Background: an optimization exercise with open tools, aiming at small area. Do not read the settings as production practice.
At most, simulation tests tie the RTL to the original design; equivalence was not proved.
Some runs may be left out. An edit can pass the tests and still lose a function that they never use.
Function not checked in run 2: the RTL went through the layout flow alone.

Fig. 1: run 1, sequential cells grouped by signal name
(1.5 px per µm)
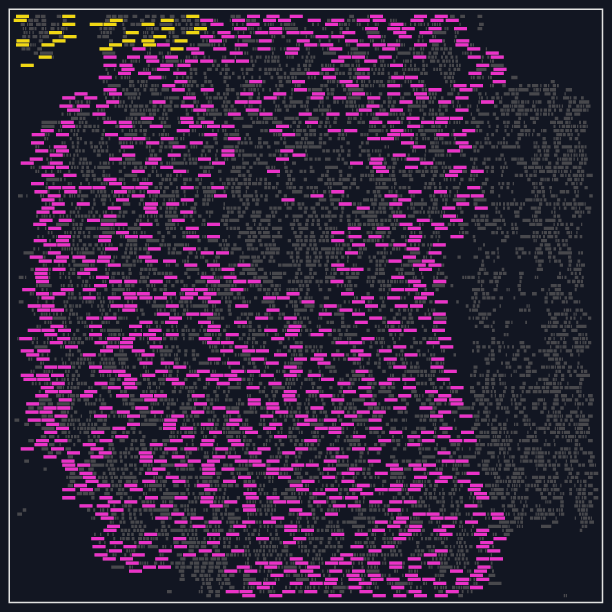
Fig. 2: run 1, full-chip view from the flow's report step
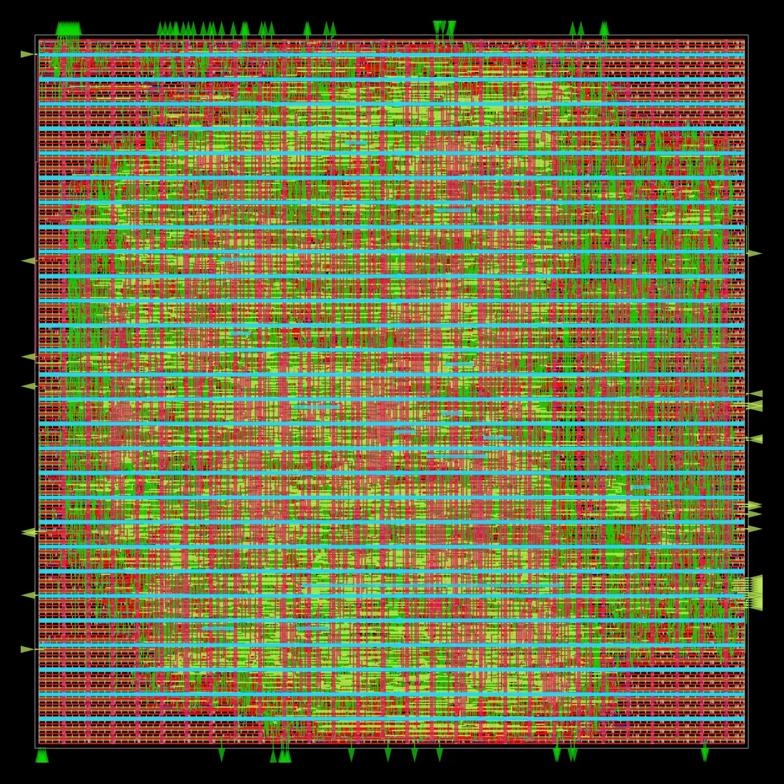
Fig. 3: run 1, signal wires on met2
(1 px per µm) Cells faint in the background.
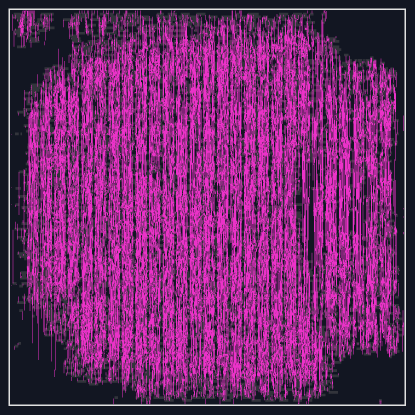
Fig. 4: run 1, cell classes on the final placement
(1 px per µm)
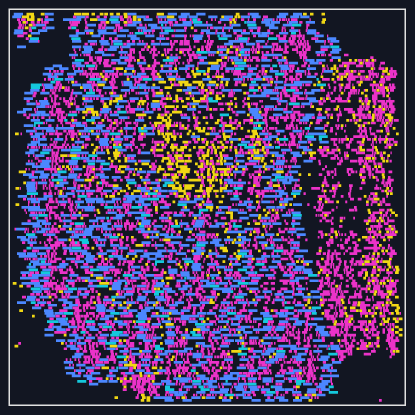
==> flow/design.v <==
`timescale 1ns / 1ps
module LCA_32(
    input [31:0] A,
    input [31:0] B,
    input C0,
    output [31:0] F,
    output C2       );
    wire [2:0] C;
    reg [1:0] P, G;
    reg [7:0] P_t, G_t;
    wire [31:0] p,g;
    assign p = A | B;
    assign g = A & B;
    task cal_PG_4;
        input [3:0] p,g;
        output reg P,G;
        begin
            P = p[3] & p[2] & p[1] & p[0];
            G = g[3] | p[3] & g[2] | p[3] & p[2] & g[1] | p[3] & p[2] & p[1] & g[0];
        end
    endtask
    always @* begin
        cal_PG_4(p[3:0],g[3:0],P_t[0],G_t[0]);
        cal_PG_4(p[7:4],g[7:4],P_t[1],G_t[1]);
        cal_PG_4(p[11:8],g[11:8],P_t[2],G_t[2]);
        cal_PG_4(p[15:12],g[15:12],P_t[3],G_t[3]);
        cal_PG_4(p[19:16],g[19:16],P_t[4],G_t[4]);
        cal_PG_4(p[23:20],g[23:20],P_t[5],G_t[5]);
        cal_PG_4(p[27:24],g[27:24],P_t[6],G_t[6]);
        cal_PG_4(p[31:28],g[31:28],P_t[7],G_t[7]);
        cal_PG_4(P_t[3:0],G_t[3:0],P[0],G[0]);
        cal_PG_4(P_t[7:4],G_t[7:4],P[1],G[1]);
    end
    assign C[0] = C0;
    assign C[1] = G[0] | P[0] & C[0];
    assign C[2] = G[1] | P[1] & G[0] | P[1] & P[0] & C[0];
    LCA_16 uu1(A[15:0], B[15:0], C[0], F[15:0], );
    LCA_16 uu2(A[31:16], B[31:16], C[1], F[31:16], );
    assign C2 = C[2];
endmodule
module LCA_16(    
    input [15:0] A,
    input [15:0] B,
    input C0,
    output [15:0] F,
    output C4       );
    wire [4:0] C;
    reg [3:0] P, G;
    wire [15:0] p, g;
    assign p = A | B;
    assign g = A & B;
    task cal_PG;
        input [3:0] p,g;
        output reg P,G;
        begin
            P = p[3] & p[2] & p[1] & p[0];
            G = g[3] | p[3] & g[2] | p[3] & p[2] & g[1] | p[3] & p[2] & p[1] & g[0];
        end
    endtask
    always @* begin
        cal_PG(p[3:0],g[3:0],P[0],G[0]);
        cal_PG(p[7:4],g[7:4],P[1],G[1]);
        cal_PG(p[11:8],g[11:8],P[2],G[2]);
        cal_PG(p[15:12],g[15:12],P[3],G[3]);        
    end    
    assign C[0] = C0;
    assign C[1] = G[0] | P[0] & C[0];
    assign C[2] = G[1] | P[1] & G[0] | P[1] & P[0] & C[0];
    assign C[3] = G[2] | P[2] & G[1] | P[2] & P[1] & G[0] | P[2] & P[1] & P[0] & C[0];
    assign C[4] = G[3] | P[3] & G[2] | P[3] & P[2] & G[1] | P[3] & P[2] & P[1] & G[0] | P[3] & P[2] & P[1] & P[0] & C[0];
    LCA_Adder uu1(A[3:0], B[3:0], C[0], F[3:0], );
    LCA_Adder uu2(A[7:4], B[7:4], C[1], F[7:4], );
    LCA_Adder uu3(A[11:8], B[11:8], C[2], F[11:8], );
    LCA_Adder uu4(A[15:12], B[15:12], C[3], F[15:12], );
    assign C4 = C[4];
endmodule
module LCA_Adder(
    input [3:0] A,
    input [3:0] B,
    input C0,
    output [3:0] F,
    output C4       );
    wire [4:0] C;
    wire [3:0] P, G;
    assign P = A | B;
    assign G = A & B;
    assign C[0] = C0;
    assign C[1] = G[0] | P[0] & C[0];
    assign C[2] = G[1] | P[1] & G[0] | P[1] & P[0] & C[0];
    assign C[3] = G[2] | P[2] & G[1] | P[2] & P[1] & G[0] | P[2] & P[1] & P[0] & C[0];
    assign C[4] = G[3] | P[3] & G[2] | P[3] & P[2] & G[1] | P[3] & P[2] & P[1] & G[0] | P[3] & P[2] & P[1] & P[0] & C[0];
    full_adder uu1(A[0], B[0], C[0], F[0], );
    full_adder uu2(A[1], B[1], C[1], F[1], );
    full_adder uu3(A[2], B[2], C[2], F[2], );
    full_adder uu4(A[3], B[3], C[3], F[3], );
    assign C4 = C[4];
endmodule
module full_adder(A, B, Cin, Sum, Cout);
    input A, B, Cin;
    output Sum, Cout;
    wire S1, T1, T2, T3;
    xor uu1(S1, A, B);
    xor uu2(Sum, S1, Cin);
    and uu3(T1, A, B);
    and uu4(T2, A, Cin);
    and uu5(T3, B, Cin);
    or  uu6(Cout, T1, T2, T3);
endmodule
`timescale 1ns / 1ps
module ALU(
    input [3:0] ALU_OP,
    input [31:0] A,
    input [31:0] B,
    output [31:0] F,
    output ZF,
    output OF,
    output SF,
    output CF,
    output PF
    );
    reg [31:0] F_reg;
    reg Cout, OF_reg;
    wire C0_add, C0_sub;
    wire Cout_add, Cout_sub;
    wire [31:0] F_add, F_sub;
    assign C0_add = 1'b0;
    assign C0_sub = 1'b1;
    always @* begin
        Cout = 1'b0;
        OF_reg = 1'b0;
        F_reg = 32'h0000_0000;
        case(ALU_OP)
            4'b0000: F_reg = A & B;   
            4'b0001: F_reg = A | B;    
            4'b0010: F_reg = A ^ B;    
            4'b0011: F_reg = ~(A | B);    
            4'b0100: begin F_reg = F_add; Cout = Cout_add; OF_reg = A[31]^B[31]^F_add[31]^Cout_add; end    
            4'b0101: begin F_reg = F_sub; Cout = Cout_sub; OF_reg = A[31]^(~B[31])^F_sub[31]^Cout_sub; end    
            4'b0110: F_reg = (A < B);    
            4'b0111: F_reg = B << A;    
            default: ;
        endcase
    end
    LCA_32 Adder(.A(A), .B(B), .C0(C0_add), .F(F_add), .C2(Cout_add));
    LCA_32 Suber(.A(A), .B(~B), .C0(C0_sub), .F(F_sub), .C2(Cout_sub));
    assign F = F_reg;
    assign ZF = (F==32'h0000_0000);
    assign OF = OF_reg;
    assign SF = A[31];
    assign CF = Cout;
    assign PF = ~^F;
endmodule
`timescale 1ns / 1ps
module RegisterFile(
    input [4:0] R_Addr_A,
    input [4:0] R_Addr_B,
    input [4:0] W_Addr,
    input [31:0] W_Data,
    input reset,
    input clk,
    input Write_Reg,
    output [31:0] R_Data_A,
    output [31:0] R_Data_B
    );
    reg [31:0] REG_Files[0:31];
    integer i;
    always  @(posedge clk or posedge reset) begin
        if(reset)
            for (i=0;i<=31;i=i+1)
                REG_Files[i] <= 32'h0000_0000;
        else begin
            if (Write_Reg && W_Addr!=0)
                REG_Files[W_Addr] <= W_Data;
        end
    end
    assign R_Data_A = REG_Files[R_Addr_A];
    assign R_Data_B = REG_Files[R_Addr_B];
endmodule
`timescale 1ns / 1ps
module decode(
    input [5:0] OP,
    input [5:0] func,
    output [3:0] ALU_OP,
    output Write_Wire
    );
    reg Write_Reg;
    reg [3:0] ALU_OP_reg;
    always @* begin
        ALU_OP_reg = 4'b0000;
        Write_Reg = 0;
        if(OP == 6'b000000) begin
            case(func)
                6'b100000: begin ALU_OP_reg = 4'b0100; Write_Reg = 1; end
                6'b100010: begin ALU_OP_reg = 4'b0101; Write_Reg = 1; end
                6'b100100: begin ALU_OP_reg = 4'b0000; Write_Reg = 1; end
                6'b100101: begin ALU_OP_reg = 4'b0001; Write_Reg = 1; end
                6'b100110: begin ALU_OP_reg = 4'b0010; Write_Reg = 1; end
                6'b100111: begin ALU_OP_reg = 4'b0011; Write_Reg = 1; end
                6'b101011: begin ALU_OP_reg = 4'b0110; Write_Reg = 1; end
                6'b000100: begin ALU_OP_reg = 4'b0111; Write_Reg = 1; end
                default: ;
            endcase
        end
    end
    assign ALU_OP = ALU_OP_reg;
    assign Write_Wire = Write_Reg;
endmodule
`timescale 1ns / 1ps
module fetch(
    input clk,
    input reset,
    output [31:0] PC
    );
    reg [31:0] PC_reg;
    always @(posedge clk or posedge reset) begin
        if (reset) begin
            PC_reg <= 0;
        end
        else begin
            PC_reg <= PC_reg + 4;
        end
    end
    assign PC = PC_reg;
endmodule
`timescale 1ns / 1ps
module R_CPU(
    input clk,
    input reset,
    input [31:0] Inst_code,
    output [31:0] PC,
    output [31:0] ALU_F,
    output OF,
    output ZF
    );
    wire [5:0] OP, func;
    wire [4:0] rs, rt, rd;
    wire [31:0] ALU_A, ALU_B, F_wire;
    wire [3:0] ALU_OP;
    wire Write_Wire, OF_wire, ZF_wire;
    assign OP = Inst_code[31:26];
    assign rs = Inst_code[25:21];
    assign rt = Inst_code[20:16];
    assign rd = Inst_code[15:11];
    assign func = Inst_code[5:0];
    fetch fetch_inst(
        .clk(clk),
        .reset(reset),
        .PC(PC)
    );
    decode decode_inst(
        .OP(OP),
        .func(func),
        .ALU_OP(ALU_OP),
        .Write_Wire(Write_Wire)
    );
    RegisterFile RF_inst(
        .R_Addr_A(rs),
        .R_Addr_B(rt),
        .W_Addr(rd),
        .W_Data(F_wire),
        .reset(reset),
        .clk(clk),
        .Write_Reg(Write_Wire),
        .R_Data_A(ALU_A),
        .R_Data_B(ALU_B)
    );
    ALU ALU_inst(
        .ALU_OP(ALU_OP),
        .A(ALU_A),
        .B(ALU_B),
        .F(F_wire),
        .OF(OF_wire),
        .ZF(ZF_wire)
    );
    assign ALU_F = F_wire;
    assign OF = OF_wire;
    assign ZF = ZF_wire;
endmodule
==> flow/run.sh <==
#!/bin/bash
# synth_recipe.tcl (not shown) runs the flow's synth.tcl, then flattens the netlist and writes it again
# the make line also repeats each setting of config.mk as NAME=value (left out here)
make -C /OpenROAD-flow-scripts/flow DESIGN_CONFIG=/design/flow/config.mk WORK_HOME=/design/flow/orfs CLKGATE_MAP_FILE= SYNTH_SCRIPT=/design/flow/synth_recipe.tcl finish
==> flow/config.mk <==
export PLATFORM = sky130hd
export DESIGN_NAME = R_CPU
export DESIGN_NICKNAME = R_CPU
export VERILOG_FILES = /design/flow/design.v
export SDC_FILE = /design/flow/constraint.sdc
export NUM_CORES = 4
export LEC_CHECK = 0
export ABC_CLOCK_PERIOD_IN_PS = 10000
export CAP_MARGIN = 20
export CORE_MARGIN = 2
export CORE_UTILIZATION = 40
export SLEW_MARGIN = 20
==> flow/constraint.sdc <==
create_clock -name core_clock -period 14.0 [get_ports {clk}]
set_input_delay 2.8000 -clock core_clock [delete_from_list [all_inputs] [get_ports {clk}]]
set_output_delay 2.8000 -clock core_clock [all_outputs]
set_load 0.01 [all_outputs]
==> flow_results.xml, run 1 <==
<?xml version="1.0" encoding="UTF-8"?>
<metrics>
  <group name="final_layout">
    <metric name="area.share.sequential" unit="%">35.2</metric>
    <metric name="mostFrequentLayoutCell" unit="">sky130_fd_sc_hd__dfrtp_1</metric>
    <metric name="area.sequential" unit="µm²">26400</metric>
    <metric name="fillCellCount" unit="">14531</metric>
    <metric name="layout-area-overhead-vs-synth" unit="%">22.7</metric>
    <metric name="layout_common_cells" unit="">1054 x sky130_fd_sc_hd__dfrtp_1, 1028 x sky130_fd_sc_hd__nor2_1, 1005 x sky130_fd_sc_hd__a21oi_1</metric>
    <metric name="largest_register_ffs" unit="">1024</metric>
    <metric name="final_layout_size_suffix_gt1_share" unit="%">19.7</metric>
    <metric name="sequential_cell_total" unit="">1054</metric>
    <metric name="signal_buffer_area_fraction" unit="%">11.8</metric>
    <metric name="multiInputCombCellCount" unit="">5249</metric>
  </group>
  <group name="global_routing">
    <metric name="grt_pass1_vias" unit="">62453</metric>
    <metric name="all_layer_global_routing_usage" unit="%">44.1</metric>
    <metric name="antenna_found_initial" unit="">39</metric>
    <metric name="grt_first_pass_wirelength" unit="µm">488000</metric>
    <metric name="overflow" unit="">0</metric>
  </group>
  <group name="die">
    <metric name="design.portCount" unit="">100</metric>
  </group>
  <group name="clock_network">
    <metric name="cts_resizes" unit="">42</metric>
    <metric name="cts.path.max_buffers" unit="">3</metric>
    <metric name="post-cts-setup-buffers" unit="">2</metric>
    <metric name="cts_root_buf" unit="">sky130_fd_sc_hd__clkbuf_16</metric>
    <metric name="cts_buffers" unit="">111</metric>
  </group>
  <group name="critical_path">
    <metric name="crit_end" unit="">ZF</metric>
    <metric name="rr_endpoint" unit="">RF_inst.REG_Files[25][28]$_DFFE_PP0P_</metric>
    <metric name="critical_path.max_fanout" unit="">12</metric>
    <metric name="worst_path_most_repeated_cell" unit="">sky130_fd_sc_hd__buf_4</metric>
    <metric name="r2r-start" unit="">RF_inst.REG_Files[15][0]$_DFFE_PP0P_</metric>
    <metric name="worstRegToRegCells" unit="">30</metric>
  </group>
  <group name="placement">
    <metric name="finalWeightedCongestion" unit="">1.06</metric>
    <metric name="postPlaceCellArea" unit="µm²">70200</metric>
  </group>
  <group name="timing">
    <metric name="slew_limit_fails" unit="">0</metric>
    <metric name="rsz0062_at_grt" unit="">no</metric>
    <metric name="max_slew.worst_pin.slew" unit="ps">1160</metric>
    <metric name="skew" unit="ps">91.8</metric>
  </group>
  <group name="logic_synthesis">
    <metric name="fraction_of_registers_with_async_set_or_reset_after_synthesis" unit="%">100</metric>
    <metric name="synth_area_leader_cell" unit="">sky130_fd_sc_hd__dfrtp_1</metric>
    <metric name="synth.ff_latch_count" unit="">1054</metric>
    <metric name="syn-cell-area" unit="µm²">61000</metric>
    <metric name="synthesis.area_per_instance" unit="µm²">8.52</metric>
    <metric name="ys_types" unit="">98</metric>
  </group>
  <group name="outcome">
    <metric name="run_status" unit="">complete, no violations</metric>
  </group>
  <group name="hold_path">
    <metric name="worst_hold_startpoint" unit="">RF_inst.REG_Files[0][24]$_DFFE_PP0P_</metric>
  </group>
  <group name="route">
    <metric name="met2_wirelength" unit="µm">143000</metric>
    <metric name="maxUsedRoutingLayer" unit="">met5</metric>
  </group>
</metrics>
Notes on Fig. 1 above:
legend:
  magenta:
    netlist_name: RF_inst.REG_Files
    sequential_cells: 1024
    where: all over the die
  yellow:
    netlist_name: fetch_inst.PC_reg
    sequential_cells: 30
    where: north-west
post-layout util: 49.3%

Notes on Fig. 2 above:
Die Span X: 395 µm
die outline height: 395 µm
Die Footprint: 156000 µm²

Notes on Fig. 3 above:
wire length on this layer: 143 mm
longest straight run: 192 µm
Final Routed Wirelength: 354000 µm
total number of vias: 67017

Notes on Fig. 4 above:
legend:
  yellow:
    class: remaining buffers and delay cells
    cells: 1018
    share_of_their_area: 12%
  cyan:
    class: clock drivers and dummy loads
    cells: 206
    share_of_their_area: 5.5%
  blue:
    class: sequential cells
    cells: 1054
    share_of_their_area: 37%
  magenta:
    class: combinational and other logic
    cells: 5404
    share_of_their_area: 46%
core box area: 152000 µm²
number of core rows: 143
total non-filler cell area in the finished layout: 74800 µm²

## run 1: cell families (layout without fill, tap and decap cells)
family	Yosys count	count (layout)	synth area share (%)
buffers and inverters	861	1379	5.46
XOR/XNOR	34	34	0.488
multiplexers	187	187	3.39
AO/OA/AOI/OAI	1958	1958	20.4
adder cells (fa/ha/maj)	141	141	3.07
flip-flops	1054	1054	43.2
other	1	33	0.00615
AND/OR/NAND/NOR	2927	2927	23.9
## run 1: per-stage QoR
stage               hold slack [ps]  setup slack (ps)  util, %  setup TNS [ps]
global placement                384              -637     46.3            -637
global route                    416               331     49.3               0
detailed placement              388              -640     46.3            -640
CTS                             402             0.720     49.0               0
finish                          403               430     49.3               0
floorplan                       444             -3330        -        -3513570
## Run 2: files that changed since run 1, shown whole
removed: flow/run.sh
==> flow/design.v <==
`timescale 1ns / 1ps
module LCA_32(
    input [31:0] A,
    input [31:0] B,
    input C0,
    output [31:0] F,
    output C2
    );
    assign {C2, F} = A + B + C0;
endmodule
`timescale 1ns / 1ps
module ALU(
    input op_add,
    input op_sub,
    input op_and,
    input op_or,
    input op_xor,
    input op_nor,
    input op_sltu,
    input op_sll,
    input [31:0] A,
    input [31:0] B,
    output [31:0] F,
    output ZF,
    output OF
    );
    wire sub = op_sub | op_sltu;
    wire [31:0] Bx = B ^ {32{sub}};
    wire [31:0] S;
    wire cout;
    LCA_32 adder(.A(A), .B(Bx), .C0(sub), .F(S), .C2(cout));
    wire [31:0] sh = (|A[31:5]) ? 32'd0 : (B << A[4:0]);
    assign F = ({32{op_add | op_sub}} & S)
             | ({32{op_and}} & (A & B))
             | ({32{op_or}}  & (A | B))
             | ({32{op_xor}} & (A ^ B))
             | ({32{op_nor}} & ~(A | B))
             | {31'd0, op_sltu & ~cout}
             | ({32{op_sll}} & sh);
    assign OF = (op_add | op_sub) & (A[31] == Bx[31]) & (S[31] != A[31]);
    assign ZF = ~|F;
endmodule
`timescale 1ns / 1ps
module RegisterFile(
    input [4:0] R_Addr_A, input [4:0] R_Addr_B, input [4:0] W_Addr, input [31:0] W_Data,
    input reset, input clk, input Write_Reg, output [31:0] R_Data_A, output [31:0] R_Data_B);
    reg [31:0] valid;
    wire [31:0] wsel = Write_Reg ? (32'd1 << W_Addr) : 32'd0;
    always @(posedge clk or posedge reset)
        if (reset) valid <= 32'd0; else valid <= valid | {wsel[31:1], 1'b0};
    wire [31:0] q [0:31];
    assign q[0] = 32'd0;
    genvar i;
    generate for (i = 1; i < 32; i = i + 1) begin : r
        reg [31:0] d;
        always @(posedge clk) if (wsel[i]) d <= W_Data;
        assign q[i] = d;
    end endgenerate
    assign R_Data_A = valid[R_Addr_A] ? q[R_Addr_A] : 32'd0;
    assign R_Data_B = valid[R_Addr_B] ? q[R_Addr_B] : 32'd0;
endmodule
`timescale 1ns / 1ps
module decode(
    input [5:0] OP,
    input [5:0] func,
    output op_add,
    output op_sub,
    output op_and,
    output op_or,
    output op_xor,
    output op_nor,
    output op_sltu,
    output op_sll,
    output Write_Wire
    );
    wire r = (OP == 6'b000000);
    assign op_add  = r & (func == 6'b100000);
    assign op_sub  = r & (func == 6'b100010);
    assign op_and  = r & (func == 6'b100100);
    assign op_or   = r & (func == 6'b100101);
    assign op_xor  = r & (func == 6'b100110);
    assign op_nor  = r & (func == 6'b100111);
    assign op_sltu = r & (func == 6'b101011);
    assign op_sll  = r & (func == 6'b000100);
    assign Write_Wire = op_add | op_sub | op_and | op_or | op_xor | op_nor | op_sltu | op_sll;
endmodule
`timescale 1ns / 1ps
module fetch(
    input clk,
    input reset,
    output [31:0] PC
    );
    reg [31:2] PC_reg;
    always @(posedge clk or posedge reset) begin
        if (reset)
            PC_reg <= 30'd0;
        else
            PC_reg <= PC_reg + 30'd1;
    end
    assign PC = {PC_reg, 2'b00};
endmodule
`timescale 1ns / 1ps
module R_CPU(
    input clk,
    input reset,
    input [31:0] Inst_code,
    output [31:0] PC,
    output [31:0] ALU_F,
    output OF,
    output ZF
    );
    wire [4:0] rs = Inst_code[25:21];
    wire [4:0] rt = Inst_code[20:16];
    wire [4:0] rd = Inst_code[15:11];
    wire [31:0] A, B, F;
    wire op_add, op_sub, op_and, op_or, op_xor, op_nor, op_sltu, op_sll, wr;
    fetch fetch_inst(.clk(clk), .reset(reset), .PC(PC));
    decode decode_inst(
        .OP(Inst_code[31:26]), .func(Inst_code[5:0]),
        .op_add(op_add), .op_sub(op_sub), .op_and(op_and), .op_or(op_or),
        .op_xor(op_xor), .op_nor(op_nor), .op_sltu(op_sltu), .op_sll(op_sll),
        .Write_Wire(wr)
    );
    RegisterFile RF_inst(
        .R_Addr_A(rs), .R_Addr_B(rt), .W_Addr(rd), .W_Data(F),
        .reset(reset), .clk(clk), .Write_Reg(wr),
        .R_Data_A(A), .R_Data_B(B)
    );
    ALU ALU_inst(
        .op_add(op_add), .op_sub(op_sub), .op_and(op_and), .op_or(op_or),
        .op_xor(op_xor), .op_nor(op_nor), .op_sltu(op_sltu), .op_sll(op_sll),
        .A(A), .B(B), .F(F), .OF(OF), .ZF(ZF)
    );
    assign ALU_F = F;
endmodule
==> flow/flow/run.sh <==
#!/bin/bash
# Layout flow: the standard flow, except that synthesis maps the combinational
# logic with the area-oriented ABC script in flow/abc.script (flow/synth.tcl is
# synth_recipe.tcl with only that change). Each tool's output goes to a log here.
set -euo pipefail
W=$(pwd)
export MY_ABC_SCRIPT=$W/flow/abc.script
make -C "$FLOW_HOME" DESIGN_CONFIG=$W/config.mk WORK_HOME=$W/orfs CLKGATE_MAP_FILE= \
    SYNTH_SCRIPT=$W/flow/synth.tcl synth > $W/synth.log 2>&1
bash standard.sh > $W/layout.log 2>&1
==> flow/flow/abc.script <==
&get -n
&st
&dch
&nf -R 1000
&put
==> flow/flow/synth.tcl <==
# The standard flow's synthesis (synth_recipe.tcl) with one change: the ABC script that maps the
# combinational logic is the one in the file named by MY_ABC_SCRIPT.
proc synth {args} { yosys synth -nofsm -noshare {*}$args }
proc abc {args} {
  set i [lsearch -exact $args -script]
  if { $i >= 0 } {
    set args [lreplace $args [expr {$i + 1}] [expr {$i + 1}] $::env(MY_ABC_SCRIPT)]
  }
  set j [lsearch -exact $args -D]
  if { $j >= 0 } {
    set args [lreplace $args $j [expr {$j + 1}]]
  }
  yosys abc {*}$args
}
source $::env(SCRIPTS_DIR)/synth.tcl
# left out here: clear keep_hierarchy, flatten, clean up, hide names made inside functions, write 1_2_yosys.v
==> flow/standard.sh <==
#!/bin/bash
# synth_recipe.tcl (not shown) runs the flow's synth.tcl, then flattens the netlist and writes it again
# the make line also repeats each setting of config.mk as NAME=value (left out here)
make -C /OpenROAD-flow-scripts/flow DESIGN_CONFIG=/design/flow/config.mk WORK_HOME=/design/flow/orfs CLKGATE_MAP_FILE= SYNTH_SCRIPT=/design/flow/synth_recipe.tcl "${@:-finish}"
==> run 2 against run 1 <==
Against the previous run: still clean; count of clock-buffer cells in the layout is 32 lower; utilization shrank 0.85 points; final cell count shrank 43%; critical path depth is 2 lower.
==> flow_results.xml, run 2 <==
<?xml version="1.0" encoding="UTF-8"?>
<metrics>
  <group name="placement">
    <metric name="dp_worst_setup_slack" unit="ps">312</metric>
    <metric name="finalWeightedCongestion" unit="">0.967</metric>
    <metric name="postPlaceCellArea" unit="µm²">53700</metric>
  </group>
  <group name="route">
    <metric name="met2_wirelength" unit="µm">86700</metric>
    <metric name="maxUsedRoutingLayer" unit="">met4</metric>
    <metric name="detail_route.wirelength" unit="µm">205000</metric>
    <metric name="detailroute.via_count" unit="">40001</metric>
  </group>
  <group name="logic_synthesis">
    <metric name="synthesis.area_per_instance" unit="µm²">13.9</metric>
    <metric name="synth_compound_area_share" unit="%">19.2</metric>
    <metric name="synthesized_area_fraction_occupied_by_adder_cells" unit="%">2.59</metric>
    <metric name="synth_simple_gate_area_share" unit="%">9.52</metric>
    <metric name="syn-cell-area" unit="µm²">47600</metric>
    <metric name="synth_area_leader_cell" unit="">sky130_fd_sc_hd__edfxtp_1</metric>
    <metric name="synth.mux.area_fraction" unit="%">0.937</metric>
    <metric name="synth_top_family_by_area" unit="">compound AO/OA/AOI/OAI gates</metric>
    <metric name="synth.ff_latch_count" unit="">1053</metric>
  </group>
  <group name="critical_path">
    <metric name="critical_path.max_fanout" unit="">17</metric>
    <metric name="rr_endpoint" unit="">RF_inst.r[18].d[30]$_DFFE_PP_</metric>
    <metric name="worst_path_most_repeated_cell" unit="">sky130_fd_sc_hd__nand3_1</metric>
    <metric name="r2r-start" unit="">RF_inst.r[20].d[3]$_DFFE_PP_</metric>
    <metric name="worstRegToRegCells" unit="">24</metric>
    <metric name="crit_end" unit="">ZF</metric>
  </group>
  <group name="die">
    <metric name="core_area" unit="µm²">118000</metric>
    <metric name="floorplan.die_area" unit="µm²">122000</metric>
    <metric name="design.portCount" unit="">100</metric>
    <metric name="die_x" unit="µm">349</metric>
    <metric name="placement_rows" unit="">126</metric>
  </group>
  <group name="global_routing">
    <metric name="grt_pass1_vias" unit="">37908</metric>
    <metric name="grt_first_pass_wirelength" unit="µm">283000</metric>
    <metric name="grt_start_max_net_pins" unit="">62</metric>
    <metric name="all_layer_global_routing_usage" unit="%">32.7</metric>
    <metric name="overflow" unit="">0</metric>
    <metric name="antenna_found_initial" unit="">3</metric>
  </group>
  <group name="final_layout">
    <metric name="signal_buffer_area_fraction" unit="%">5.57</metric>
    <metric name="final_layout_size_suffix_gt1_share" unit="%">14.5</metric>
    <metric name="area.sequential" unit="µm²">31300</metric>
    <metric name="area.share.sequential" unit="%">54.7</metric>
    <metric name="finalInstanceArea" unit="µm²">57200</metric>
    <metric name="fillCellCount" unit="">10149</metric>
    <metric name="mostFrequentLayoutCell" unit="">sky130_fd_sc_hd__edfxtp_1</metric>
    <metric name="layout_common_cells" unit="">992 x sky130_fd_sc_hd__edfxtp_1, 330 x sky130_fd_sc_hd__a222oi_1, 276 x sky130_fd_sc_hd__buf_4</metric>
    <metric name="largest_register_ffs" unit="">992</metric>
    <metric name="layout.core_utilization" unit="%">48.5</metric>
    <metric name="sequential_cell_total" unit="">1053</metric>
    <metric name="multiInputCombCellCount" unit="">2307</metric>
  </group>
  <group name="clock_network">
    <metric name="cts.path.max_buffers" unit="">3</metric>
    <metric name="post-cts-setup-buffers" unit="">0</metric>
    <metric name="cts_root_buf" unit="">sky130_fd_sc_hd__clkbuf_16</metric>
    <metric name="cts_resizes" unit="">0</metric>
  </group>
  <group name="outcome">
    <metric name="run_status" unit="">complete, no violations</metric>
  </group>
  <group name="hold_path">
    <metric name="worst_hold_startpoint" unit="">fetch_inst.PC_reg[31]$_DFF_PP0_</metric>
  </group>
  <group name="timing">
    <metric name="final_total_negative_setup_slack" unit="ps">0</metric>
    <metric name="slew_limit_fails" unit="">0</metric>
    <metric name="max_slew.worst_pin.slew" unit="ps">1290</metric>
    <metric name="skew" unit="ps">50.0</metric>
    <metric name="final.hold.worst_slack" unit="ps">482</metric>
    <metric name="worst_slack" unit="ps">265</metric>
  </group>
</metrics>
==> run 2: kinds of logic (layout without fill, tap and decap cells) <==
family,after synthesis,count (layout)
and+or+nand+nor,941,941
AOI/OAI and AO/OA,1149,1149
muxes,44,44
other,1,5
adders and majority gates,98,98
DFF,1053,1053
xor gates and xnor gates,73,73
buffers and inverters,79,650
==> run 2: worst min-delay path by stage <==
stage	end	cells after the start
finish	fetch_inst.PC_reg[31]$_DFF_PP0_	1
global route	fetch_inst.PC_reg[31]$_DFF_PP0_	1
CTS	fetch_inst.PC_reg[31]$_DFF_PP0_	1
detailed placement	fetch_inst.PC_reg[31]$_DFF_PP0_	1
global placement	fetch_inst.PC_reg[31]$_DFF_PP0_	1
floorplan	RF_inst.valid[1]$_DFF_PP0_	1
==> run 2: per-layer routing <==
metal / vias to the layer above / global-route usage [%]
met5: - / 0
met4: 0 / 18.0
met3: 844 / 10.6
met2: 3522 / 48.6
met1: 19648 / 42.2
li1: 15987 / -
Fig. 5: run 2, floorplan with the power grid
(1.5 px per µm) Pins as bars on the die edge.
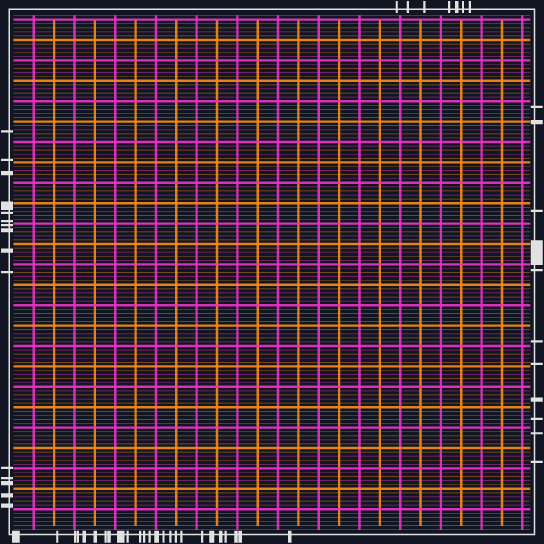
legend:
  magenta:
    net: VSS
  orange:
    net: VDD
met5 straps: 25
signal pins: 100
met1 rails: 127
rows: 126
met4 straps: 25

Fig. 6: run 2, full-chip view from the flow's report step
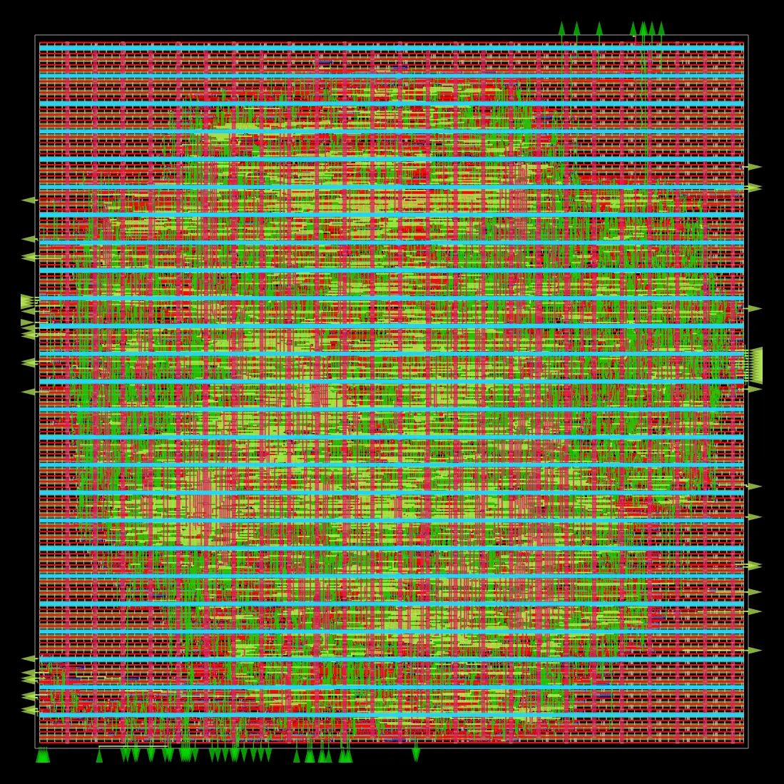
non-filler instance count after layout: 5549
die outline height: 349 µm

==> inputs of run 3 (changes only) <==
--- a/flow/design.v
+++ b/flow/design.v
@@ -1,12 +1,39 @@
 `timescale 1ns / 1ps
 module LCA_32(
-    input [31:0] A,
-    input [31:0] B,
+    input [31:0] g,
+    input [31:0] t,
     input C0,
-    output [31:0] F,
-    output C2
+    output [32:0] c
     );
-    assign {C2, F} = A + B + C0;
+    wire [7:0] G, P;
+    assign c[0] = C0;
+    genvar i, j;
+    generate
+        for (j = 0; j < 8; j = j + 1) begin : grp
+            assign G[j] = g[4*j+3] | (t[4*j+3] & g[4*j+2]) | (t[4*j+3] & t[4*j+2] & g[4*j+1])
+                        | (t[4*j+3] & t[4*j+2] & t[4*j+1] & g[4*j]);
+            assign P[j] = t[4*j+3] & t[4*j+2] & t[4*j+1] & t[4*j];
+            for (i = 0; i < 3; i = i + 1) begin : b
+                assign c[4*j+i+1] = g[4*j+i] | (t[4*j+i] & c[4*j+i]);
+            end
+        end
+    endgenerate
+    wire G10 = G[1] | (P[1] & G[0]);
+    wire P10 = P[1] & P[0];
+    wire G32 = G[3] | (P[3] & G[2]);
+    wire P32 = P[3] & P[2];
+    wire G54 = G[5] | (P[5] & G[4]);
+    wire P54 = P[5] & P[4];
+    wire G76 = G[7] | (P[7] & G[6]);
+    wire P76 = P[7] & P[6];
+    assign c[4]  = G[0] | (P[0] & c[0]);
+    assign c[8]  = G10 | (P10 & c[0]);
+    assign c[12] = G[2] | (P[2] & c[8]);
+    assign c[16] = G32 | (P32 & c[8]);
+    assign c[20] = G[4] | (P[4] & c[16]);
+    assign c[24] = G54 | (P54 & c[16]);
+    assign c[28] = G[6] | (P[6] & c[24]);
+    assign c[32] = G76 | (P76 & c[24]);
 endmodule
 `timescale 1ns / 1ps
 module ALU(
@@ -25,19 +52,25 @@
     output OF
     );
     wire sub = op_sub | op_sltu;
+    wire arith = op_add | op_sub;
     wire [31:0] Bx = B ^ {32{sub}};
-    wire [31:0] S;
-    wire cout;
-    LCA_32 adder(.A(A), .B(Bx), .C0(sub), .F(S), .C2(cout));
-    wire [31:0] sh = (|A[31:5]) ? 32'd0 : (B << A[4:0]);
-    assign F = ({32{op_add | op_sub}} & S)
-             | ({32{op_and}} & (A & B))
-             | ({32{op_or}}  & (A | B))
-             | ({32{op_xor}} & (A ^ B))
-             | ({32{op_nor}} & ~(A | B))
-             | {31'd0, op_sltu & ~cout}
-             | ({32{op_sll}} & sh);
-    assign OF = (op_add | op_sub) & (A[31] == Bx[31]) & (S[31] != A[31]);
+    wire [31:0] g = A & Bx;
+    wire [31:0] t = A | Bx;
+    wire [31:0] p = A ^ Bx;
+    wire [32:0] c;
+    LCA_32 carry(.g(g), .t(t), .C0(sub), .c(c));
+    wire big = |A[31:5];
+    wire [31:0] s0 = A[0] ? {B[30:0], 1'b0} : B;
+    wire [31:0] s1 = A[1] ? {s0[29:0], 2'b0} : s0;
+    wire [31:0] s2 = A[2] ? {s1[27:0], 4'b0} : s1;
+    wire [31:0] s3 = A[3] ? {s2[23:0], 8'b0} : s2;
+    wire [31:0] s4 = A[4] ? {s3[15:0], 16'b0} : s3;
+    wire shen = op_sll & ~big;
+    wire xa = arith | op_xor;
+    assign F = ({32{xa}} & (p ^ ({32{arith}} & c[31:0])))
+             | ({32{op_and}} & g) | ({32{op_or}} & t) | ({32{op_nor}} & ~t)
+             | ({32{shen}} & s4) | {31'd0, op_sltu & ~c[32]};
+    assign OF = arith & (A[31] == Bx[31]) & (p[31] ^ c[31] ^ A[31]);
     assign ZF = ~|F;
 endmodule
 `timescale 1ns / 1ps
==> flow/flow/run.sh (replaced) <==
#!/bin/bash
# Layout flow: the standard ORFS flow with these changes:
#  - synthesis maps the combinational logic with the area-oriented ABC script
#    flow/abc.script (flow/synth.tcl is synth_recipe.tcl with only that change),
#    and does not pre-map full/half adders (ADDER_MAP_FILE empty);
#  - clock tree synthesis uses the buffers in flow/cts_bufs and no dummy loads.
# Each tool's output goes to a log file in this folder.
set -euo pipefail
W=$(pwd)
export MY_ABC_SCRIPT=$W/flow/abc.script
CTS_BUFS=$(cat $W/flow/cts_bufs)
make -C "$FLOW_HOME" DESIGN_CONFIG=$W/config.mk WORK_HOME=$W/orfs CLKGATE_MAP_FILE= \
    SYNTH_SCRIPT=$W/flow/synth.tcl ADDER_MAP_FILE= synth > $W/synth.log 2>&1
make -C "$FLOW_HOME" DESIGN_CONFIG=$W/config.mk WORK_HOME=$W/orfs CLKGATE_MAP_FILE= \
    SYNTH_SCRIPT=$W/flow/synth.tcl ADDER_MAP_FILE= \
    CTS_ARGS="-sink_clustering_enable -repair_clock_nets -dont_use_dummy_load -buf_list {$CTS_BUFS}" \
    finish > $W/layout.log 2>&1
R=$W/orfs/results/sky130hd/R_CPU/base
: # left out here: write the final layout as DEF
==> flow/flow/cts_bufs (new file) <==
sky130_fd_sc_hd__clkbuf_4 sky130_fd_sc_hd__clkbuf_8
--- a/flow/config.mk
+++ b/flow/config.mk
@@ -8,5 +8,5 @@
 export ABC_CLOCK_PERIOD_IN_PS = 10000
 export CAP_MARGIN = 20
 export CORE_MARGIN = 2
-export CORE_UTILIZATION = 40
+export CORE_UTILIZATION = 55
 export SLEW_MARGIN = 20
==> run 3 against run 2 <==
Against the previous run: highest routed layer is now met5; non-clock buffer count fell by 7; critical path depth fell by 4; sequential cell count did not move; sequential share of layout area rose by 3.2 points.
==> flow_results.xml, run 3 <==
<?xml version="1.0" encoding="UTF-8"?>
<metrics>
  <group name="route">
    <metric name="maxUsedRoutingLayer" unit="">met5</metric>
    <metric name="met2_wirelength" unit="µm">81400</metric>
  </group>
  <group name="outcome">
    <metric name="run_status" unit="">complete, no violations</metric>
  </group>
  <group name="global_routing">
    <metric name="grt_pass1_vias" unit="">36728</metric>
    <metric name="all_layer_global_routing_usage" unit="%">41.8</metric>
    <metric name="grt_first_pass_wirelength" unit="µm">256000</metric>
    <metric name="overflow" unit="">0</metric>
  </group>
  <group name="hold_path">
    <metric name="hold_path_depth" unit="">1</metric>
  </group>
  <group name="clock_network">
    <metric name="cts_resizes" unit="">0</metric>
    <metric name="post-cts-setup-buffers" unit="">0</metric>
  </group>
  <group name="timing">
    <metric name="max_slew.worst_pin.slew" unit="ps">1190</metric>
    <metric name="worst_slack" unit="ps">203</metric>
  </group>
  <group name="placement">
    <metric name="postPlaceCellArea" unit="µm²">51700</metric>
  </group>
  <group name="final_layout">
    <metric name="fillCellCount" unit="">6175</metric>
    <metric name="stdcell_count" unit="">4906</metric>
    <metric name="mostFrequentLayoutCell" unit="">sky130_fd_sc_hd__edfxtp_1</metric>
  </group>
  <group name="die">
    <metric name="placement_rows" unit="">106</metric>
    <metric name="floorplan.die_area" unit="µm²">86600</metric>
    <metric name="die_x" unit="µm">294</metric>
    <metric name="design.portCount" unit="">100</metric>
  </group>
  <group name="logic_synthesis">
    <metric name="synth_area_leader_cell" unit="">sky130_fd_sc_hd__edfxtp_1</metric>
    <metric name="syn-cell-area" unit="µm²">46300</metric>
  </group>
</metrics>
-- run 3: cell count changes after synthesis, moves of 19 or more --
cell,change
sky130_fd_sc_hd__ha_1,-97
sky130_fd_sc_hd__clkinv_1,-56
sky130_fd_sc_hd__a21oi_1,-47
sky130_fd_sc_hd__a22oi_1,-30
sky130_fd_sc_hd__nand4_1,-25
sky130_fd_sc_hd__a222oi_1,-19
sky130_fd_sc_hd__mux2i_1,+19
sky130_fd_sc_hd__nand2_1,+19
sky130_fd_sc_hd__nor3_1,-19
-- run 3: layout make-up --
type	instances	area share [%]
Antenna cell	7	0.0324
Clock buffer	168	4.28
Inverter	21	0.146
Multi-Input combinational cell	2206	28.9
Sequential cell	1053	57.9
Tap cell	1080	2.50
Timing Repair Buffer	371	6.20
-- run 3: cell families (layout without fill, tap and decap cells) --
kind of cell / count (synthesis) / in the layout / synth area share (%)
muxes: 62 / 62 / 1.35
and+or+nand+nor: 959 / 959 / 10.1
other: 1 / 9 / 0.00810
xor gates and xnor gates: 67 / 67 / 1.27
AOI/OAI and AO/OA: 1116 / 1116 / 19.5
DFF: 1053 / 1053 / 67.6
buffers and inverters: 23 / 560 / 0.203
Fig. 7: run 3, signal wires on met2
(1 px per µm) Cells faint in the background.
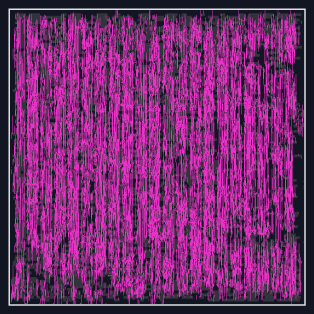
share of all routed wire: 44%
wire length on this layer: 81.4 mm
main direction: vertical
fraction of met2 tracks used by global routing: 63.6%
Final Routed Wirelength: 183000 µm
total number of vias: 38149

Fig. 8: run 3, sequential cells grouped by signal name
(2 px per µm)
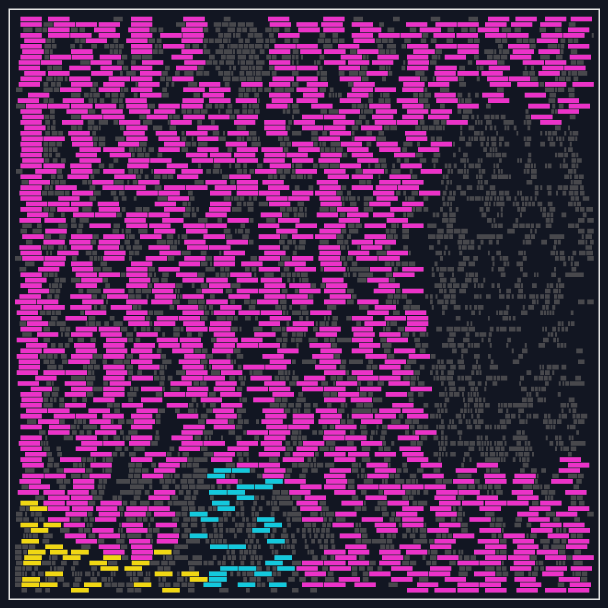
legend:
  cyan:
    netlist_name: RF_inst.valid
    sequential_cells: 31
    where: south
  magenta:
    netlist_name: RF_inst.r.d
    sequential_cells: 992
    where: all over the die
  yellow:
    netlist_name: fetch_inst.PC_reg
    sequential_cells: 30
    where: south-west
area of all sequential standard cells: 31300 µm²
sequential cell area share: 57.9%
post-layout util: 64.7%

==> inputs of run 4 (changes only) <==
==> flow/flow/run.sh (replaced) <==
#!/bin/bash
# Layout flow: the standard ORFS flow with these changes:
#  - synthesis maps the combinational logic with the area-oriented ABC script
#    flow/abc.script (flow/synth.tcl is synth_recipe.tcl with only that change),
#    and does not pre-map full/half adders (ADDER_MAP_FILE empty);
#  - clock tree synthesis takes its arguments from flow/cts_args (small
#    buffers, small sink clusters, no dummy loads);
#  - ports are buffered with the cell named in flow/port_buf.
# Each tool's output goes to a log file in this folder.
set -euo pipefail
W=$(pwd)
export MY_ABC_SCRIPT=$W/flow/abc.script
CTS=$(cat $W/flow/cts_args)
PBUF=$(cat $W/flow/port_buf)
make -C "$FLOW_HOME" DESIGN_CONFIG=$W/config.mk WORK_HOME=$W/orfs CLKGATE_MAP_FILE= \
    SYNTH_SCRIPT=$W/flow/synth.tcl ADDER_MAP_FILE= synth > $W/synth.log 2>&1
make -C "$FLOW_HOME" DESIGN_CONFIG=$W/config.mk WORK_HOME=$W/orfs CLKGATE_MAP_FILE= \
    SYNTH_SCRIPT=$W/flow/synth.tcl ADDER_MAP_FILE= \
    CTS_ARGS="$CTS" BUFFER_PORTS_ARGS="-buffer_cell $PBUF" \
    finish > $W/layout.log 2>&1
R=$W/orfs/results/sky130hd/R_CPU/base
: # left out here: write the final layout as DEF
==> flow/flow/cts_args (new file) <==
-sink_clustering_enable -repair_clock_nets -dont_use_dummy_load -buf_list {sky130_fd_sc_hd__clkbuf_4} -sink_clustering_size 9 -sink_clustering_max_diameter 45
==> flow/flow/port_buf (new file) <==
sky130_fd_sc_hd__buf_1
removed: flow/flow/cts_bufs
==> run 4 against run 3 <==
Against the previous run: first-iteration DRC count decreased by 0.68%; register-to-register slack worse by 190 ps; sequential cell count unchanged; sequential share of layout area is 2.4 points higher; synthesized cell count did not move; maximum frequency grew 1.2%; synthesized area stayed put.
==> flow_results.xml, run 4 <==
<?xml version="1.0" encoding="UTF-8"?>
<metrics>
  <group name="outcome">
    <metric name="run_status" unit="">complete, no violations</metric>
  </group>
  <group name="logic_synthesis">
    <metric name="synth_area_leader_cell" unit="">sky130_fd_sc_hd__edfxtp_1</metric>
    <metric name="synth_compound_area_share" unit="%">19.5</metric>
    <metric name="syn-cell-area" unit="µm²">46300</metric>
    <metric name="synth.mux.area_fraction" unit="%">1.35</metric>
    <metric name="synthesized_area_fraction_occupied_by_adder_cells" unit="%">0</metric>
    <metric name="synth_top_family_by_area" unit="">compound AO/OA/AOI/OAI gates</metric>
  </group>
  <group name="route">
    <metric name="drcViolationCount" unit="">0</metric>
  </group>
  <group name="timing">
    <metric name="skew" unit="ps">178</metric>
    <metric name="max_slew.worst_pin.slew" unit="ps">1300</metric>
    <metric name="worst_slack" unit="ps">367</metric>
  </group>
  <group name="die">
    <metric name="placement_rows" unit="">106</metric>
    <metric name="floorplan.die_area" unit="µm²">86600</metric>
    <metric name="die_x" unit="µm">294</metric>
  </group>
  <group name="global_routing">
    <metric name="all_layer_global_routing_usage" unit="%">42.3</metric>
    <metric name="grt_start_max_net_pins" unit="">62</metric>
    <metric name="grt_first_pass_wirelength" unit="µm">258000</metric>
    <metric name="overflow" unit="">0</metric>
    <metric name="grt_pass1_vias" unit="">36186</metric>
  </group>
  <group name="clock_network">
    <metric name="cts_buffers" unit="">143</metric>
    <metric name="clk-insertion-delay-late" unit="ps">1100</metric>
    <metric name="post-cts-setup-buffers" unit="">0</metric>
  </group>
  <group name="placement">
    <metric name="postPlaceCellArea" unit="µm²">50800</metric>
  </group>
  <group name="final_layout">
    <metric name="mostFrequentLayoutCell" unit="">sky130_fd_sc_hd__edfxtp_1</metric>
    <metric name="layout.core_utilization" unit="%">62.2</metric>
  </group>
  <group name="hold_path">
    <metric name="hold_path_depth" unit="">1</metric>
  </group>
</metrics>
-- run 4: changes by cell type in the layout (fill, tap and decap cells not counted), sizes merged --
cell / change
clkbuf: -24
diode: +2
clkdlybuf4s50: -92
buf: +59
-- run 4: layout make-up --
type,count,share of cell area [%]
Sequential cell,1053,60.3
Multi-Input combinational cell,2206,30.2
Timing Repair Buffer,339,4.70
Tap cell,1080,2.60
Clock buffer,143,2.07
Inverter,21,0.152
Antenna cell,9,0.0433
-- run 4: routing by layer --
layer  part of all wire, %  GRT usage (%)
met1                    35           55.0
met2                    44           63.1
met3                    17           17.3
met4                   4.4           17.0
met5                 0.053              0
-- run 4: worst register-to-register path: cells and delay by family (launching register included) --
| kind | cells | cell delay, ps |
|---|---|---|
| flops | 1 | 400 |
| buf+inv | 2 | 540 |
| simple gates | 4 | 720 |
| compound gates | 14 | 4500 |
-- run 4: repair_timing --
action / CTS / global route
endpoints found under the setup margin: 0 / 1
hold endpoints to repair: 0 / 0
gates resized for setup: 0 / 1
Fig. 9: run 4, signal wires on met2
(1 px per µm) Cells faint in the background.
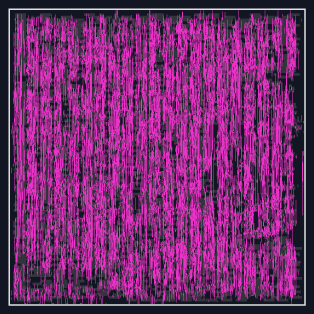
wire length on this layer: 81.2 mm
longest straight run: 95.5 µm
share of all routed wire: 44%
nets with wire on the layer: 3376
Final Routed Wirelength: 184000 µm
fraction of met2 tracks used by global routing: 63.1%
total number of vias: 38348

Fig. 10: run 4, full-chip view from the flow's report step
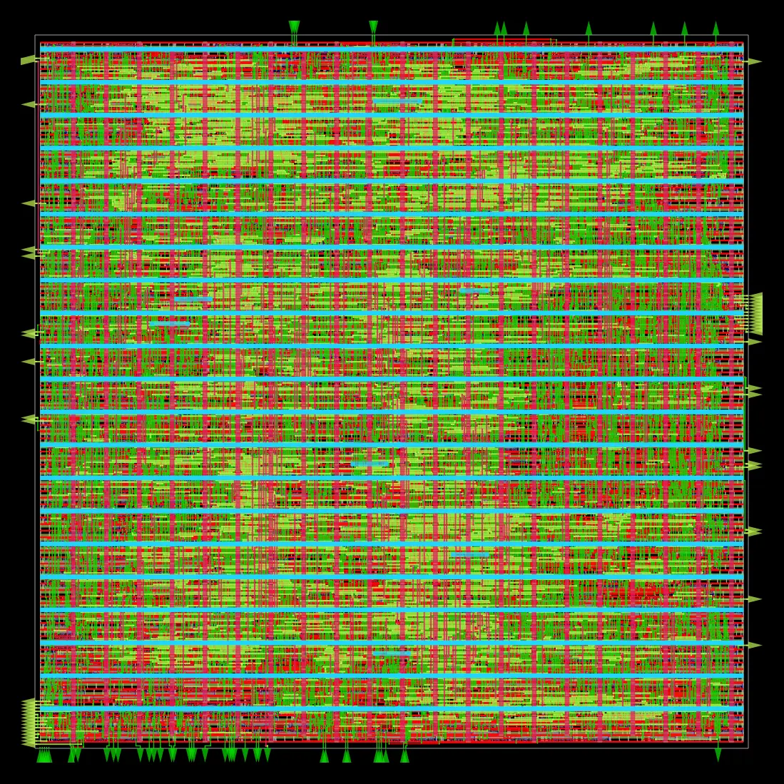
non-filler instance count after layout: 4851
IO Count: 100

==> inputs of run 5 (changes only) <==
--- a/flow/design.v
+++ b/flow/design.v
@@ -64,12 +64,14 @@
     wire [31:0] s1 = A[1] ? {s0[29:0], 2'b0} : s0;
     wire [31:0] s2 = A[2] ? {s1[27:0], 4'b0} : s1;
     wire [31:0] s3 = A[3] ? {s2[23:0], 8'b0} : s2;
-    wire [31:0] s4 = A[4] ? {s3[15:0], 16'b0} : s3;
     wire shen = op_sll & ~big;
+    wire sh16 = shen & A[4];
+    wire sh00 = shen & ~A[4];
+    wire [31:0] s4 = ({32{sh16}} & {s3[15:0], 16'b0}) | ({32{sh00}} & s3);
     wire xa = arith | op_xor;
     assign F = ({32{xa}} & (p ^ ({32{arith}} & c[31:0])))
              | ({32{op_and}} & g) | ({32{op_or}} & t) | ({32{op_nor}} & ~t)
-             | ({32{shen}} & s4) | {31'd0, op_sltu & ~c[32]};
+             | s4 | {31'd0, op_sltu & ~c[32]};
     assign OF = arith & (A[31] == Bx[31]) & (p[31] ^ c[31] ^ A[31]);
     assign ZF = ~|F;
 endmodule
==> flow/flow/run.sh (replaced) <==
#!/bin/bash
# Layout flow: the standard ORFS flow with these changes:
#  - synthesis maps the combinational logic with the area-oriented ABC script
#    flow/abc.script (flow/synth.tcl is synth_recipe.tcl with only that change),
#    and does not pre-map full/half adders (ADDER_MAP_FILE empty);
#  - the ORFS variables in flow/make_vars (one NAME=value per line) are set
#    for every step: clock tree arguments (small buffers, small sink clusters,
#    no dummy loads), the port buffer cell, and area recovery after global
#    routing.
# Each tool's output goes to a log file in this folder.
set -euo pipefail
W=$(pwd)
export MY_ABC_SCRIPT=$W/flow/abc.script
VARS=()
while IFS= read -r line; do
    [[ -z "$line" || "$line" == \#* ]] && continue
    VARS+=("$line")
done < $W/flow/make_vars
make -C "$FLOW_HOME" DESIGN_CONFIG=$W/config.mk WORK_HOME=$W/orfs CLKGATE_MAP_FILE= \
    SYNTH_SCRIPT=$W/flow/synth.tcl ADDER_MAP_FILE= synth > $W/synth.log 2>&1
make -C "$FLOW_HOME" DESIGN_CONFIG=$W/config.mk WORK_HOME=$W/orfs CLKGATE_MAP_FILE= \
    SYNTH_SCRIPT=$W/flow/synth.tcl ADDER_MAP_FILE= "${VARS[@]}" \
    finish > $W/layout.log 2>&1
R=$W/orfs/results/sky130hd/R_CPU/base
: # left out here: write the final layout as DEF
==> flow/flow/make_vars (new file) <==
CTS_ARGS=-sink_clustering_enable -repair_clock_nets -dont_use_dummy_load -buf_list {sky130_fd_sc_hd__clkbuf_4} -sink_clustering_size 9 -sink_clustering_max_diameter 45
BUFFER_PORTS_ARGS=-buffer_cell sky130_fd_sc_hd__buf_1
RECOVER_POWER=100
removed: flow/flow/cts_args
removed: flow/flow/port_buf
==> run 5 against run 4 <==
Against the previous run: the layout now fails its checks (max-capacitance violations, max-slew violations); global-route usage rose by 0.55 points; final area fell by 0.96%; die area is 0.37% lower; synthesized area decreased by 0.38%; first-iteration DRC count increased by 2.4%; sequential cell count unchanged.
==> flow_results.xml, run 5 <==
<?xml version="1.0" encoding="UTF-8"?>
<metrics>
  <group name="outcome">
    <metric name="run_status" unit="">finished with violations</metric>
    <metric name="checkFailReasons" unit="">max-capacitance violations, max-slew violations</metric>
  </group>
  <group name="die">
    <metric name="die_x" unit="µm">294</metric>
    <metric name="design.portCount" unit="">100</metric>
    <metric name="floorplan.die_area" unit="µm²">86200</metric>
  </group>
  <group name="final_layout">
    <metric name="largestClassByArea" unit="">flip-flops and latches</metric>
    <metric name="multi_input_area_share" unit="%">29.9</metric>
    <metric name="mostFrequentLayoutCell" unit="">sky130_fd_sc_hd__edfxtp_1</metric>
    <metric name="num-nonclk-buffers" unit="">311</metric>
    <metric name="n_diodes" unit="">17</metric>
    <metric name="clock_cell_area_share" unit="%">2.09</metric>
    <metric name="signal_buffer_area_fraction" unit="%">4.35</metric>
    <metric name="multiInputCombCellCount" unit="">2146</metric>
    <metric name="clock_buffer_cells" unit="">143</metric>
    <metric name="n_all_inverters" unit="">17</metric>
  </group>
  <group name="route">
    <metric name="met2_wirelength" unit="µm">80800</metric>
    <metric name="detail_route.wirelength" unit="µm">186000</metric>
    <metric name="m1WireLength" unit="µm">64900</metric>
    <metric name="detailroute.wirelength.met3" unit="µm">31700</metric>
    <metric name="maxUsedRoutingLayer" unit="">met4</metric>
  </group>
  <group name="flow_run">
    <metric name="timing.max_cap.violations" unit="">51</metric>
  </group>
  <group name="global_routing">
    <metric name="use_met3" unit="%">16.3</metric>
    <metric name="grt_start_max_net_pins" unit="">62</metric>
    <metric name="grt_first_pass_wirelength" unit="µm">261000</metric>
    <metric name="grt_pass1_vias" unit="">35923</metric>
    <metric name="all_layer_global_routing_usage" unit="%">42.8</metric>
    <metric name="overflow" unit="">0</metric>
  </group>
  <group name="logic_synthesis">
    <metric name="synth_compound_area_share" unit="%">19.0</metric>
    <metric name="synth_top_family_by_area" unit="">compound AO/OA/AOI/OAI gates</metric>
    <metric name="synth_area_leader_cell" unit="">sky130_fd_sc_hd__edfxtp_1</metric>
    <metric name="syn-cell-area" unit="µm²">46100</metric>
    <metric name="synthesized_area_fraction_occupied_by_adder_cells" unit="%">0</metric>
    <metric name="synth.mux.area_fraction" unit="%">1.89</metric>
  </group>
  <group name="hold_path">
    <metric name="hold_path_depth" unit="">1</metric>
  </group>
  <group name="timing">
    <metric name="slew_limit_fails" unit="">1688</metric>
  </group>
  <group name="clock_network">
    <metric name="cts_resizes" unit="">0</metric>
    <metric name="clk-insertion-delay-late" unit="ps">1130</metric>
    <metric name="cts_buffers" unit="">143</metric>
  </group>
</metrics>
-- run 5: changes by cell type after synthesis, moves of 8 or more --
cell	change
sky130_fd_sc_hd__o21ai_0	-45
sky130_fd_sc_hd__a222oi_1	+31
sky130_fd_sc_hd__mux2i_1	+20
sky130_fd_sc_hd__nor2_1	-20
sky130_fd_sc_hd__a22oi_1	-16
sky130_fd_sc_hd__a221oi_1	-14
sky130_fd_sc_hd__a22o_1	-13
sky130_fd_sc_hd__nand4_1	-13
sky130_fd_sc_hd__a41oi_1	+12
sky130_fd_sc_hd__nor4_1	-8
-- run 5: worst max path at each step --
stage / from / end / slack [ps]
detailed placement: Inst_code[25] / ZF / 900
finish: Inst_code[25] / ZF / 250
CTS: Inst_code[19] / ZF / 920
global route: Inst_code[25] / ZF / 170
global placement: Inst_code[25] / ZF / 1040
floorplan: Inst_code[22] / ZF / 10
-- run 5: per-stage QoR --
step	instance area (µm²)	util [%]
global route	51400	61.7
CTS	51700	62.0
detailed placement	50600	60.7
finish	51500	61.7
global placement	50600	60.7
floorplan	46200	-
Fig. 11: run 5, signal wires on met2
(1 px per µm) Cells faint in the background.
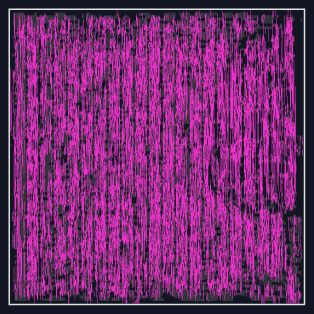
wire length on this layer: 80.8 mm
main direction: vertical
longest straight run: 107 µm
nets with wire on the layer: 3259
fraction of met2 tracks used by global routing: 63.2%
total number of vias: 37822

Fig. 12: run 5, cell classes on the final placement
(1.5 px per µm)
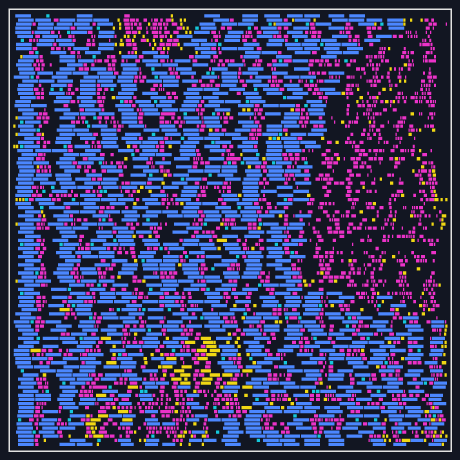
legend:
  cyan:
    class: clock drivers
    cells: 143
    share_of_their_area: 2.1%
  blue:
    class: sequential cells
    cells: 1053
    share_of_their_area: 63%
  yellow:
    class: remaining buffers and delay cells
    cells: 311
    share_of_their_area: 4.5%
  magenta:
    class: combinational and other logic
    cells: 2163
    share_of_their_area: 31%
total non-filler cell area in the finished layout: 51500 µm²
core box area: 83400 µm²
sequential cell area share: 60.9%
post-layout util: 61.7%
number of core rows: 106

==> inputs of run 6 (changes only) <==
--- a/flow/design.v
+++ b/flow/design.v
@@ -76,23 +76,66 @@
     assign ZF = ~|F;
 endmodule
 `timescale 1ns / 1ps
+module rf_sel3(
+    input s0, input d0,
+    input s1, input d1,
+    input s2, input d2,
+    output y
+    );
+    assign y = ~((s0 & d0) | (s1 & d1) | (s2 & d2));
+endmodule
+module rf_join(
+    input [9:0] y,
+    input s31, input d31,
+    output o
+    );
+    assign o = ~(&y) | (s31 & d31);
+endmodule
 module RegisterFile(
-    input [4:0] R_Addr_A, input [4:0] R_Addr_B, input [4:0] W_Addr, input [31:0] W_Data,
-    input reset, input clk, input Write_Reg, output [31:0] R_Data_A, output [31:0] R_Data_B);
-    reg [31:0] valid;
+    input [4:0] R_Addr_A,
+    input [4:0] R_Addr_B,
+    input [4:0] W_Addr,
+    input [31:0] W_Data,
+    input reset,
+    input clk,
+    input Write_Reg,
+    output [31:0] R_Data_A,
+    output [31:0] R_Data_B
+    );
+    reg [31:1] valid;
     wire [31:0] wsel = Write_Reg ? (32'd1 << W_Addr) : 32'd0;
-    always @(posedge clk or posedge reset)
-        if (reset) valid <= 32'd0; else valid <= valid | {wsel[31:1], 1'b0};
-    wire [31:0] q [0:31];
-    assign q[0] = 32'd0;
-    genvar i;
-    generate for (i = 1; i < 32; i = i + 1) begin : r
-        reg [31:0] d;
-        always @(posedge clk) if (wsel[i]) d <= W_Data;
-        assign q[i] = d;
-    end endgenerate
-    assign R_Data_A = valid[R_Addr_A] ? q[R_Addr_A] : 32'd0;
-    assign R_Data_B = valid[R_Addr_B] ? q[R_Addr_B] : 32'd0;
+    wire [31:0] asel = (32'd1 << R_Addr_A) & {valid, 1'b0};
+    wire [31:0] bsel = (32'd1 << R_Addr_B) & {valid, 1'b0};
+    always @(posedge clk or posedge reset) begin
+        if (reset)
+            valid <= 31'd0;
+        else
+            valid <= valid | wsel[31:1];
+    end
+    wire [31:0] q [1:31];
+    genvar i, k;
+    generate
+        for (i = 1; i < 32; i = i + 1) begin : r
+            reg [31:0] d;
+            always @(posedge clk)
+                if (wsel[i])
+                    d <= W_Data;
+            assign q[i] = d;
+        end
+        for (k = 0; k < 32; k = k + 1) begin : bt
+            wire [9:0] ya, yb;
+            for (i = 0; i < 10; i = i + 1) begin : g
+                rf_sel3 ua(.s0(asel[3*i+1]), .d0(q[3*i+1][k]),
+                           .s1(asel[3*i+2]), .d1(q[3*i+2][k]),
+                           .s2(asel[3*i+3]), .d2(q[3*i+3][k]), .y(ya[i]));
+                rf_sel3 ub(.s0(bsel[3*i+1]), .d0(q[3*i+1][k]),
+                           .s1(bsel[3*i+2]), .d1(q[3*i+2][k]),
+                           .s2(bsel[3*i+3]), .d2(q[3*i+3][k]), .y(yb[i]));
+            end
+            rf_join ja(.y(ya), .s31(asel[31]), .d31(q[31][k]), .o(R_Data_A[k]));
+            rf_join jb(.y(yb), .s31(bsel[31]), .d31(q[31][k]), .o(R_Data_B[k]));
+        end
+    endgenerate
 endmodule
 `timescale 1ns / 1ps
 module decode(
--- a/flow/flow/run.sh
+++ b/flow/flow/run.sh
@@ -1,16 +1,18 @@
 #!/bin/bash
 # Layout flow: the standard ORFS flow with these changes:
-#  - synthesis maps the combinational logic with the area-oriented ABC script
-#    flow/abc.script (flow/synth.tcl is synth_recipe.tcl with only that change),
-#    and does not pre-map full/half adders (ADDER_MAP_FILE empty);
+#  - synthesis (flow/synth.tcl, synth_recipe.tcl with two changes) first turns
+#    the instances of the modules in flow/cellmap.v into the standard cells
+#    given there, then maps the rest of the combinational logic with the
+#    area-oriented ABC script flow/abc.script; it does not pre-map full/half
+#    adders (ADDER_MAP_FILE empty);
 #  - the ORFS variables in flow/make_vars (one NAME=value per line) are set
 #    for every step: clock tree arguments (small buffers, small sink clusters,
-#    no dummy loads), the port buffer cell, and area recovery after global
-#    routing.
+#    no dummy loads) and the port buffer cell.
 # Each tool's output goes to a log file in this folder.
 set -euo pipefail
 W=$(pwd)
 export MY_ABC_SCRIPT=$W/flow/abc.script
+export MY_CELLMAP=$W/flow/cellmap.v
 VARS=()
 while IFS= read -r line; do
     [[ -z "$line" || "$line" == \#* ]] && continue
==> flow/flow/cellmap.v (new file) <==
// Maps each rf_sel3 instance to one sky130 a222oi cell, which computes the
// same function: Y = !((A1 & A2) | (B1 & B2) | (C1 & C2)).
module rf_sel3(input s0, input d0, input s1, input d1, input s2, input d2, output y);
    sky130_fd_sc_hd__a222oi_1 _TECHMAP_REPLACE_ (
        .A1(d0), .A2(s0), .B1(d1), .B2(s1), .C1(d2), .C2(s2), .Y(y));
endmodule

// Maps each rf_join instance to four NANDs and an OR:
// o = !(y0&y1&y2&y3) | !(y4&y5&y6&y7) | !(y8 & y9 & !(s31&d31)).
module rf_join(input [9:0] y, input s31, input d31, output o);
    wire n31, t0, t1, t2;
    sky130_fd_sc_hd__nand2_1 u31 (.A(s31), .B(d31), .Y(n31));
    sky130_fd_sc_hd__nand4_1 u0 (.A(y[0]), .B(y[1]), .C(y[2]), .D(y[3]), .Y(t0));
    sky130_fd_sc_hd__nand4_1 u1 (.A(y[4]), .B(y[5]), .C(y[6]), .D(y[7]), .Y(t1));
    sky130_fd_sc_hd__nand3_1 u2 (.A(y[8]), .B(y[9]), .C(n31), .Y(t2));
    sky130_fd_sc_hd__or3_1 _TECHMAP_REPLACE_ (.A(t0), .B(t1), .C(t2), .X(o));
endmodule
==> flow/flow/make_vars (replaced) <==
CTS_ARGS=-sink_clustering_enable -repair_clock_nets -dont_use_dummy_load -buf_list {sky130_fd_sc_hd__clkbuf_4} -sink_clustering_size 8 -sink_clustering_max_diameter 45
BUFFER_PORTS_ARGS=-buffer_cell sky130_fd_sc_hd__buf_1
--- a/flow/flow/synth.tcl
+++ b/flow/flow/synth.tcl
@@ -1,6 +1,15 @@
-# The standard flow's synthesis (synth_recipe.tcl) with one change: the ABC script that maps the
+# The standard flow's synthesis (synth_recipe.tcl) with two changes: the instances of the
+# modules in the file named by MY_CELLMAP are mapped to the standard cells given
+# there before synthesis starts, and the ABC script that maps the rest of the
 # combinational logic is the one in the file named by MY_ABC_SCRIPT.
-proc synth {args} { yosys synth -nofsm -noshare {*}$args }
+set ::cellmap_done 0
+proc synth {args} {
+  if { !$::cellmap_done } {
+    yosys techmap -map $::env(MY_CELLMAP)
+    set ::cellmap_done 1
+  }
+  yosys synth -nofsm -noshare {*}$args
+}
 proc abc {args} {
   set i [lsearch -exact $args -script]
   if { $i >= 0 } {
==> run 6 against run 5 <==
Against the previous run: via count decreased by 4.5%; critical path depth increased by 1; wire length decreased by 3.8%; critical path type unchanged; first-iteration DRC count increased by 3.1%; hold slack got worse by 24 ps; the run now finishes clean; critical endpoint unchanged; sequential share of layout area increased by 2.3 points; highest routed layer is now met5.
==> flow_results.xml, run 6 <==
<?xml version="1.0" encoding="UTF-8"?>
<metrics>
  <group name="outcome">
    <metric name="run_status" unit="">complete, no violations</metric>
  </group>
  <group name="global_routing">
    <metric name="all_layer_global_routing_usage" unit="%">41.9</metric>
    <metric name="grt.met2_usage" unit="%">62.8</metric>
    <metric name="use_met3" unit="%">12.3</metric>
    <metric name="grt_start_max_net_pins" unit="">62</metric>
    <metric name="grt_pass1_vias" unit="">35243</metric>
    <metric name="overflow" unit="">0</metric>
  </group>
  <group name="critical_path">
    <metric name="crit_end" unit="">ZF</metric>
  </group>
  <group name="timing">
    <metric name="slew_limit_fails" unit="">0</metric>
  </group>
  <group name="final_layout">
    <metric name="finalInstanceArea" unit="µm²">49600</metric>
    <metric name="mostFrequentLayoutCell" unit="">sky130_fd_sc_hd__edfxtp_1</metric>
  </group>
  <group name="logic_synthesis">
    <metric name="synth_area_leader_cell" unit="">sky130_fd_sc_hd__edfxtp_1</metric>
    <metric name="synth_top_family_by_area" unit="">compound AO/OA/AOI/OAI gates</metric>
    <metric name="synth.mux.area_fraction" unit="%">1.11</metric>
    <metric name="synthesized_area_fraction_occupied_by_adder_cells" unit="%">0</metric>
  </group>
  <group name="clock_network">
    <metric name="clk-insertion-delay-late" unit="ps">1100</metric>
    <metric name="cts_resizes" unit="">0</metric>
  </group>
  <group name="die">
    <metric name="die_x" unit="µm">290</metric>
    <metric name="floorplan.die_area" unit="µm²">84200</metric>
    <metric name="design.portCount" unit="">100</metric>
  </group>
  <group name="route">
    <metric name="m1WireLength" unit="µm">59800</metric>
    <metric name="detailroute.wirelength.met3" unit="µm">28200</metric>
    <metric name="detailroute.via_count" unit="">36110</metric>
    <metric name="maxUsedRoutingLayer" unit="">met5</metric>
    <metric name="met2_wirelength" unit="µm">78500</metric>
  </group>
  <group name="hold_path">
    <metric name="hold_path_depth" unit="">1</metric>
    <metric name="hold_path.class" unit="">reg -&gt; reg</metric>
  </group>
  <group name="flow_run">
    <metric name="timing.max_cap.violations" unit="">0</metric>
  </group>
  <group name="placement">
    <metric name="port_buffers" unit="">92</metric>
    <metric name="postPlaceCellArea" unit="µm²">48400</metric>
  </group>
</metrics>
run 6: changes by cell type after synthesis, sizes merged, moves of 16 or more:
cell	before	now
nand2	267	198
mux2i	78	24
a41oi	37	1
a222oi	342	641
or3	9	80
nand4	67	140
nor2	169	187
nor3	89	36
a22oi	216	1
a22o	93	0
nand3	126	87
a21oi	74	58
a221oi	104	4
o22ai	33	14
run 6: area by class of cell:
cell class,instances,area [µm²],area share [%]
inverter,12,45.0,0.0909
antenna,5,12.5,0.0252
multi-input combinational,1897,14200,28.7
tap,1060,1330,2.68
sequential,1053,31300,63.2
timing repair buffer,247,1510,3.05
clock buffer,153,1150,2.32
run 6: worst max-delay path, delay by kind of cell:
family	cells	cell delay (ps)
buffers and inverters	4	1320
and+or+nand+nor	14	3540
xor gates and xnor gates	1	260
AOI/OAI and AO/OA	8	2550
Fig. 13: run 6, full-chip view from the flow's report step
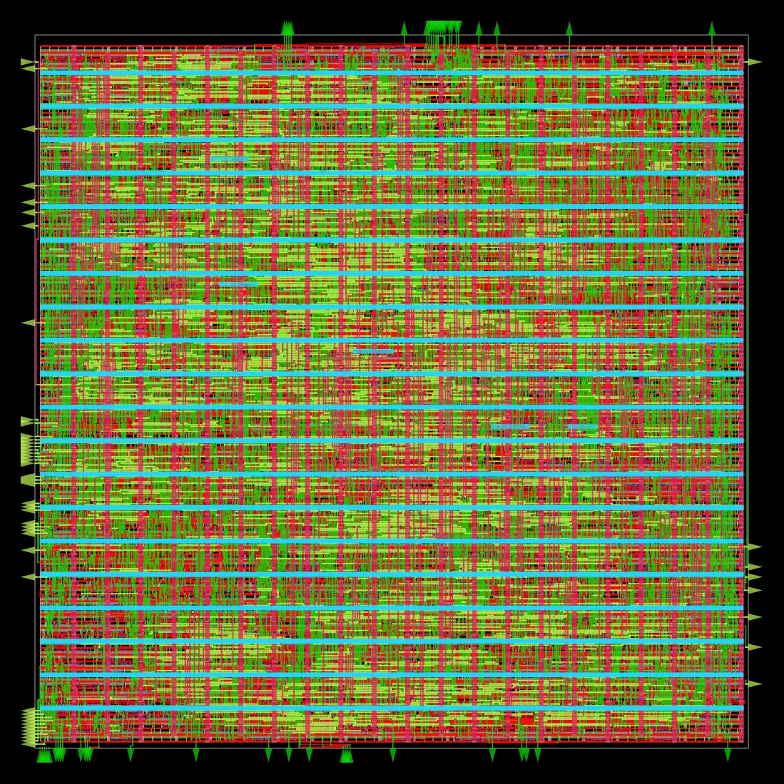
Final Routed Wirelength: 179000 µm
number of core rows: 104
die outline height: 290 µm
post-layout util: 61.3%

Fig. 14: run 6, signal wires on met2
(1 px per µm) Cells faint in the background.
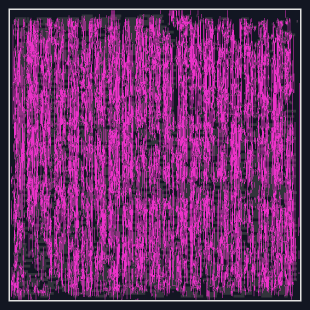
main direction: vertical
nets with wire on the layer: 3106
longest straight run: 158 µm

==> inputs of run 7 (changes only) <==
--- a/flow/config.mk
+++ b/flow/config.mk
@@ -6,7 +6,8 @@
 export NUM_CORES = 4
 export LEC_CHECK = 0
 export ABC_CLOCK_PERIOD_IN_PS = 10000
-export CAP_MARGIN = 20
+export CAP_MARGIN = 10
 export CORE_MARGIN = 2
 export CORE_UTILIZATION = 55
-export SLEW_MARGIN = 20
+export PLACE_DENSITY = 0.7
+export SLEW_MARGIN = 10
==> run 7 against run 6 <==
Against the previous run: non-clock buffer count up 9; global-route usage down 2.5 points; synthesized cell count unchanged; synthesized area unchanged; hold slack better by 10 ps; via count about the same; sequential cell count unchanged; still clean.
==> flow_results.xml, run 7 <==
<?xml version="1.0" encoding="UTF-8"?>
<metrics>
  <group name="final_layout">
    <metric name="layout.core_utilization" unit="%">61.3</metric>
    <metric name="finish.net_count" unit="">3406</metric>
    <metric name="finalInstanceArea" unit="µm²">49500</metric>
    <metric name="multi_input_gate_area" unit="µm²">14100</metric>
    <metric name="area.sequential" unit="µm²">31300</metric>
    <metric name="mostFrequentLayoutCell" unit="">sky130_fd_sc_hd__edfxtp_1</metric>
  </group>
  <group name="global_routing">
    <metric name="overflow" unit="">0</metric>
    <metric name="grt_start_max_net_pins" unit="">62</metric>
    <metric name="grt_pass1_vias" unit="">34495</metric>
    <metric name="all_layer_global_routing_usage" unit="%">39.4</metric>
    <metric name="use_met3" unit="%">13.6</metric>
  </group>
  <group name="clock_network">
    <metric name="clk-insertion-delay-late" unit="ps">1060</metric>
    <metric name="post-cts-setup-buffers" unit="">0</metric>
    <metric name="cts_resizes" unit="">0</metric>
    <metric name="cts_hold_buffers" unit="">0</metric>
  </group>
  <group name="die">
    <metric name="floorplan.die_area" unit="µm²">84200</metric>
    <metric name="design.portCount" unit="">100</metric>
    <metric name="die_x" unit="µm">290</metric>
    <metric name="die_height" unit="µm">290</metric>
    <metric name="placement_rows" unit="">104</metric>
  </group>
  <group name="critical_path">
    <metric name="critPathCaptureType" unit="">output pin</metric>
    <metric name="critical_path.max_fanout" unit="">15</metric>
    <metric name="critical-path-top-delay-family" unit="">simple AND/OR/NAND/NOR gates</metric>
    <metric name="worstSetupPathType" unit="">in -&gt; out</metric>
    <metric name="cp.buffers_inverters" unit="">4</metric>
  </group>
  <group name="logic_synthesis">
    <metric name="post_syn_instances" unit="">2963</metric>
    <metric name="synth_area_leader_cell" unit="">sky130_fd_sc_hd__edfxtp_1</metric>
    <metric name="number_of_enable_flip_flop_cells_after_synthesis" unit="">992</metric>
    <metric name="most_frequent_cells_after_synthesis" unit="">992 x sky130_fd_sc_hd__edfxtp_1, 641 x sky130_fd_sc_hd__a222oi_1, 198 x sky130_fd_sc_hd__nand2_1</metric>
    <metric name="yosysTopAreaCellShare" unit="%">66.2</metric>
  </group>
  <group name="timing">
    <metric name="slew_limit_fails" unit="">0</metric>
  </group>
  <group name="placement">
    <metric name="port_buffers" unit="">92</metric>
    <metric name="postPlaceCellArea" unit="µm²">48400</metric>
    <metric name="finalWeightedCongestion" unit="">0.998</metric>
    <metric name="dp_worst_setup_slack" unit="ps">720</metric>
  </group>
  <group name="route">
    <metric name="ant_nets" unit="">0</metric>
  </group>
  <group name="flow_run">
    <metric name="timing.max_cap.violations" unit="">0</metric>
  </group>
  <group name="hold_path">
    <metric name="worst_hold_startpoint" unit="">fetch_inst.PC_reg[12]$_DFF_PP0_</metric>
    <metric name="hold_path.class" unit="">reg -&gt; reg</metric>
    <metric name="hold_path_depth" unit="">1</metric>
  </group>
  <group name="outcome">
    <metric name="run_status" unit="">complete, no violations</metric>
  </group>
</metrics>
==> run 7: how the worst max path moves through the flow <==
| stage | to | slack, ps | depth (start not counted) |
|---|---|---|---|
| final | ZF | 420 | 29 |
| after global routing | ZF | 60 | 29 |
| after CTS | ZF | 670 | 29 |
| after detailed placement | ZF | 720 | 29 |
| after global placement | ZF | 750 | 29 |
| after floorplan | ZF | 330 | 22 |
==> run 7: layout make-up <==
class	instances	share of cell area, %
inverters	12	0.0909
well taps	1060	2.68
flip-flops and latches	1053	63.2
clock buffers	152	2.30
multi-input cells	1897	28.4
repair buffers	256	3.24
diodes	11	0.0556
==> run 7: logic make-up after synthesis <==
family,after synthesis,share of synthesized area [%]
AO/OA/AOI/OAI,865,17.4
XOR/XNOR,68,1.32
buffers and inverters,14,0.133
flip-flops,1053,69.6
multiplexers,45,1.11
other,1,0.00833
AND/OR/NAND/NOR,917,10.4
==> run 7: routing by layer <==
metal  vias to the layer above  wire [µm]
met5                         -         37
met1                     17361      55300
met2                      3748      73300
met4                         6      11600
met3                       567      30100
li1                      14414          -
Fig. 15: run 7, floorplan with the power grid
(1.5 px per µm) Pins as bars on the die edge.
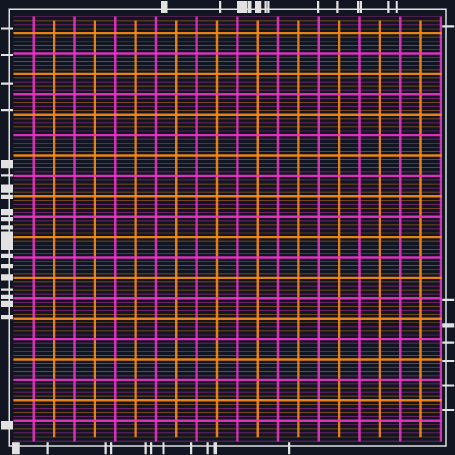
legend:
  magenta:
    net: VSS
  orange:
    net: VDD
met5 straps: 20
met1 rails: 105

Fig. 16: run 7, signal wires on met2
(1 px per µm) Cells faint in the background.
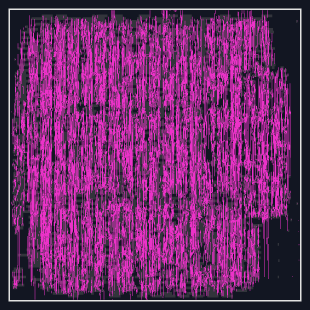
wire length on this layer: 73.3 mm
share of all routed wire: 43%
nets with wire on the layer: 3108
main direction: vertical
longest straight run: 107 µm
total number of vias: 36096
fraction of met2 tracks used by global routing: 57.9%
Final Routed Wirelength: 170000 µm

==> inputs of run 8 (changes only) <==
--- a/flow/design.v
+++ b/flow/design.v
@@ -103,9 +103,27 @@
     output [31:0] R_Data_B
     );
     reg [31:1] valid;
-    wire [31:0] wsel = Write_Reg ? (32'd1 << W_Addr) : 32'd0;
-    wire [31:0] asel = (32'd1 << R_Addr_A) & {valid, 1'b0};
-    wire [31:0] bsel = (32'd1 << R_Addr_B) & {valid, 1'b0};
+    wire [3:0] alo = 4'd1 << R_Addr_A[1:0];
+    wire [7:0] ahi = 8'd1 << R_Addr_A[4:2];
+    wire [3:0] blo = 4'd1 << R_Addr_B[1:0];
+    wire [7:0] bhi = 8'd1 << R_Addr_B[4:2];
+    wire [3:0] wlo = 4'd1 << W_Addr[1:0];
+    wire [7:0] whi = Write_Reg ? (8'd1 << W_Addr[4:2]) : 8'd0;
+    wire [31:0] wsel, asel, bsel;
+    genvar i, k;
+    generate
+        for (i = 0; i < 32; i = i + 1) begin : dec
+            if (i == 0) begin
+                assign wsel[0] = 1'b0;
+                assign asel[0] = 1'b0;
+                assign bsel[0] = 1'b0;
+            end else begin
+                assign wsel[i] = wlo[i % 4] & whi[i / 4];
+                assign asel[i] = alo[i % 4] & ahi[i / 4] & valid[i];
+                assign bsel[i] = blo[i % 4] & bhi[i / 4] & valid[i];
+            end
+        end
+    endgenerate
     always @(posedge clk or posedge reset) begin
         if (reset)
             valid <= 31'd0;
@@ -113,7 +131,6 @@
             valid <= valid | wsel[31:1];
     end
     wire [31:0] q [1:31];
-    genvar i, k;
     generate
         for (i = 1; i < 32; i = i + 1) begin : r
             reg [31:0] d;
@@ -163,19 +180,39 @@
     assign Write_Wire = op_add | op_sub | op_and | op_or | op_xor | op_nor | op_sltu | op_sll;
 endmodule
 `timescale 1ns / 1ps
+module pc_ha(
+    input a,
+    input b,
+    output s,
+    output c
+    );
+    assign s = a ^ b;
+    assign c = a & b;
+endmodule
 module fetch(
     input clk,
     input reset,
     output [31:0] PC
     );
-    reg [31:2] PC_reg;
+    reg [31:2] q;
+    wire [31:2] n;
+    wire [32:3] t;
+    assign n[2] = ~q[2];
+    assign t[3] = q[2];
+    genvar i;
+    generate
+        for (i = 3; i < 31; i = i + 1) begin : inc
+            pc_ha h(.a(q[i]), .b(t[i]), .s(n[i]), .c(t[i+1]));
+        end
+    endgenerate
+    assign n[31] = q[31] ^ t[31];
     always @(posedge clk or posedge reset) begin
         if (reset)
-            PC_reg <= 30'd0;
+            q <= 30'd0;
         else
-            PC_reg <= PC_reg + 30'd1;
+            q <= n;
     end
-    assign PC = {PC_reg, 2'b00};
+    assign PC = {q, 2'b00};
 endmodule
 `timescale 1ns / 1ps
 module R_CPU(
--- a/flow/flow/cellmap.v
+++ b/flow/flow/cellmap.v
@@ -15,3 +15,8 @@
     sky130_fd_sc_hd__nand3_1 u2 (.A(y[8]), .B(y[9]), .C(n31), .Y(t2));
     sky130_fd_sc_hd__or3_1 _TECHMAP_REPLACE_ (.A(t0), .B(t1), .C(t2), .X(o));
 endmodule
+
+// Maps each pc_ha instance to one sky130 half adder: SUM = A ^ B, COUT = A & B.
+module pc_ha(input a, input b, output s, output c);
+    sky130_fd_sc_hd__ha_1 _TECHMAP_REPLACE_ (.A(a), .B(b), .SUM(s), .COUT(c));
+endmodule
--- a/flow/config.mk
+++ b/flow/config.mk
@@ -6,8 +6,7 @@
 export NUM_CORES = 4
 export LEC_CHECK = 0
 export ABC_CLOCK_PERIOD_IN_PS = 10000
-export CAP_MARGIN = 10
+export CAP_MARGIN = 20
 export CORE_MARGIN = 2
 export CORE_UTILIZATION = 55
-export PLACE_DENSITY = 0.7
-export SLEW_MARGIN = 10
+export SLEW_MARGIN = 20
==> run 8 against run 7 <==
Against the previous run: sequential share of layout area rose by 0.27 points; first-iteration DRC count down 10%; register-to-register slack lost 40 ps; non-clock buffer count grew 4; die area decreased by 0.51%; maximum frequency up 1.6%; critical path type unchanged; critical path depth fell by 4.
==> flow_results.xml, run 8 <==
<?xml version="1.0" encoding="UTF-8"?>
<metrics>
  <group name="placement">
    <metric name="port_buffers" unit="">92</metric>
    <metric name="dp_worst_setup_slack" unit="ps">925</metric>
    <metric name="finalWeightedCongestion" unit="">1.06</metric>
  </group>
  <group name="outcome">
    <metric name="run_status" unit="">complete, no violations</metric>
  </group>
  <group name="hold_path">
    <metric name="hold_path.class" unit="">reg -&gt; reg</metric>
    <metric name="hold_path_depth" unit="">1</metric>
  </group>
  <group name="logic_synthesis">
    <metric name="synth_simple_gate_area_share" unit="%">9.36</metric>
    <metric name="synth_top_family_by_area" unit="">compound AO/OA/AOI/OAI gates</metric>
    <metric name="synth_compound_area_share" unit="%">17.7</metric>
    <metric name="synth_area_leader_cell" unit="">sky130_fd_sc_hd__edfxtp_1</metric>
    <metric name="synth.mux.area_fraction" unit="%">1.07</metric>
  </group>
  <group name="critical_path">
    <metric name="cp_num_cells" unit="">25</metric>
    <metric name="critical-path-top-delay-family" unit="">simple AND/OR/NAND/NOR gates</metric>
    <metric name="critical_path.max_fanout" unit="">13</metric>
    <metric name="worstSetupPathType" unit="">in -&gt; out</metric>
    <metric name="cp.buffers_inverters" unit="">5</metric>
    <metric name="critPathCaptureType" unit="">output pin</metric>
  </group>
  <group name="final_layout">
    <metric name="layout.core_utilization" unit="%">61.2</metric>
    <metric name="mostFrequentLayoutCell" unit="">sky130_fd_sc_hd__edfxtp_1</metric>
    <metric name="finalInstanceArea" unit="µm²">49300</metric>
  </group>
  <group name="route">
    <metric name="detailroute.via_count" unit="">35958</metric>
    <metric name="detail_route.wirelength" unit="µm">177000</metric>
  </group>
  <group name="die">
    <metric name="placement_rows" unit="">104</metric>
  </group>
  <group name="flow_run">
    <metric name="timing.max_cap.violations" unit="">0</metric>
  </group>
  <group name="clock_network">
    <metric name="post-cts-setup-buffers" unit="">0</metric>
    <metric name="cts_hold_buffers" unit="">0</metric>
  </group>
  <group name="global_routing">
    <metric name="grt_pass1_vias" unit="">34563</metric>
  </group>
</metrics>
==> run 8: path summary, 6_finish.rpt <==
path | from | to | slack [ps]
setup / recovery | Inst_code[17] | ZF | 640
hold / removal | fetch_inst.q[31]$_DFF_PP0_ | fetch_inst.q[31]$_DFF_PP0_ | 470
setup reg to reg | RF_inst.valid[2]$_DFF_PP0_ | RF_inst.r[3].d[31]$_DFFE_PP_ | 6940
hold reg to reg | fetch_inst.q[31]$_DFF_PP0_ | fetch_inst.q[31]$_DFF_PP0_ | 470
max in group asynchronous | reset | RF_inst.valid[23]$_DFF_PP0_ | 11530
min in group asynchronous | reset | fetch_inst.q[3]$_DFF_PP0_ | 1920
==> run 8: cell type report <==
cell class / count / area, µm²
timing repair buffer: 260 / 1630
fill: 6199 / 31200
tap: 1060 / 1330
inverter: 37 / 139
multi-input combinational: 1813 / 13700
antenna: 8 / 20.0
sequential: 1053 / 31300
clock buffer: 154 / 1160
==> run 8: metal layers <==
metal	vias up	track usage (%)	routed length, µm
met1	17578	56.1	60100
li1	14202	-	-
met2	3546	60.9	76500
met4	12	23.6	11400
met3	620	13.1	29200
met5	-	0	73
Fig. 17: run 8, sequential cells grouped by signal name
(2 px per µm)
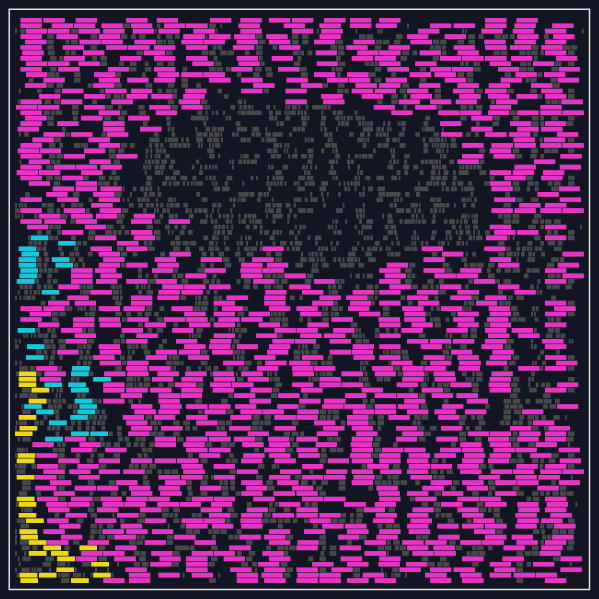
legend:
  yellow:
    netlist_name: fetch_inst.q
    sequential_cells: 30
    where: south-west
  cyan:
    netlist_name: RF_inst.valid
    sequential_cells: 31
  magenta:
    netlist_name: RF_inst.r.d
    sequential_cells: 992
    where: all over the die

Fig. 18: run 8, full-chip view from the flow's report step
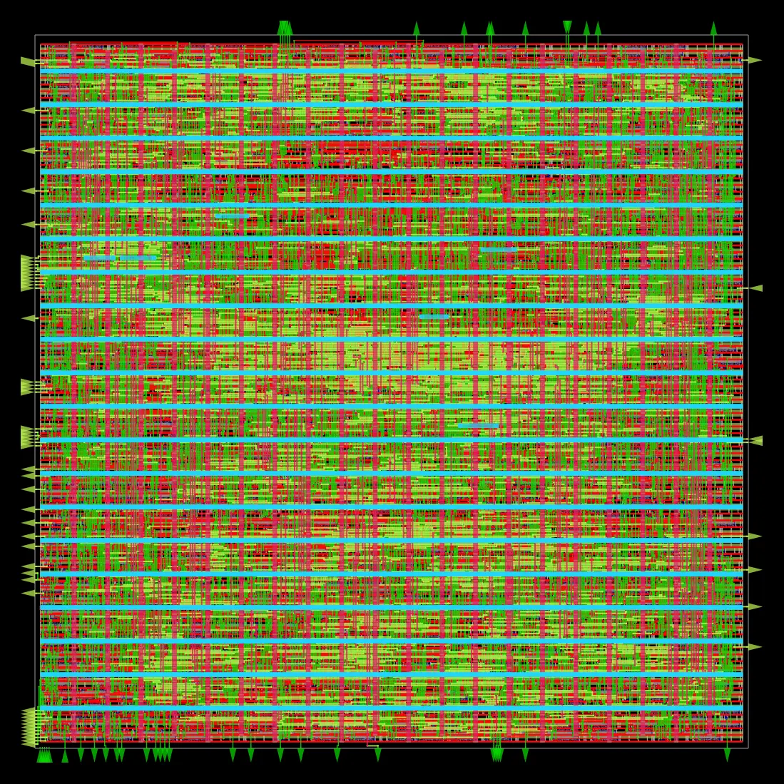
non-filler instance count after layout: 4385
die outline height: 289 µm
Die Footprint: 83700 µm²

==> inputs of run 9 (changes only) <==
--- a/flow/design.v
+++ b/flow/design.v
@@ -69,8 +69,12 @@
     wire sh00 = shen & ~A[4];
     wire [31:0] s4 = ({32{sh16}} & {s3[15:0], 16'b0}) | ({32{sh00}} & s3);
     wire xa = arith | op_xor;
-    assign F = ({32{xa}} & (p ^ ({32{arith}} & c[31:0])))
-             | ({32{op_and}} & g) | ({32{op_or}} & t) | ({32{op_nor}} & ~t)
+    wire l00 = op_nor;
+    wire l01 = op_or | xa;
+    wire l10 = op_or | xa;
+    wire l11 = op_and | op_or;
+    wire [31:0] lg = (~A & ~Bx & {32{l00}}) | (~A & Bx & {32{l01}}) | (A & ~Bx & {32{l10}}) | (A & Bx & {32{l11}});
+    assign F = (lg ^ ({32{arith}} & c[31:0]))
              | s4 | {31'd0, op_sltu & ~c[32]};
     assign OF = arith & (A[31] == Bx[31]) & (p[31] ^ c[31] ^ A[31]);
     assign ZF = ~|F;
==> run 9 against run 8 <==
Against the previous run: sequential cell count stayed put; sequential share of layout area grew 0.39 points; critical path type unchanged; critical endpoint unchanged; highest routed layer unchanged.
==> flow_results.xml, run 9 <==
<?xml version="1.0" encoding="UTF-8"?>
<metrics>
  <group name="critical_path">
    <metric name="worstRegToRegCells" unit="">25</metric>
    <metric name="cp_num_cells" unit="">25</metric>
    <metric name="worstSetupStartpoint" unit="">Inst_code[16]</metric>
    <metric name="critPathCaptureType" unit="">output pin</metric>
    <metric name="rr_endpoint" unit="">RF_inst.r[17].d[31]$_DFFE_PP_</metric>
    <metric name="cp.buffers_inverters" unit="">4</metric>
    <metric name="critical_path.max_fanout" unit="">11</metric>
    <metric name="worstSetupPathType" unit="">in -&gt; out</metric>
    <metric name="crit_end" unit="">ZF</metric>
    <metric name="r2r-start" unit="">RF_inst.valid[4]$_DFF_PP0_</metric>
    <metric name="worst-r2r-setup-slack" unit="ps">6930</metric>
    <metric name="critical-path-top-delay-family" unit="">simple AND/OR/NAND/NOR gates</metric>
  </group>
  <group name="clock_network">
    <metric name="post-cts-setup-buffers" unit="">0</metric>
    <metric name="cts_hold_buffers" unit="">0</metric>
  </group>
  <group name="final_layout">
    <metric name="fillCellCount" unit="">6089</metric>
    <metric name="multi_input_gate_area" unit="µm²">13500</metric>
    <metric name="stdcell_count" unit="">4330</metric>
    <metric name="area.sequential" unit="µm²">31300</metric>
  </group>
  <group name="route">
    <metric name="detailedRoute.firstIterationViolations" unit="">8553</metric>
    <metric name="detailroute.via_count" unit="">35258</metric>
    <metric name="detail_route.wirelength" unit="µm">172000</metric>
  </group>
  <group name="timing">
    <metric name="final_total_negative_setup_slack" unit="ps">0</metric>
    <metric name="max_slew.worst_pin.slew" unit="ps">958</metric>
  </group>
  <group name="die">
    <metric name="die_height" unit="µm">289</metric>
    <metric name="core_area" unit="µm²">80300</metric>
    <metric name="floorplan.die_area" unit="µm²">83200</metric>
    <metric name="placement_rows" unit="">104</metric>
  </group>
  <group name="logic_synthesis">
    <metric name="synth.mux.area_fraction" unit="%">0.922</metric>
    <metric name="synth_sequential_area_ratio" unit="%">70.3</metric>
    <metric name="synth_warnings" unit="">2</metric>
    <metric name="synth_simple_gate_area_share" unit="%">9.29</metric>
    <metric name="count_leader_synth" unit="">sky130_fd_sc_hd__edfxtp_1</metric>
    <metric name="synth_area_leader_cell" unit="">sky130_fd_sc_hd__edfxtp_1</metric>
    <metric name="synth_top_family_by_area" unit="">compound AO/OA/AOI/OAI gates</metric>
    <metric name="synth_compound_area_share" unit="%">17.5</metric>
  </group>
  <group name="hold_path">
    <metric name="hold-path-endpoint" unit="">fetch_inst.q[31]$_DFF_PP0_</metric>
    <metric name="worst_hold_startpoint" unit="">fetch_inst.q[31]$_DFF_PP0_</metric>
    <metric name="hold_path_depth" unit="">1</metric>
    <metric name="hold_path.class" unit="">reg -&gt; reg</metric>
  </group>
  <group name="flow_run">
    <metric name="timing.max_cap.violations" unit="">0</metric>
  </group>
  <group name="outcome">
    <metric name="run_status" unit="">complete, no violations</metric>
  </group>
  <group name="placement">
    <metric name="port_buffers" unit="">92</metric>
    <metric name="dp_worst_setup_slack" unit="ps">776</metric>
    <metric name="dp_hpwl" unit="µm">110000</metric>
    <metric name="finalWeightedCongestion" unit="">0.968</metric>
  </group>
  <group name="global_routing">
    <metric name="grt_pass1_vias" unit="">33786</metric>
  </group>
</metrics>
[run 9: layout make-up]
cell class	instances	area share (%)
flip-flops and latches	1053	63.9
multi-input cells	1771	27.4
repair buffers	270	3.48
well taps	1060	2.70
clock buffers	155	2.37
inverters	14	0.107
diodes	7	0.0357
[run 9: metrics by stage]
step           util (%)  hold slack, ps  area [µm²]
6_report           61.1             486       49000
4_1_cts            61.1             486       49000
2_1_floorplan         -             447       44500
5_1_grt            61.1             506       49000
3_3_place_gp       59.6             451       47900
3_5_place_dp       59.6             466       47900
[run 9: layer usage]
layer	GRT usage (%)	wire length [µm]	up-vias
li1	-	-	14005
met1	54.5	57600	17184
met2	59.9	74600	3442
met3	12.7	27800	605
met4	25.4	12200	22
met5	0	138	-
Fig. 19: run 9, cell classes on the final placement
(1.5 px per µm)
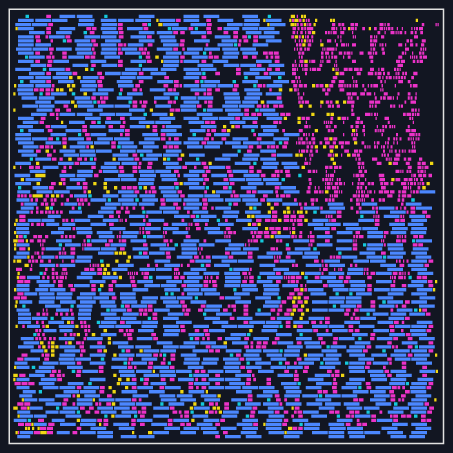
legend:
  cyan:
    class: clock drivers
    cells: 155
    share_of_their_area: 2.4%
  magenta:
    class: combinational and other logic
    cells: 1785
    share_of_their_area: 28%
  blue:
    class: sequential cells
    cells: 1053
    share_of_their_area: 66%
  yellow:
    class: remaining buffers and delay cells
    cells: 270
    share_of_their_area: 3.6%

Fig. 20: run 9, signal wires on met2
(1 px per µm) Cells faint in the background.
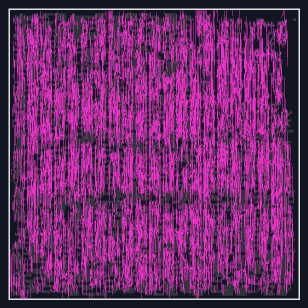
nets with wire on the layer: 3012
longest straight run: 109 µm

==> inputs of run 10 (changes only) <==
--- a/flow/design.v
+++ b/flow/design.v
@@ -88,6 +88,18 @@
     );
     assign y = ~((s0 & d0) | (s1 & d1) | (s2 & d2));
 endmodule
+module rf_sel_and3(
+    input a, input b, input c,
+    output y
+    );
+    assign y = a & b & c;
+endmodule
+module rf_sel_and2(
+    input a, input b,
+    output y
+    );
+    assign y = a & b;
+endmodule
 module rf_join(
     input [9:0] y,
     input s31, input d31,
@@ -122,9 +134,9 @@
                 assign asel[0] = 1'b0;
                 assign bsel[0] = 1'b0;
             end else begin
-                assign wsel[i] = wlo[i % 4] & whi[i / 4];
-                assign asel[i] = alo[i % 4] & ahi[i / 4] & valid[i];
-                assign bsel[i] = blo[i % 4] & bhi[i / 4] & valid[i];
+                rf_sel_and2 dw(.a(wlo[i % 4]), .b(whi[i / 4]), .y(wsel[i]));
+                rf_sel_and3 da(.a(alo[i % 4]), .b(ahi[i / 4]), .c(valid[i]), .y(asel[i]));
+                rf_sel_and3 db(.a(blo[i % 4]), .b(bhi[i / 4]), .c(valid[i]), .y(bsel[i]));
             end
         end
     endgenerate
--- a/flow/flow/cellmap.v
+++ b/flow/flow/cellmap.v
@@ -20,3 +20,13 @@
 module pc_ha(input a, input b, output s, output c);
     sky130_fd_sc_hd__ha_1 _TECHMAP_REPLACE_ (.A(a), .B(b), .SUM(s), .COUT(c));
 endmodule
+
+// Maps each register select to one AND cell strong enough to drive its
+// 32 loads: Y = A & B & C, Y = A & B.
+module rf_sel_and3(input a, input b, input c, output y);
+    sky130_fd_sc_hd__and3_2 _TECHMAP_REPLACE_ (.A(a), .B(b), .C(c), .X(y));
+endmodule
+
+module rf_sel_and2(input a, input b, output y);
+    sky130_fd_sc_hd__and2_2 _TECHMAP_REPLACE_ (.A(a), .B(b), .X(y));
+endmodule
--- a/flow/flow/synth.tcl
+++ b/flow/flow/synth.tcl
@@ -1,7 +1,8 @@
 # The standard flow's synthesis (synth_recipe.tcl) with two changes: the instances of the
 # modules in the file named by MY_CELLMAP are mapped to the standard cells given
 # there before synthesis starts, and the ABC script that maps the rest of the
-# combinational logic is the one in the file named by MY_ABC_SCRIPT.
+# combinational logic is the one in the file named by MY_ABC_SCRIPT, run without
+# a delay target.
 set ::cellmap_done 0
 proc synth {args} {
   if { !$::cellmap_done } {
==> run 10 against run 9 <==
Against the previous run: count of clock-buffer cells in the layout increased by 1; sequential share of layout area increased by 0.72 points; register-to-register slack improved by 50 ps; clock skew decreased by 72 ps; utilization decreased by 0.77 points; hold slack about the same; worst setup slack improved by 72 ps; critical path depth increased by 2; synthesized cell count decreased by 0.95%; critical path type unchanged; critical endpoint unchanged; largest cell class unchanged.
==> flow_results.xml, run 10 <==
<?xml version="1.0" encoding="UTF-8"?>
<metrics>
  <group name="final_layout">
    <metric name="fillCellCount" unit="">6196</metric>
    <metric name="multi_input_area_share" unit="%">27.4</metric>
    <metric name="num-nonclk-buffers" unit="">226</metric>
    <metric name="clock_buffer_cells" unit="">156</metric>
    <metric name="multi_input_gate_area" unit="µm²">13300</metric>
    <metric name="n_all_inverters" unit="">9</metric>
    <metric name="stdcell_count" unit="">4261</metric>
    <metric name="area.sequential" unit="µm²">31300</metric>
    <metric name="n_diodes" unit="">8</metric>
    <metric name="clock_cell_area_share" unit="%">2.42</metric>
  </group>
  <group name="placement">
    <metric name="dp_hpwl" unit="µm">99500</metric>
    <metric name="port_buffers" unit="">92</metric>
    <metric name="finalWeightedCongestion" unit="">1.01</metric>
  </group>
  <group name="logic_synthesis">
    <metric name="count_leader_synth" unit="">sky130_fd_sc_hd__edfxtp_1</metric>
    <metric name="synth_area_leader_cell" unit="">sky130_fd_sc_hd__edfxtp_1</metric>
    <metric name="synth_sequential_area_ratio" unit="%">70.2</metric>
  </group>
  <group name="die">
    <metric name="core_area" unit="µm²">80400</metric>
    <metric name="placement_rows" unit="">104</metric>
    <metric name="floorplan.die_area" unit="µm²">83400</metric>
    <metric name="tap_count" unit="">1060</metric>
  </group>
  <group name="hold_path">
    <metric name="hold-path-endpoint" unit="">fetch_inst.q[31]$_DFF_PP0_</metric>
    <metric name="hold_path_depth" unit="">1</metric>
  </group>
  <group name="outcome">
    <metric name="run_status" unit="">complete, no violations</metric>
  </group>
  <group name="critical_path">
    <metric name="cp.buffers_inverters" unit="">5</metric>
    <metric name="critPathCaptureType" unit="">output pin</metric>
    <metric name="critical-path-top-delay-family" unit="">simple AND/OR/NAND/NOR gates</metric>
    <metric name="worstSetupPathType" unit="">in -&gt; out</metric>
    <metric name="worst-r2r-setup-slack" unit="ps">6980</metric>
  </group>
  <group name="global_routing">
    <metric name="grt.met2_usage" unit="%">57.3</metric>
    <metric name="grt_pass1_vias" unit="">33353</metric>
  </group>
  <group name="route">
    <metric name="maxUsedRoutingLayer" unit="">met4</metric>
    <metric name="detailedRoute.firstIterationViolations" unit="">8162</metric>
    <metric name="met2_wirelength" unit="µm">72300</metric>
    <metric name="m1WireLength" unit="µm">56700</metric>
    <metric name="detailroute.wirelength.met3" unit="µm">23600</metric>
  </group>
  <group name="timing">
    <metric name="final_total_negative_setup_slack" unit="ps">0</metric>
    <metric name="final.hold.worst_slack" unit="ps">486</metric>
  </group>
  <group name="clock_network">
    <metric name="cts_hold_buffers" unit="">0</metric>
    <metric name="post-cts-setup-buffers" unit="">0</metric>
  </group>
</metrics>
==> run 10: per-stage QoR <==
stage          worst slack [ps]  utilization (%)
4_1_cts                     699             60.3
2_1_floorplan              1110                -
3_3_place_gp                769             58.8
6_report                    535             60.3
5_1_grt                     224             60.3
3_5_place_dp                674             58.8
==> run 10: worst max-delay path by stage <==
stage | slack [ps] | to | startpoint | cells after the start
2_1_floorplan | 1110 | ZF | Inst_code[4] | 20
3_3_place_gp | 770 | ZF | Inst_code[21] | 27
3_5_place_dp | 670 | ZF | Inst_code[21] | 27
4_1_cts | 700 | ZF | Inst_code[21] | 27
5_1_grt | 220 | ZF | Inst_code[21] | 27
6_report | 540 | ZF | Inst_code[21] | 27
==> run 10: kinds of logic (layout without fill, tap and decap cells) <==
kind of cell	after synthesis	count (layout)	synth area share (%)
AOI/OAI and AO/OA	850	850	17.3
DFF	1053	1053	70.2
muxes	46	46	1.09
and+or+nand+nor	779	779	9.55
buffers and inverters	12	391	0.126
adders and majority gates	28	28	0.786
other	1	10	0.00841
xor gates and xnor gates	44	44	0.864
Fig. 21: run 10, sequential cells grouped by signal name
(2 px per µm)
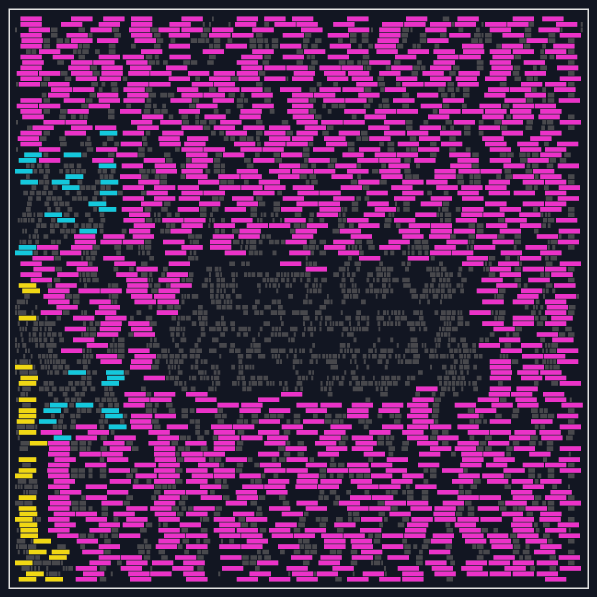
legend:
  magenta:
    netlist_name: RF_inst.r.d
    sequential_cells: 992
    where: all over the die
  cyan:
    netlist_name: RF_inst.valid
    sequential_cells: 31
  yellow:
    netlist_name: fetch_inst.q
    sequential_cells: 30
    where: south-west
post-layout util: 60.3%
sequential cell area share: 64.6%

Fig. 22: run 10, floorplan with the power grid
(1.5 px per µm) Pins as bars on the die edge.
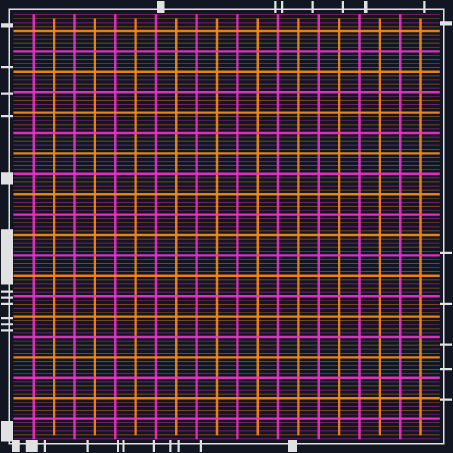
legend:
  orange:
    net: VDD
  magenta:
    net: VSS
signal pins: 100
met1 rails: 105
Die Span X: 289 µm
die outline height: 289 µm

==> inputs of run 11 (changes only) <==
==> flow/flow/make_vars (replaced) <==
CTS_ARGS=-sink_clustering_enable -repair_clock_nets -dont_use_dummy_load -buf_list {sky130_fd_sc_hd__clkbuf_4} -sink_clustering_size 9 -sink_clustering_max_diameter 45
BUFFER_PORTS_ARGS=-buffer_cell sky130_fd_sc_hd__buf_1
==> run 11 against run 10 <==
Against the previous run: critical endpoint unchanged; utilization down 0.11 points; first-iteration DRC count down 2.9%; wire length about the same; largest cell class unchanged.
==> flow_results.xml, run 11 <==
<?xml version="1.0" encoding="UTF-8"?>
<metrics>
  <group name="final_layout">
    <metric name="area.sequential" unit="µm²">31300</metric>
    <metric name="fillCellCount" unit="">6206</metric>
    <metric name="n_all_inverters" unit="">9</metric>
    <metric name="multi_input_area_share" unit="%">27.4</metric>
    <metric name="multiInputCombCellCount" unit="">1749</metric>
    <metric name="num-nonclk-buffers" unit="">227</metric>
    <metric name="clock_cell_area_share" unit="%">2.20</metric>
    <metric name="n_diodes" unit="">6</metric>
    <metric name="clock_buffer_cells" unit="">142</metric>
  </group>
  <group name="hold_path">
    <metric name="hold-path-endpoint" unit="">fetch_inst.q[31]$_DFF_PP0_</metric>
    <metric name="hold_path_depth" unit="">1</metric>
  </group>
  <group name="die">
    <metric name="placement_rows" unit="">104</metric>
    <metric name="die_height" unit="µm">289</metric>
    <metric name="die_x" unit="µm">289</metric>
  </group>
  <group name="logic_synthesis">
    <metric name="count_leader_synth" unit="">sky130_fd_sc_hd__edfxtp_1</metric>
    <metric name="synth_sequential_area_ratio" unit="%">70.2</metric>
    <metric name="synth_area_leader_cell" unit="">sky130_fd_sc_hd__edfxtp_1</metric>
  </group>
  <group name="placement">
    <metric name="port_buffers" unit="">92</metric>
    <metric name="dp_worst_setup_slack" unit="ps">674</metric>
    <metric name="finalWeightedCongestion" unit="">1.01</metric>
  </group>
  <group name="critical_path">
    <metric name="worstSetupStartpoint" unit="">Inst_code[21]</metric>
    <metric name="worstSetupPathType" unit="">in -&gt; out</metric>
    <metric name="crit_end" unit="">ZF</metric>
    <metric name="worstRegToRegCells" unit="">25</metric>
    <metric name="critPathCaptureType" unit="">output pin</metric>
    <metric name="worst-r2r-setup-slack" unit="ps">6940</metric>
  </group>
  <group name="clock_network">
    <metric name="cts_hold_buffers" unit="">0</metric>
    <metric name="post-cts-setup-buffers" unit="">0</metric>
  </group>
  <group name="global_routing">
    <metric name="grt_pass1_vias" unit="">33271</metric>
    <metric name="grt.met2_usage" unit="%">57.3</metric>
  </group>
  <group name="timing">
    <metric name="final.hold.worst_slack" unit="ps">488</metric>
    <metric name="final_total_negative_setup_slack" unit="ps">0</metric>
  </group>
  <group name="route">
    <metric name="detailedRoute.firstIterationViolations" unit="">7925</metric>
  </group>
  <group name="outcome">
    <metric name="run_status" unit="">complete, no violations</metric>
  </group>
</metrics>
run 11: cell counts after synthesis:
Identical to the previous run, type by type.
run 11: kinds of logic after synthesis:
group                      count (synthesis)  share of synthesized area, %
muxes                                     46                          1.09
other                                      1                       0.00841
AOI/OAI and AO/OA                        850                          17.3
buffers and inverters                     12                         0.126
DFF                                     1053                          70.2
and+or+nand+nor                          779                          9.55
adders and majority gates                 28                         0.786
xor gates and xnor gates                  44                         0.864
run 11: critical path: cells and delay by family:
| family | cells | cell delay [ps] |
|---|---|---|
| simple gates | 18 | 6050 |
| buf+inv | 5 | 750 |
| compound gates | 4 | 1080 |
run 11: layer usage:
layer  up-vias  part of all wire [%]
met1     16868                    35
met2      3101                    44
li1      13810                     -
met3       482                    15
met5         -                     0
met4         0                   6.5
Fig. 23: run 11, full-chip view from the flow's report step
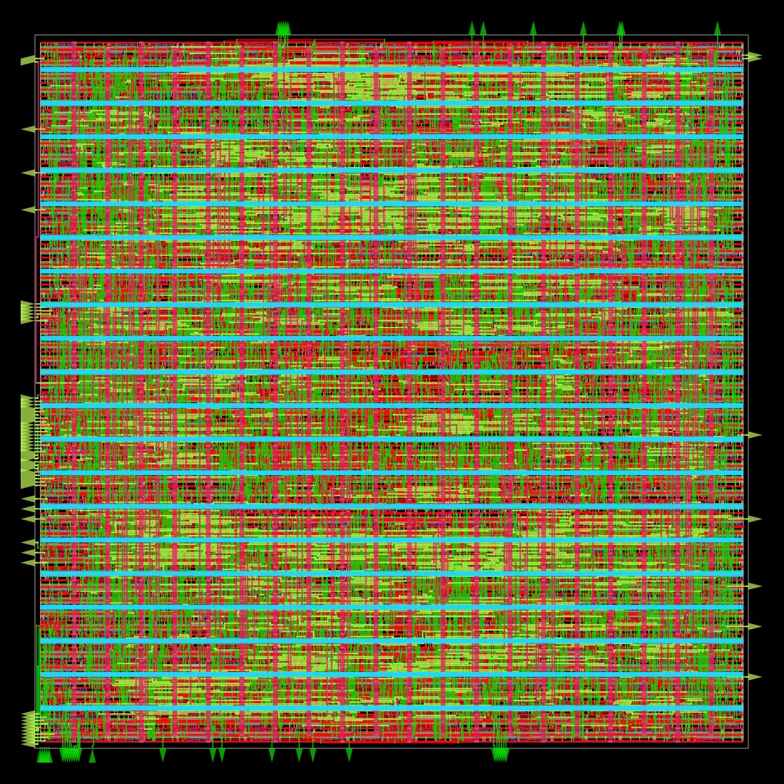
Final Routed Wirelength: 163000 µm
post-layout util: 60.2%
Die Footprint: 83400 µm²
non-filler instance count after layout: 4246

Fig. 24: run 11, cell classes on the final placement
(1.5 px per µm)
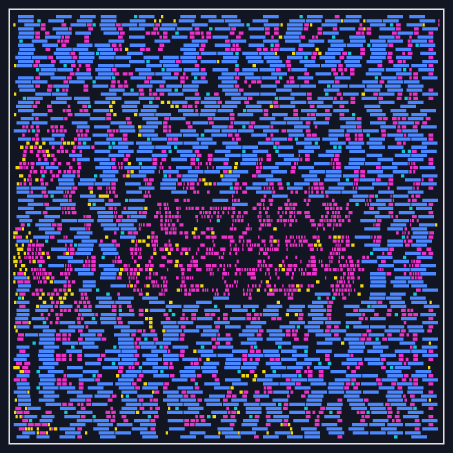
legend:
  magenta:
    class: combinational and other logic
    cells: 1758
    share_of_their_area: 28%
  blue:
    class: sequential cells
    cells: 1053
    share_of_their_area: 67%
  yellow:
    class: remaining buffers and delay cells
    cells: 227
    share_of_their_area: 2.9%
  cyan:
    class: clock drivers
    cells: 142
    share_of_their_area: 2.3%
core box area: 80400 µm²
sequential cell area share: 64.7%

==> inputs of run 12 (changes only) <==
--- a/flow/design.v
+++ b/flow/design.v
@@ -36,6 +36,12 @@
     assign c[32] = G76 | (P76 & c[24]);
 endmodule
 `timescale 1ns / 1ps
+module zf_nor32(
+    input [31:0] x,
+    output z
+    );
+    assign z = ~|x;
+endmodule
 module ALU(
     input op_add,
     input op_sub,
@@ -77,7 +83,7 @@
     assign F = (lg ^ ({32{arith}} & c[31:0]))
              | s4 | {31'd0, op_sltu & ~c[32]};
     assign OF = arith & (A[31] == Bx[31]) & (p[31] ^ c[31] ^ A[31]);
-    assign ZF = ~|F;
+    zf_nor32 zf(.x(F), .z(ZF));
 endmodule
 `timescale 1ns / 1ps
 module rf_sel3(
--- a/flow/flow/cellmap.v
+++ b/flow/flow/cellmap.v
@@ -30,3 +30,18 @@
 module rf_sel_and2(input a, input b, output y);
     sky130_fd_sc_hd__and2_2 _TECHMAP_REPLACE_ (.A(a), .B(b), .X(y));
 endmodule
+
+// Maps the zero flag to a balanced tree: eight NOR4s, two NAND4s, one NOR2.
+module zf_nor32(input [31:0] x, output z);
+    wire [7:0] m;
+    wire [1:0] n;
+    genvar j;
+    generate
+        for (j = 0; j < 8; j = j + 1) begin : l1
+            sky130_fd_sc_hd__nor4_1 u (.A(x[4*j]), .B(x[4*j+1]), .C(x[4*j+2]), .D(x[4*j+3]), .Y(m[j]));
+        end
+    endgenerate
+    sky130_fd_sc_hd__nand4_1 n0 (.A(m[0]), .B(m[1]), .C(m[2]), .D(m[3]), .Y(n[0]));
+    sky130_fd_sc_hd__nand4_1 n1 (.A(m[4]), .B(m[5]), .C(m[6]), .D(m[7]), .Y(n[1]));
+    sky130_fd_sc_hd__nor2_1 _TECHMAP_REPLACE_ (.A(n[0]), .B(n[1]), .Y(z));
+endmodule
==> flow/flow/make_vars (replaced) <==
CTS_ARGS=-sink_clustering_enable -repair_clock_nets -dont_use_dummy_load -buf_list {sky130_fd_sc_hd__clkbuf_4} -sink_clustering_size 8 -sink_clustering_max_diameter 45
BUFFER_PORTS_ARGS=-buffer_cell sky130_fd_sc_hd__buf_1
==> run 12 against run 11 <==
Against the previous run: critical path depth increased by 4; final area up 0.57%; hold slack worse by 14 ps; global-route usage rose by 1.3 points; critical endpoint unchanged.
==> flow_results.xml, run 12 <==
<?xml version="1.0" encoding="UTF-8"?>
<metrics>
  <group name="critical_path">
    <metric name="critical-path-top-delay-family" unit="">simple AND/OR/NAND/NOR gates</metric>
    <metric name="cp.buffers_inverters" unit="">6</metric>
    <metric name="critPathCaptureType" unit="">output pin</metric>
    <metric name="critical-path-slowest-cell" unit="">sky130_fd_sc_hd__and3_2</metric>
    <metric name="worstSetupPathType" unit="">in -&gt; out</metric>
    <metric name="worstSetupStartpoint" unit="">Inst_code[16]</metric>
  </group>
  <group name="route">
    <metric name="detail_route.wirelength" unit="µm">169000</metric>
    <metric name="detailedRoute.firstIterationViolations" unit="">8346</metric>
    <metric name="drt_pre_antenna_iters" unit="">12</metric>
    <metric name="detailroute.wirelength.met3" unit="µm">26500</metric>
    <metric name="maxUsedRoutingLayer" unit="">met5</metric>
  </group>
  <group name="logic_synthesis">
    <metric name="synth_sequential_area_ratio" unit="%">70.2</metric>
    <metric name="count_leader_synth" unit="">sky130_fd_sc_hd__edfxtp_1</metric>
    <metric name="synth.mux.area_fraction" unit="%">1.10</metric>
    <metric name="synth_simple_gate_area_share" unit="%">9.50</metric>
    <metric name="synthXorXnorAreaFrac" unit="%">0.648</metric>
    <metric name="synthesized_area_fraction_occupied_by_adder_cells" unit="%">0.808</metric>
  </group>
  <group name="die">
    <metric name="design.portCount" unit="">100</metric>
    <metric name="die_x" unit="µm">289</metric>
    <metric name="placement_rows" unit="">104</metric>
    <metric name="die_height" unit="µm">289</metric>
    <metric name="core_area" unit="µm²">80400</metric>
  </group>
  <group name="timing">
    <metric name="max_slew.worst_pin.slew" unit="ps">1160</metric>
    <metric name="period_share" unit="%">95.3</metric>
    <metric name="final.hold.worst_slack" unit="ps">473</metric>
    <metric name="final_total_negative_setup_slack" unit="ps">0</metric>
    <metric name="max_clock_freq" unit="MHz">74.9</metric>
  </group>
  <group name="global_routing">
    <metric name="globalRouteMet1Util" unit="%">54.6</metric>
    <metric name="use_met3" unit="%">10.9</metric>
    <metric name="grt_pass1_vias" unit="">32853</metric>
    <metric name="grt.met2_usage" unit="%">57.6</metric>
  </group>
  <group name="placement">
    <metric name="dp.cells" unit="">4113</metric>
    <metric name="finalWeightedCongestion" unit="">0.990</metric>
  </group>
  <group name="clock_network">
    <metric name="cts_hold_buffers" unit="">0</metric>
    <metric name="post-cts-setup-buffers" unit="">0</metric>
  </group>
  <group name="outcome">
    <metric name="run_status" unit="">complete, no violations</metric>
  </group>
  <group name="final_layout">
    <metric name="stdcell_count" unit="">4272</metric>
    <metric name="mostFrequentLayoutCell" unit="">sky130_fd_sc_hd__edfxtp_1</metric>
  </group>
</metrics>
-- run 12: layout make-up --
| cell class | count | area (µm²) | area share, % |
|---|---|---|---|
| repair buffers | 242 | 1510 | 3.10 |
| flip-flops and latches | 1053 | 31300 | 64.3 |
| inverters | 11 | 41.3 | 0.0848 |
| diodes | 3 | 7.51 | 0.0154 |
| clock buffers | 155 | 1160 | 2.39 |
| well taps | 1060 | 1330 | 2.72 |
| multi-input cells | 1748 | 13300 | 27.4 |
-- run 12: final timing paths --
kind,end,depth (start not counted)
max,ZF,31
min,fetch_inst.q[31]$_DFF_PP0_,1
min in group asynchronous,fetch_inst.q[7]$_DFF_PP0_,3
min reg2reg,fetch_inst.q[31]$_DFF_PP0_,1
max in group asynchronous,RF_inst.valid[27]$_DFF_PP0_,3
max reg2reg,RF_inst.r[22].d[30]$_DFFE_PP_,25
Fig. 25: run 12, signal wires on met2
(1 px per µm) Cells faint in the background.
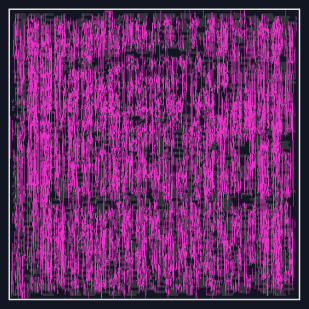
share of all routed wire: 43%
wire length on this layer: 71.9 mm

Fig. 26: run 12, cell classes on the final placement
(1.5 px per µm)
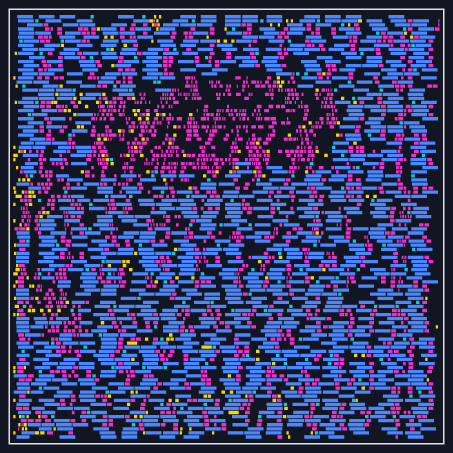
legend:
  blue:
    class: sequential cells
    cells: 1053
    share_of_their_area: 66%
  magenta:
    class: combinational and other logic
    cells: 1759
    share_of_their_area: 28%
  cyan:
    class: clock drivers
    cells: 155
    share_of_their_area: 2.5%
  yellow:
    class: remaining buffers and delay cells
    cells: 242
    share_of_their_area: 3.2%
post-layout util: 60.5%
sequential cell area share: 64.3%
total non-filler cell area in the finished layout: 48700 µm²


## Gallery

Sequential cells grouped by signal name.
(2 px per µm)
Plate I
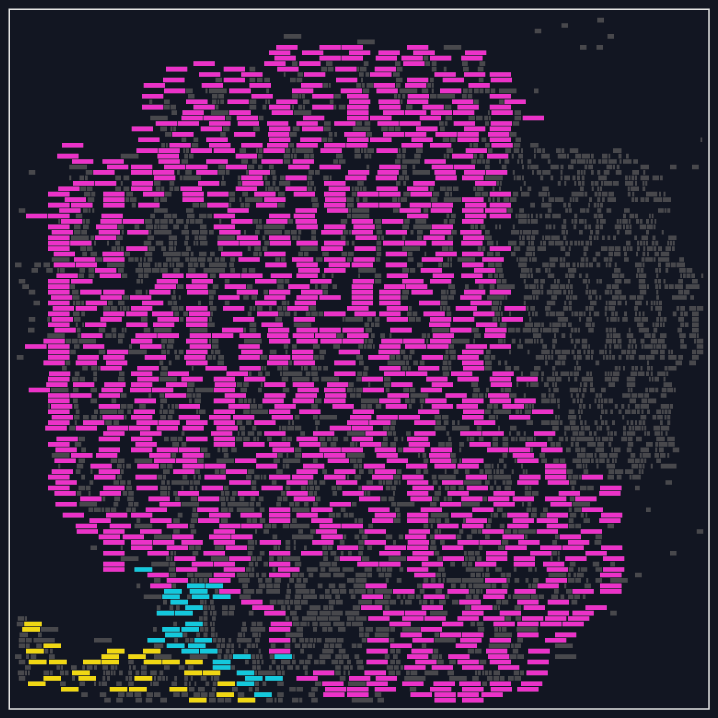
Plate II
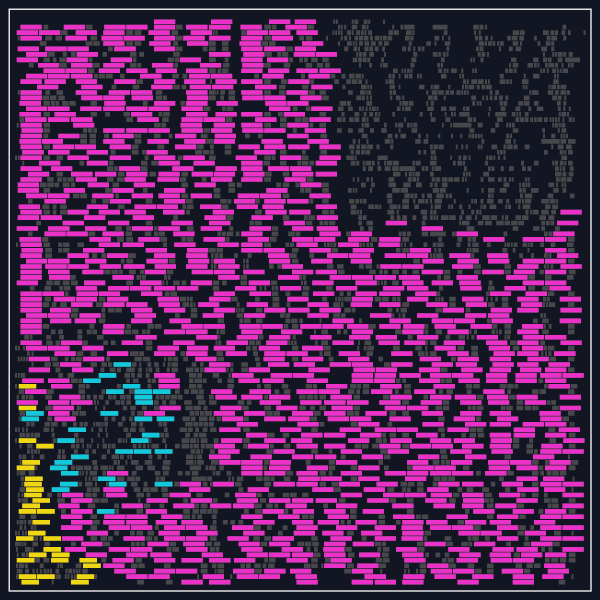
Plate III
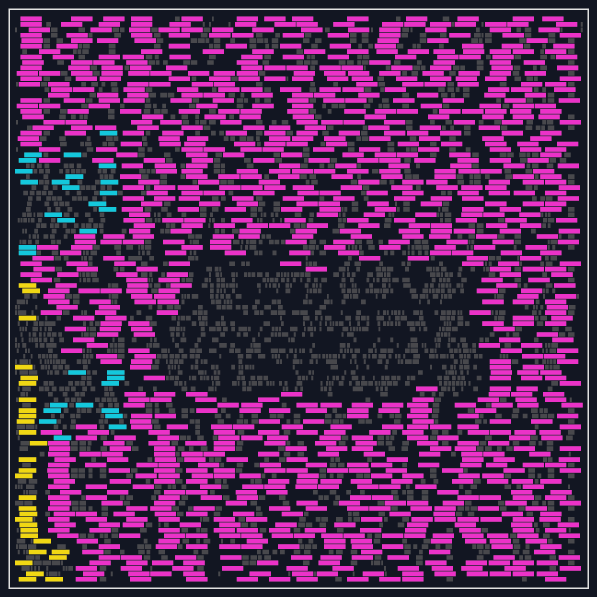
Plate IV
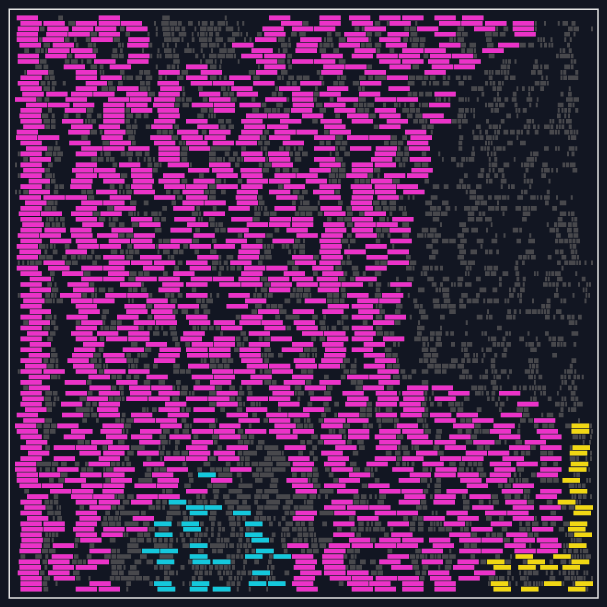
Plate V
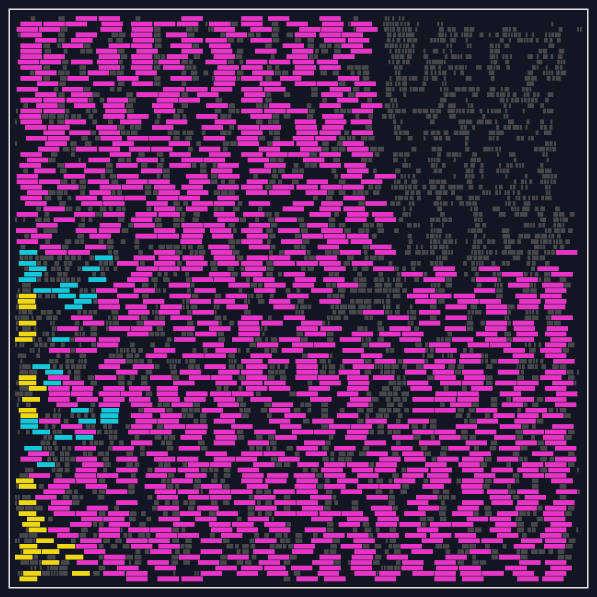
Plate VI
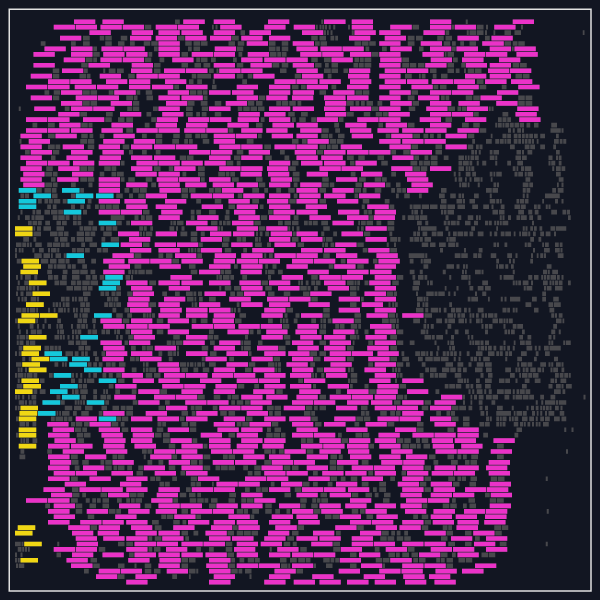
Of these, most cells: Plate I
Plate I is run 2.
Plate II is run 6.
Plate IV is run 5.
Plate VI is run 7.
Plate III is run 11.
Plate V is run 9.


==> gallery <==
Cell classes on the final placement.
(1.5 px per µm)
(a)
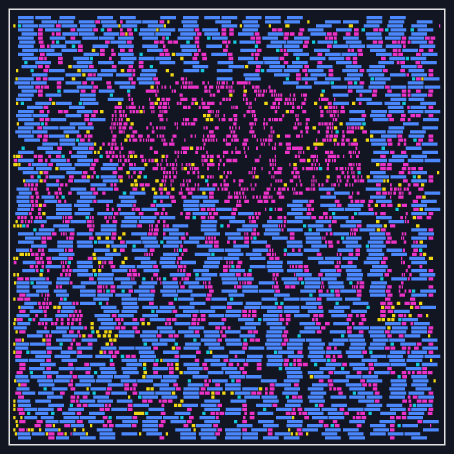
(b)
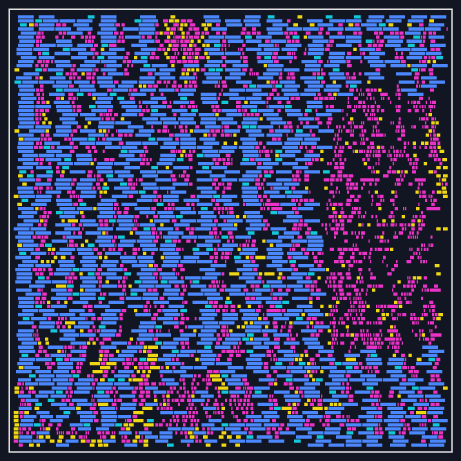
Run 3 is (b).
Run 8 is (a).

Key to (b):
legend:
  blue:
    class: sequential cells
    cells: 1053
    share_of_their_area: 59%
  magenta:
    class: combinational and other logic
    cells: 2227
    share_of_their_area: 30%
  cyan:
    class: clock drivers
    cells: 168
    share_of_their_area: 4.4%
  yellow:
    class: remaining buffers and delay cells
    cells: 371
    share_of_their_area: 6.4%

-- static timing again, ports no longer ideal --
No port has a modelled driver above. Below, the same layouts with a new extraction and two added sets of constraints. Step 1: set_driving_cell puts a clkbuf_16 on clk and a buf_2 on each other input, an assumption about the parent block. Step 2 moves the port delays by t, midway between the first and last clock arrival at a register: inputs arrive t later, outputs are due t later. That takes back most of the time a late clock gives input paths. Slacks: ideal / step 1 / step 2; pairs: ideal / step 1.
| run | t (ns) | setup slack, ns | worst setup path after step 2 | worst data-port slew with drivers (ns) | pins driven straight from the clock port |
|---|---|---|---|---|---|
| run 1 | 0.892 | 0.430 / 0.329 / 0.329 | input to output | 0.15 | 1 |
| run 2 | 0.762 | 0.265 / 0.241 / 0.241 | input to output | 0.04 | 1 |
| run 3 | 0.879 | 0.203 / 0.180 / 0.180 | input to output | 0.04 | 1 |
| run 4 | 1.075 | 0.367 / 0.343 / 0.343 | input to output | 0.04 | 1 |
| run 5 | 1.142 | 0.246 / 0.223 / 0.223 | input to output | 0.17 | 1 |
| run 6 | 1.069 | 0.686 / 0.657 / 0.657 | input to output | 0.09 | 1 |
| run 7 | 1.066 | 0.421 / 0.383 / 0.383 | input to output | 0.14 | 1 |
| run 8 | 1.091 | 0.636 / 0.613 / 0.613 | input to output | 0.17 | 1 |
| run 9 | 1.064 | 0.463 / 0.437 / 0.437 | input to output | 0.17 | 1 |
| run 10 | 1.062 | 0.535 / 0.510 / 0.510 | input to output | 0.03 | 1 |
| run 11 | 1.043 | 0.508 / 0.483 / 0.483 | input to output | 0.03 | 1 |
| run 12 | 1.055 | 0.658 / 0.626 / 0.626 | input to output | 0.04 | 1 |
For run 1, which loses most, drivers alone change the setup slack by -0.101 ns; drivers and shift together by -0.101 ns.
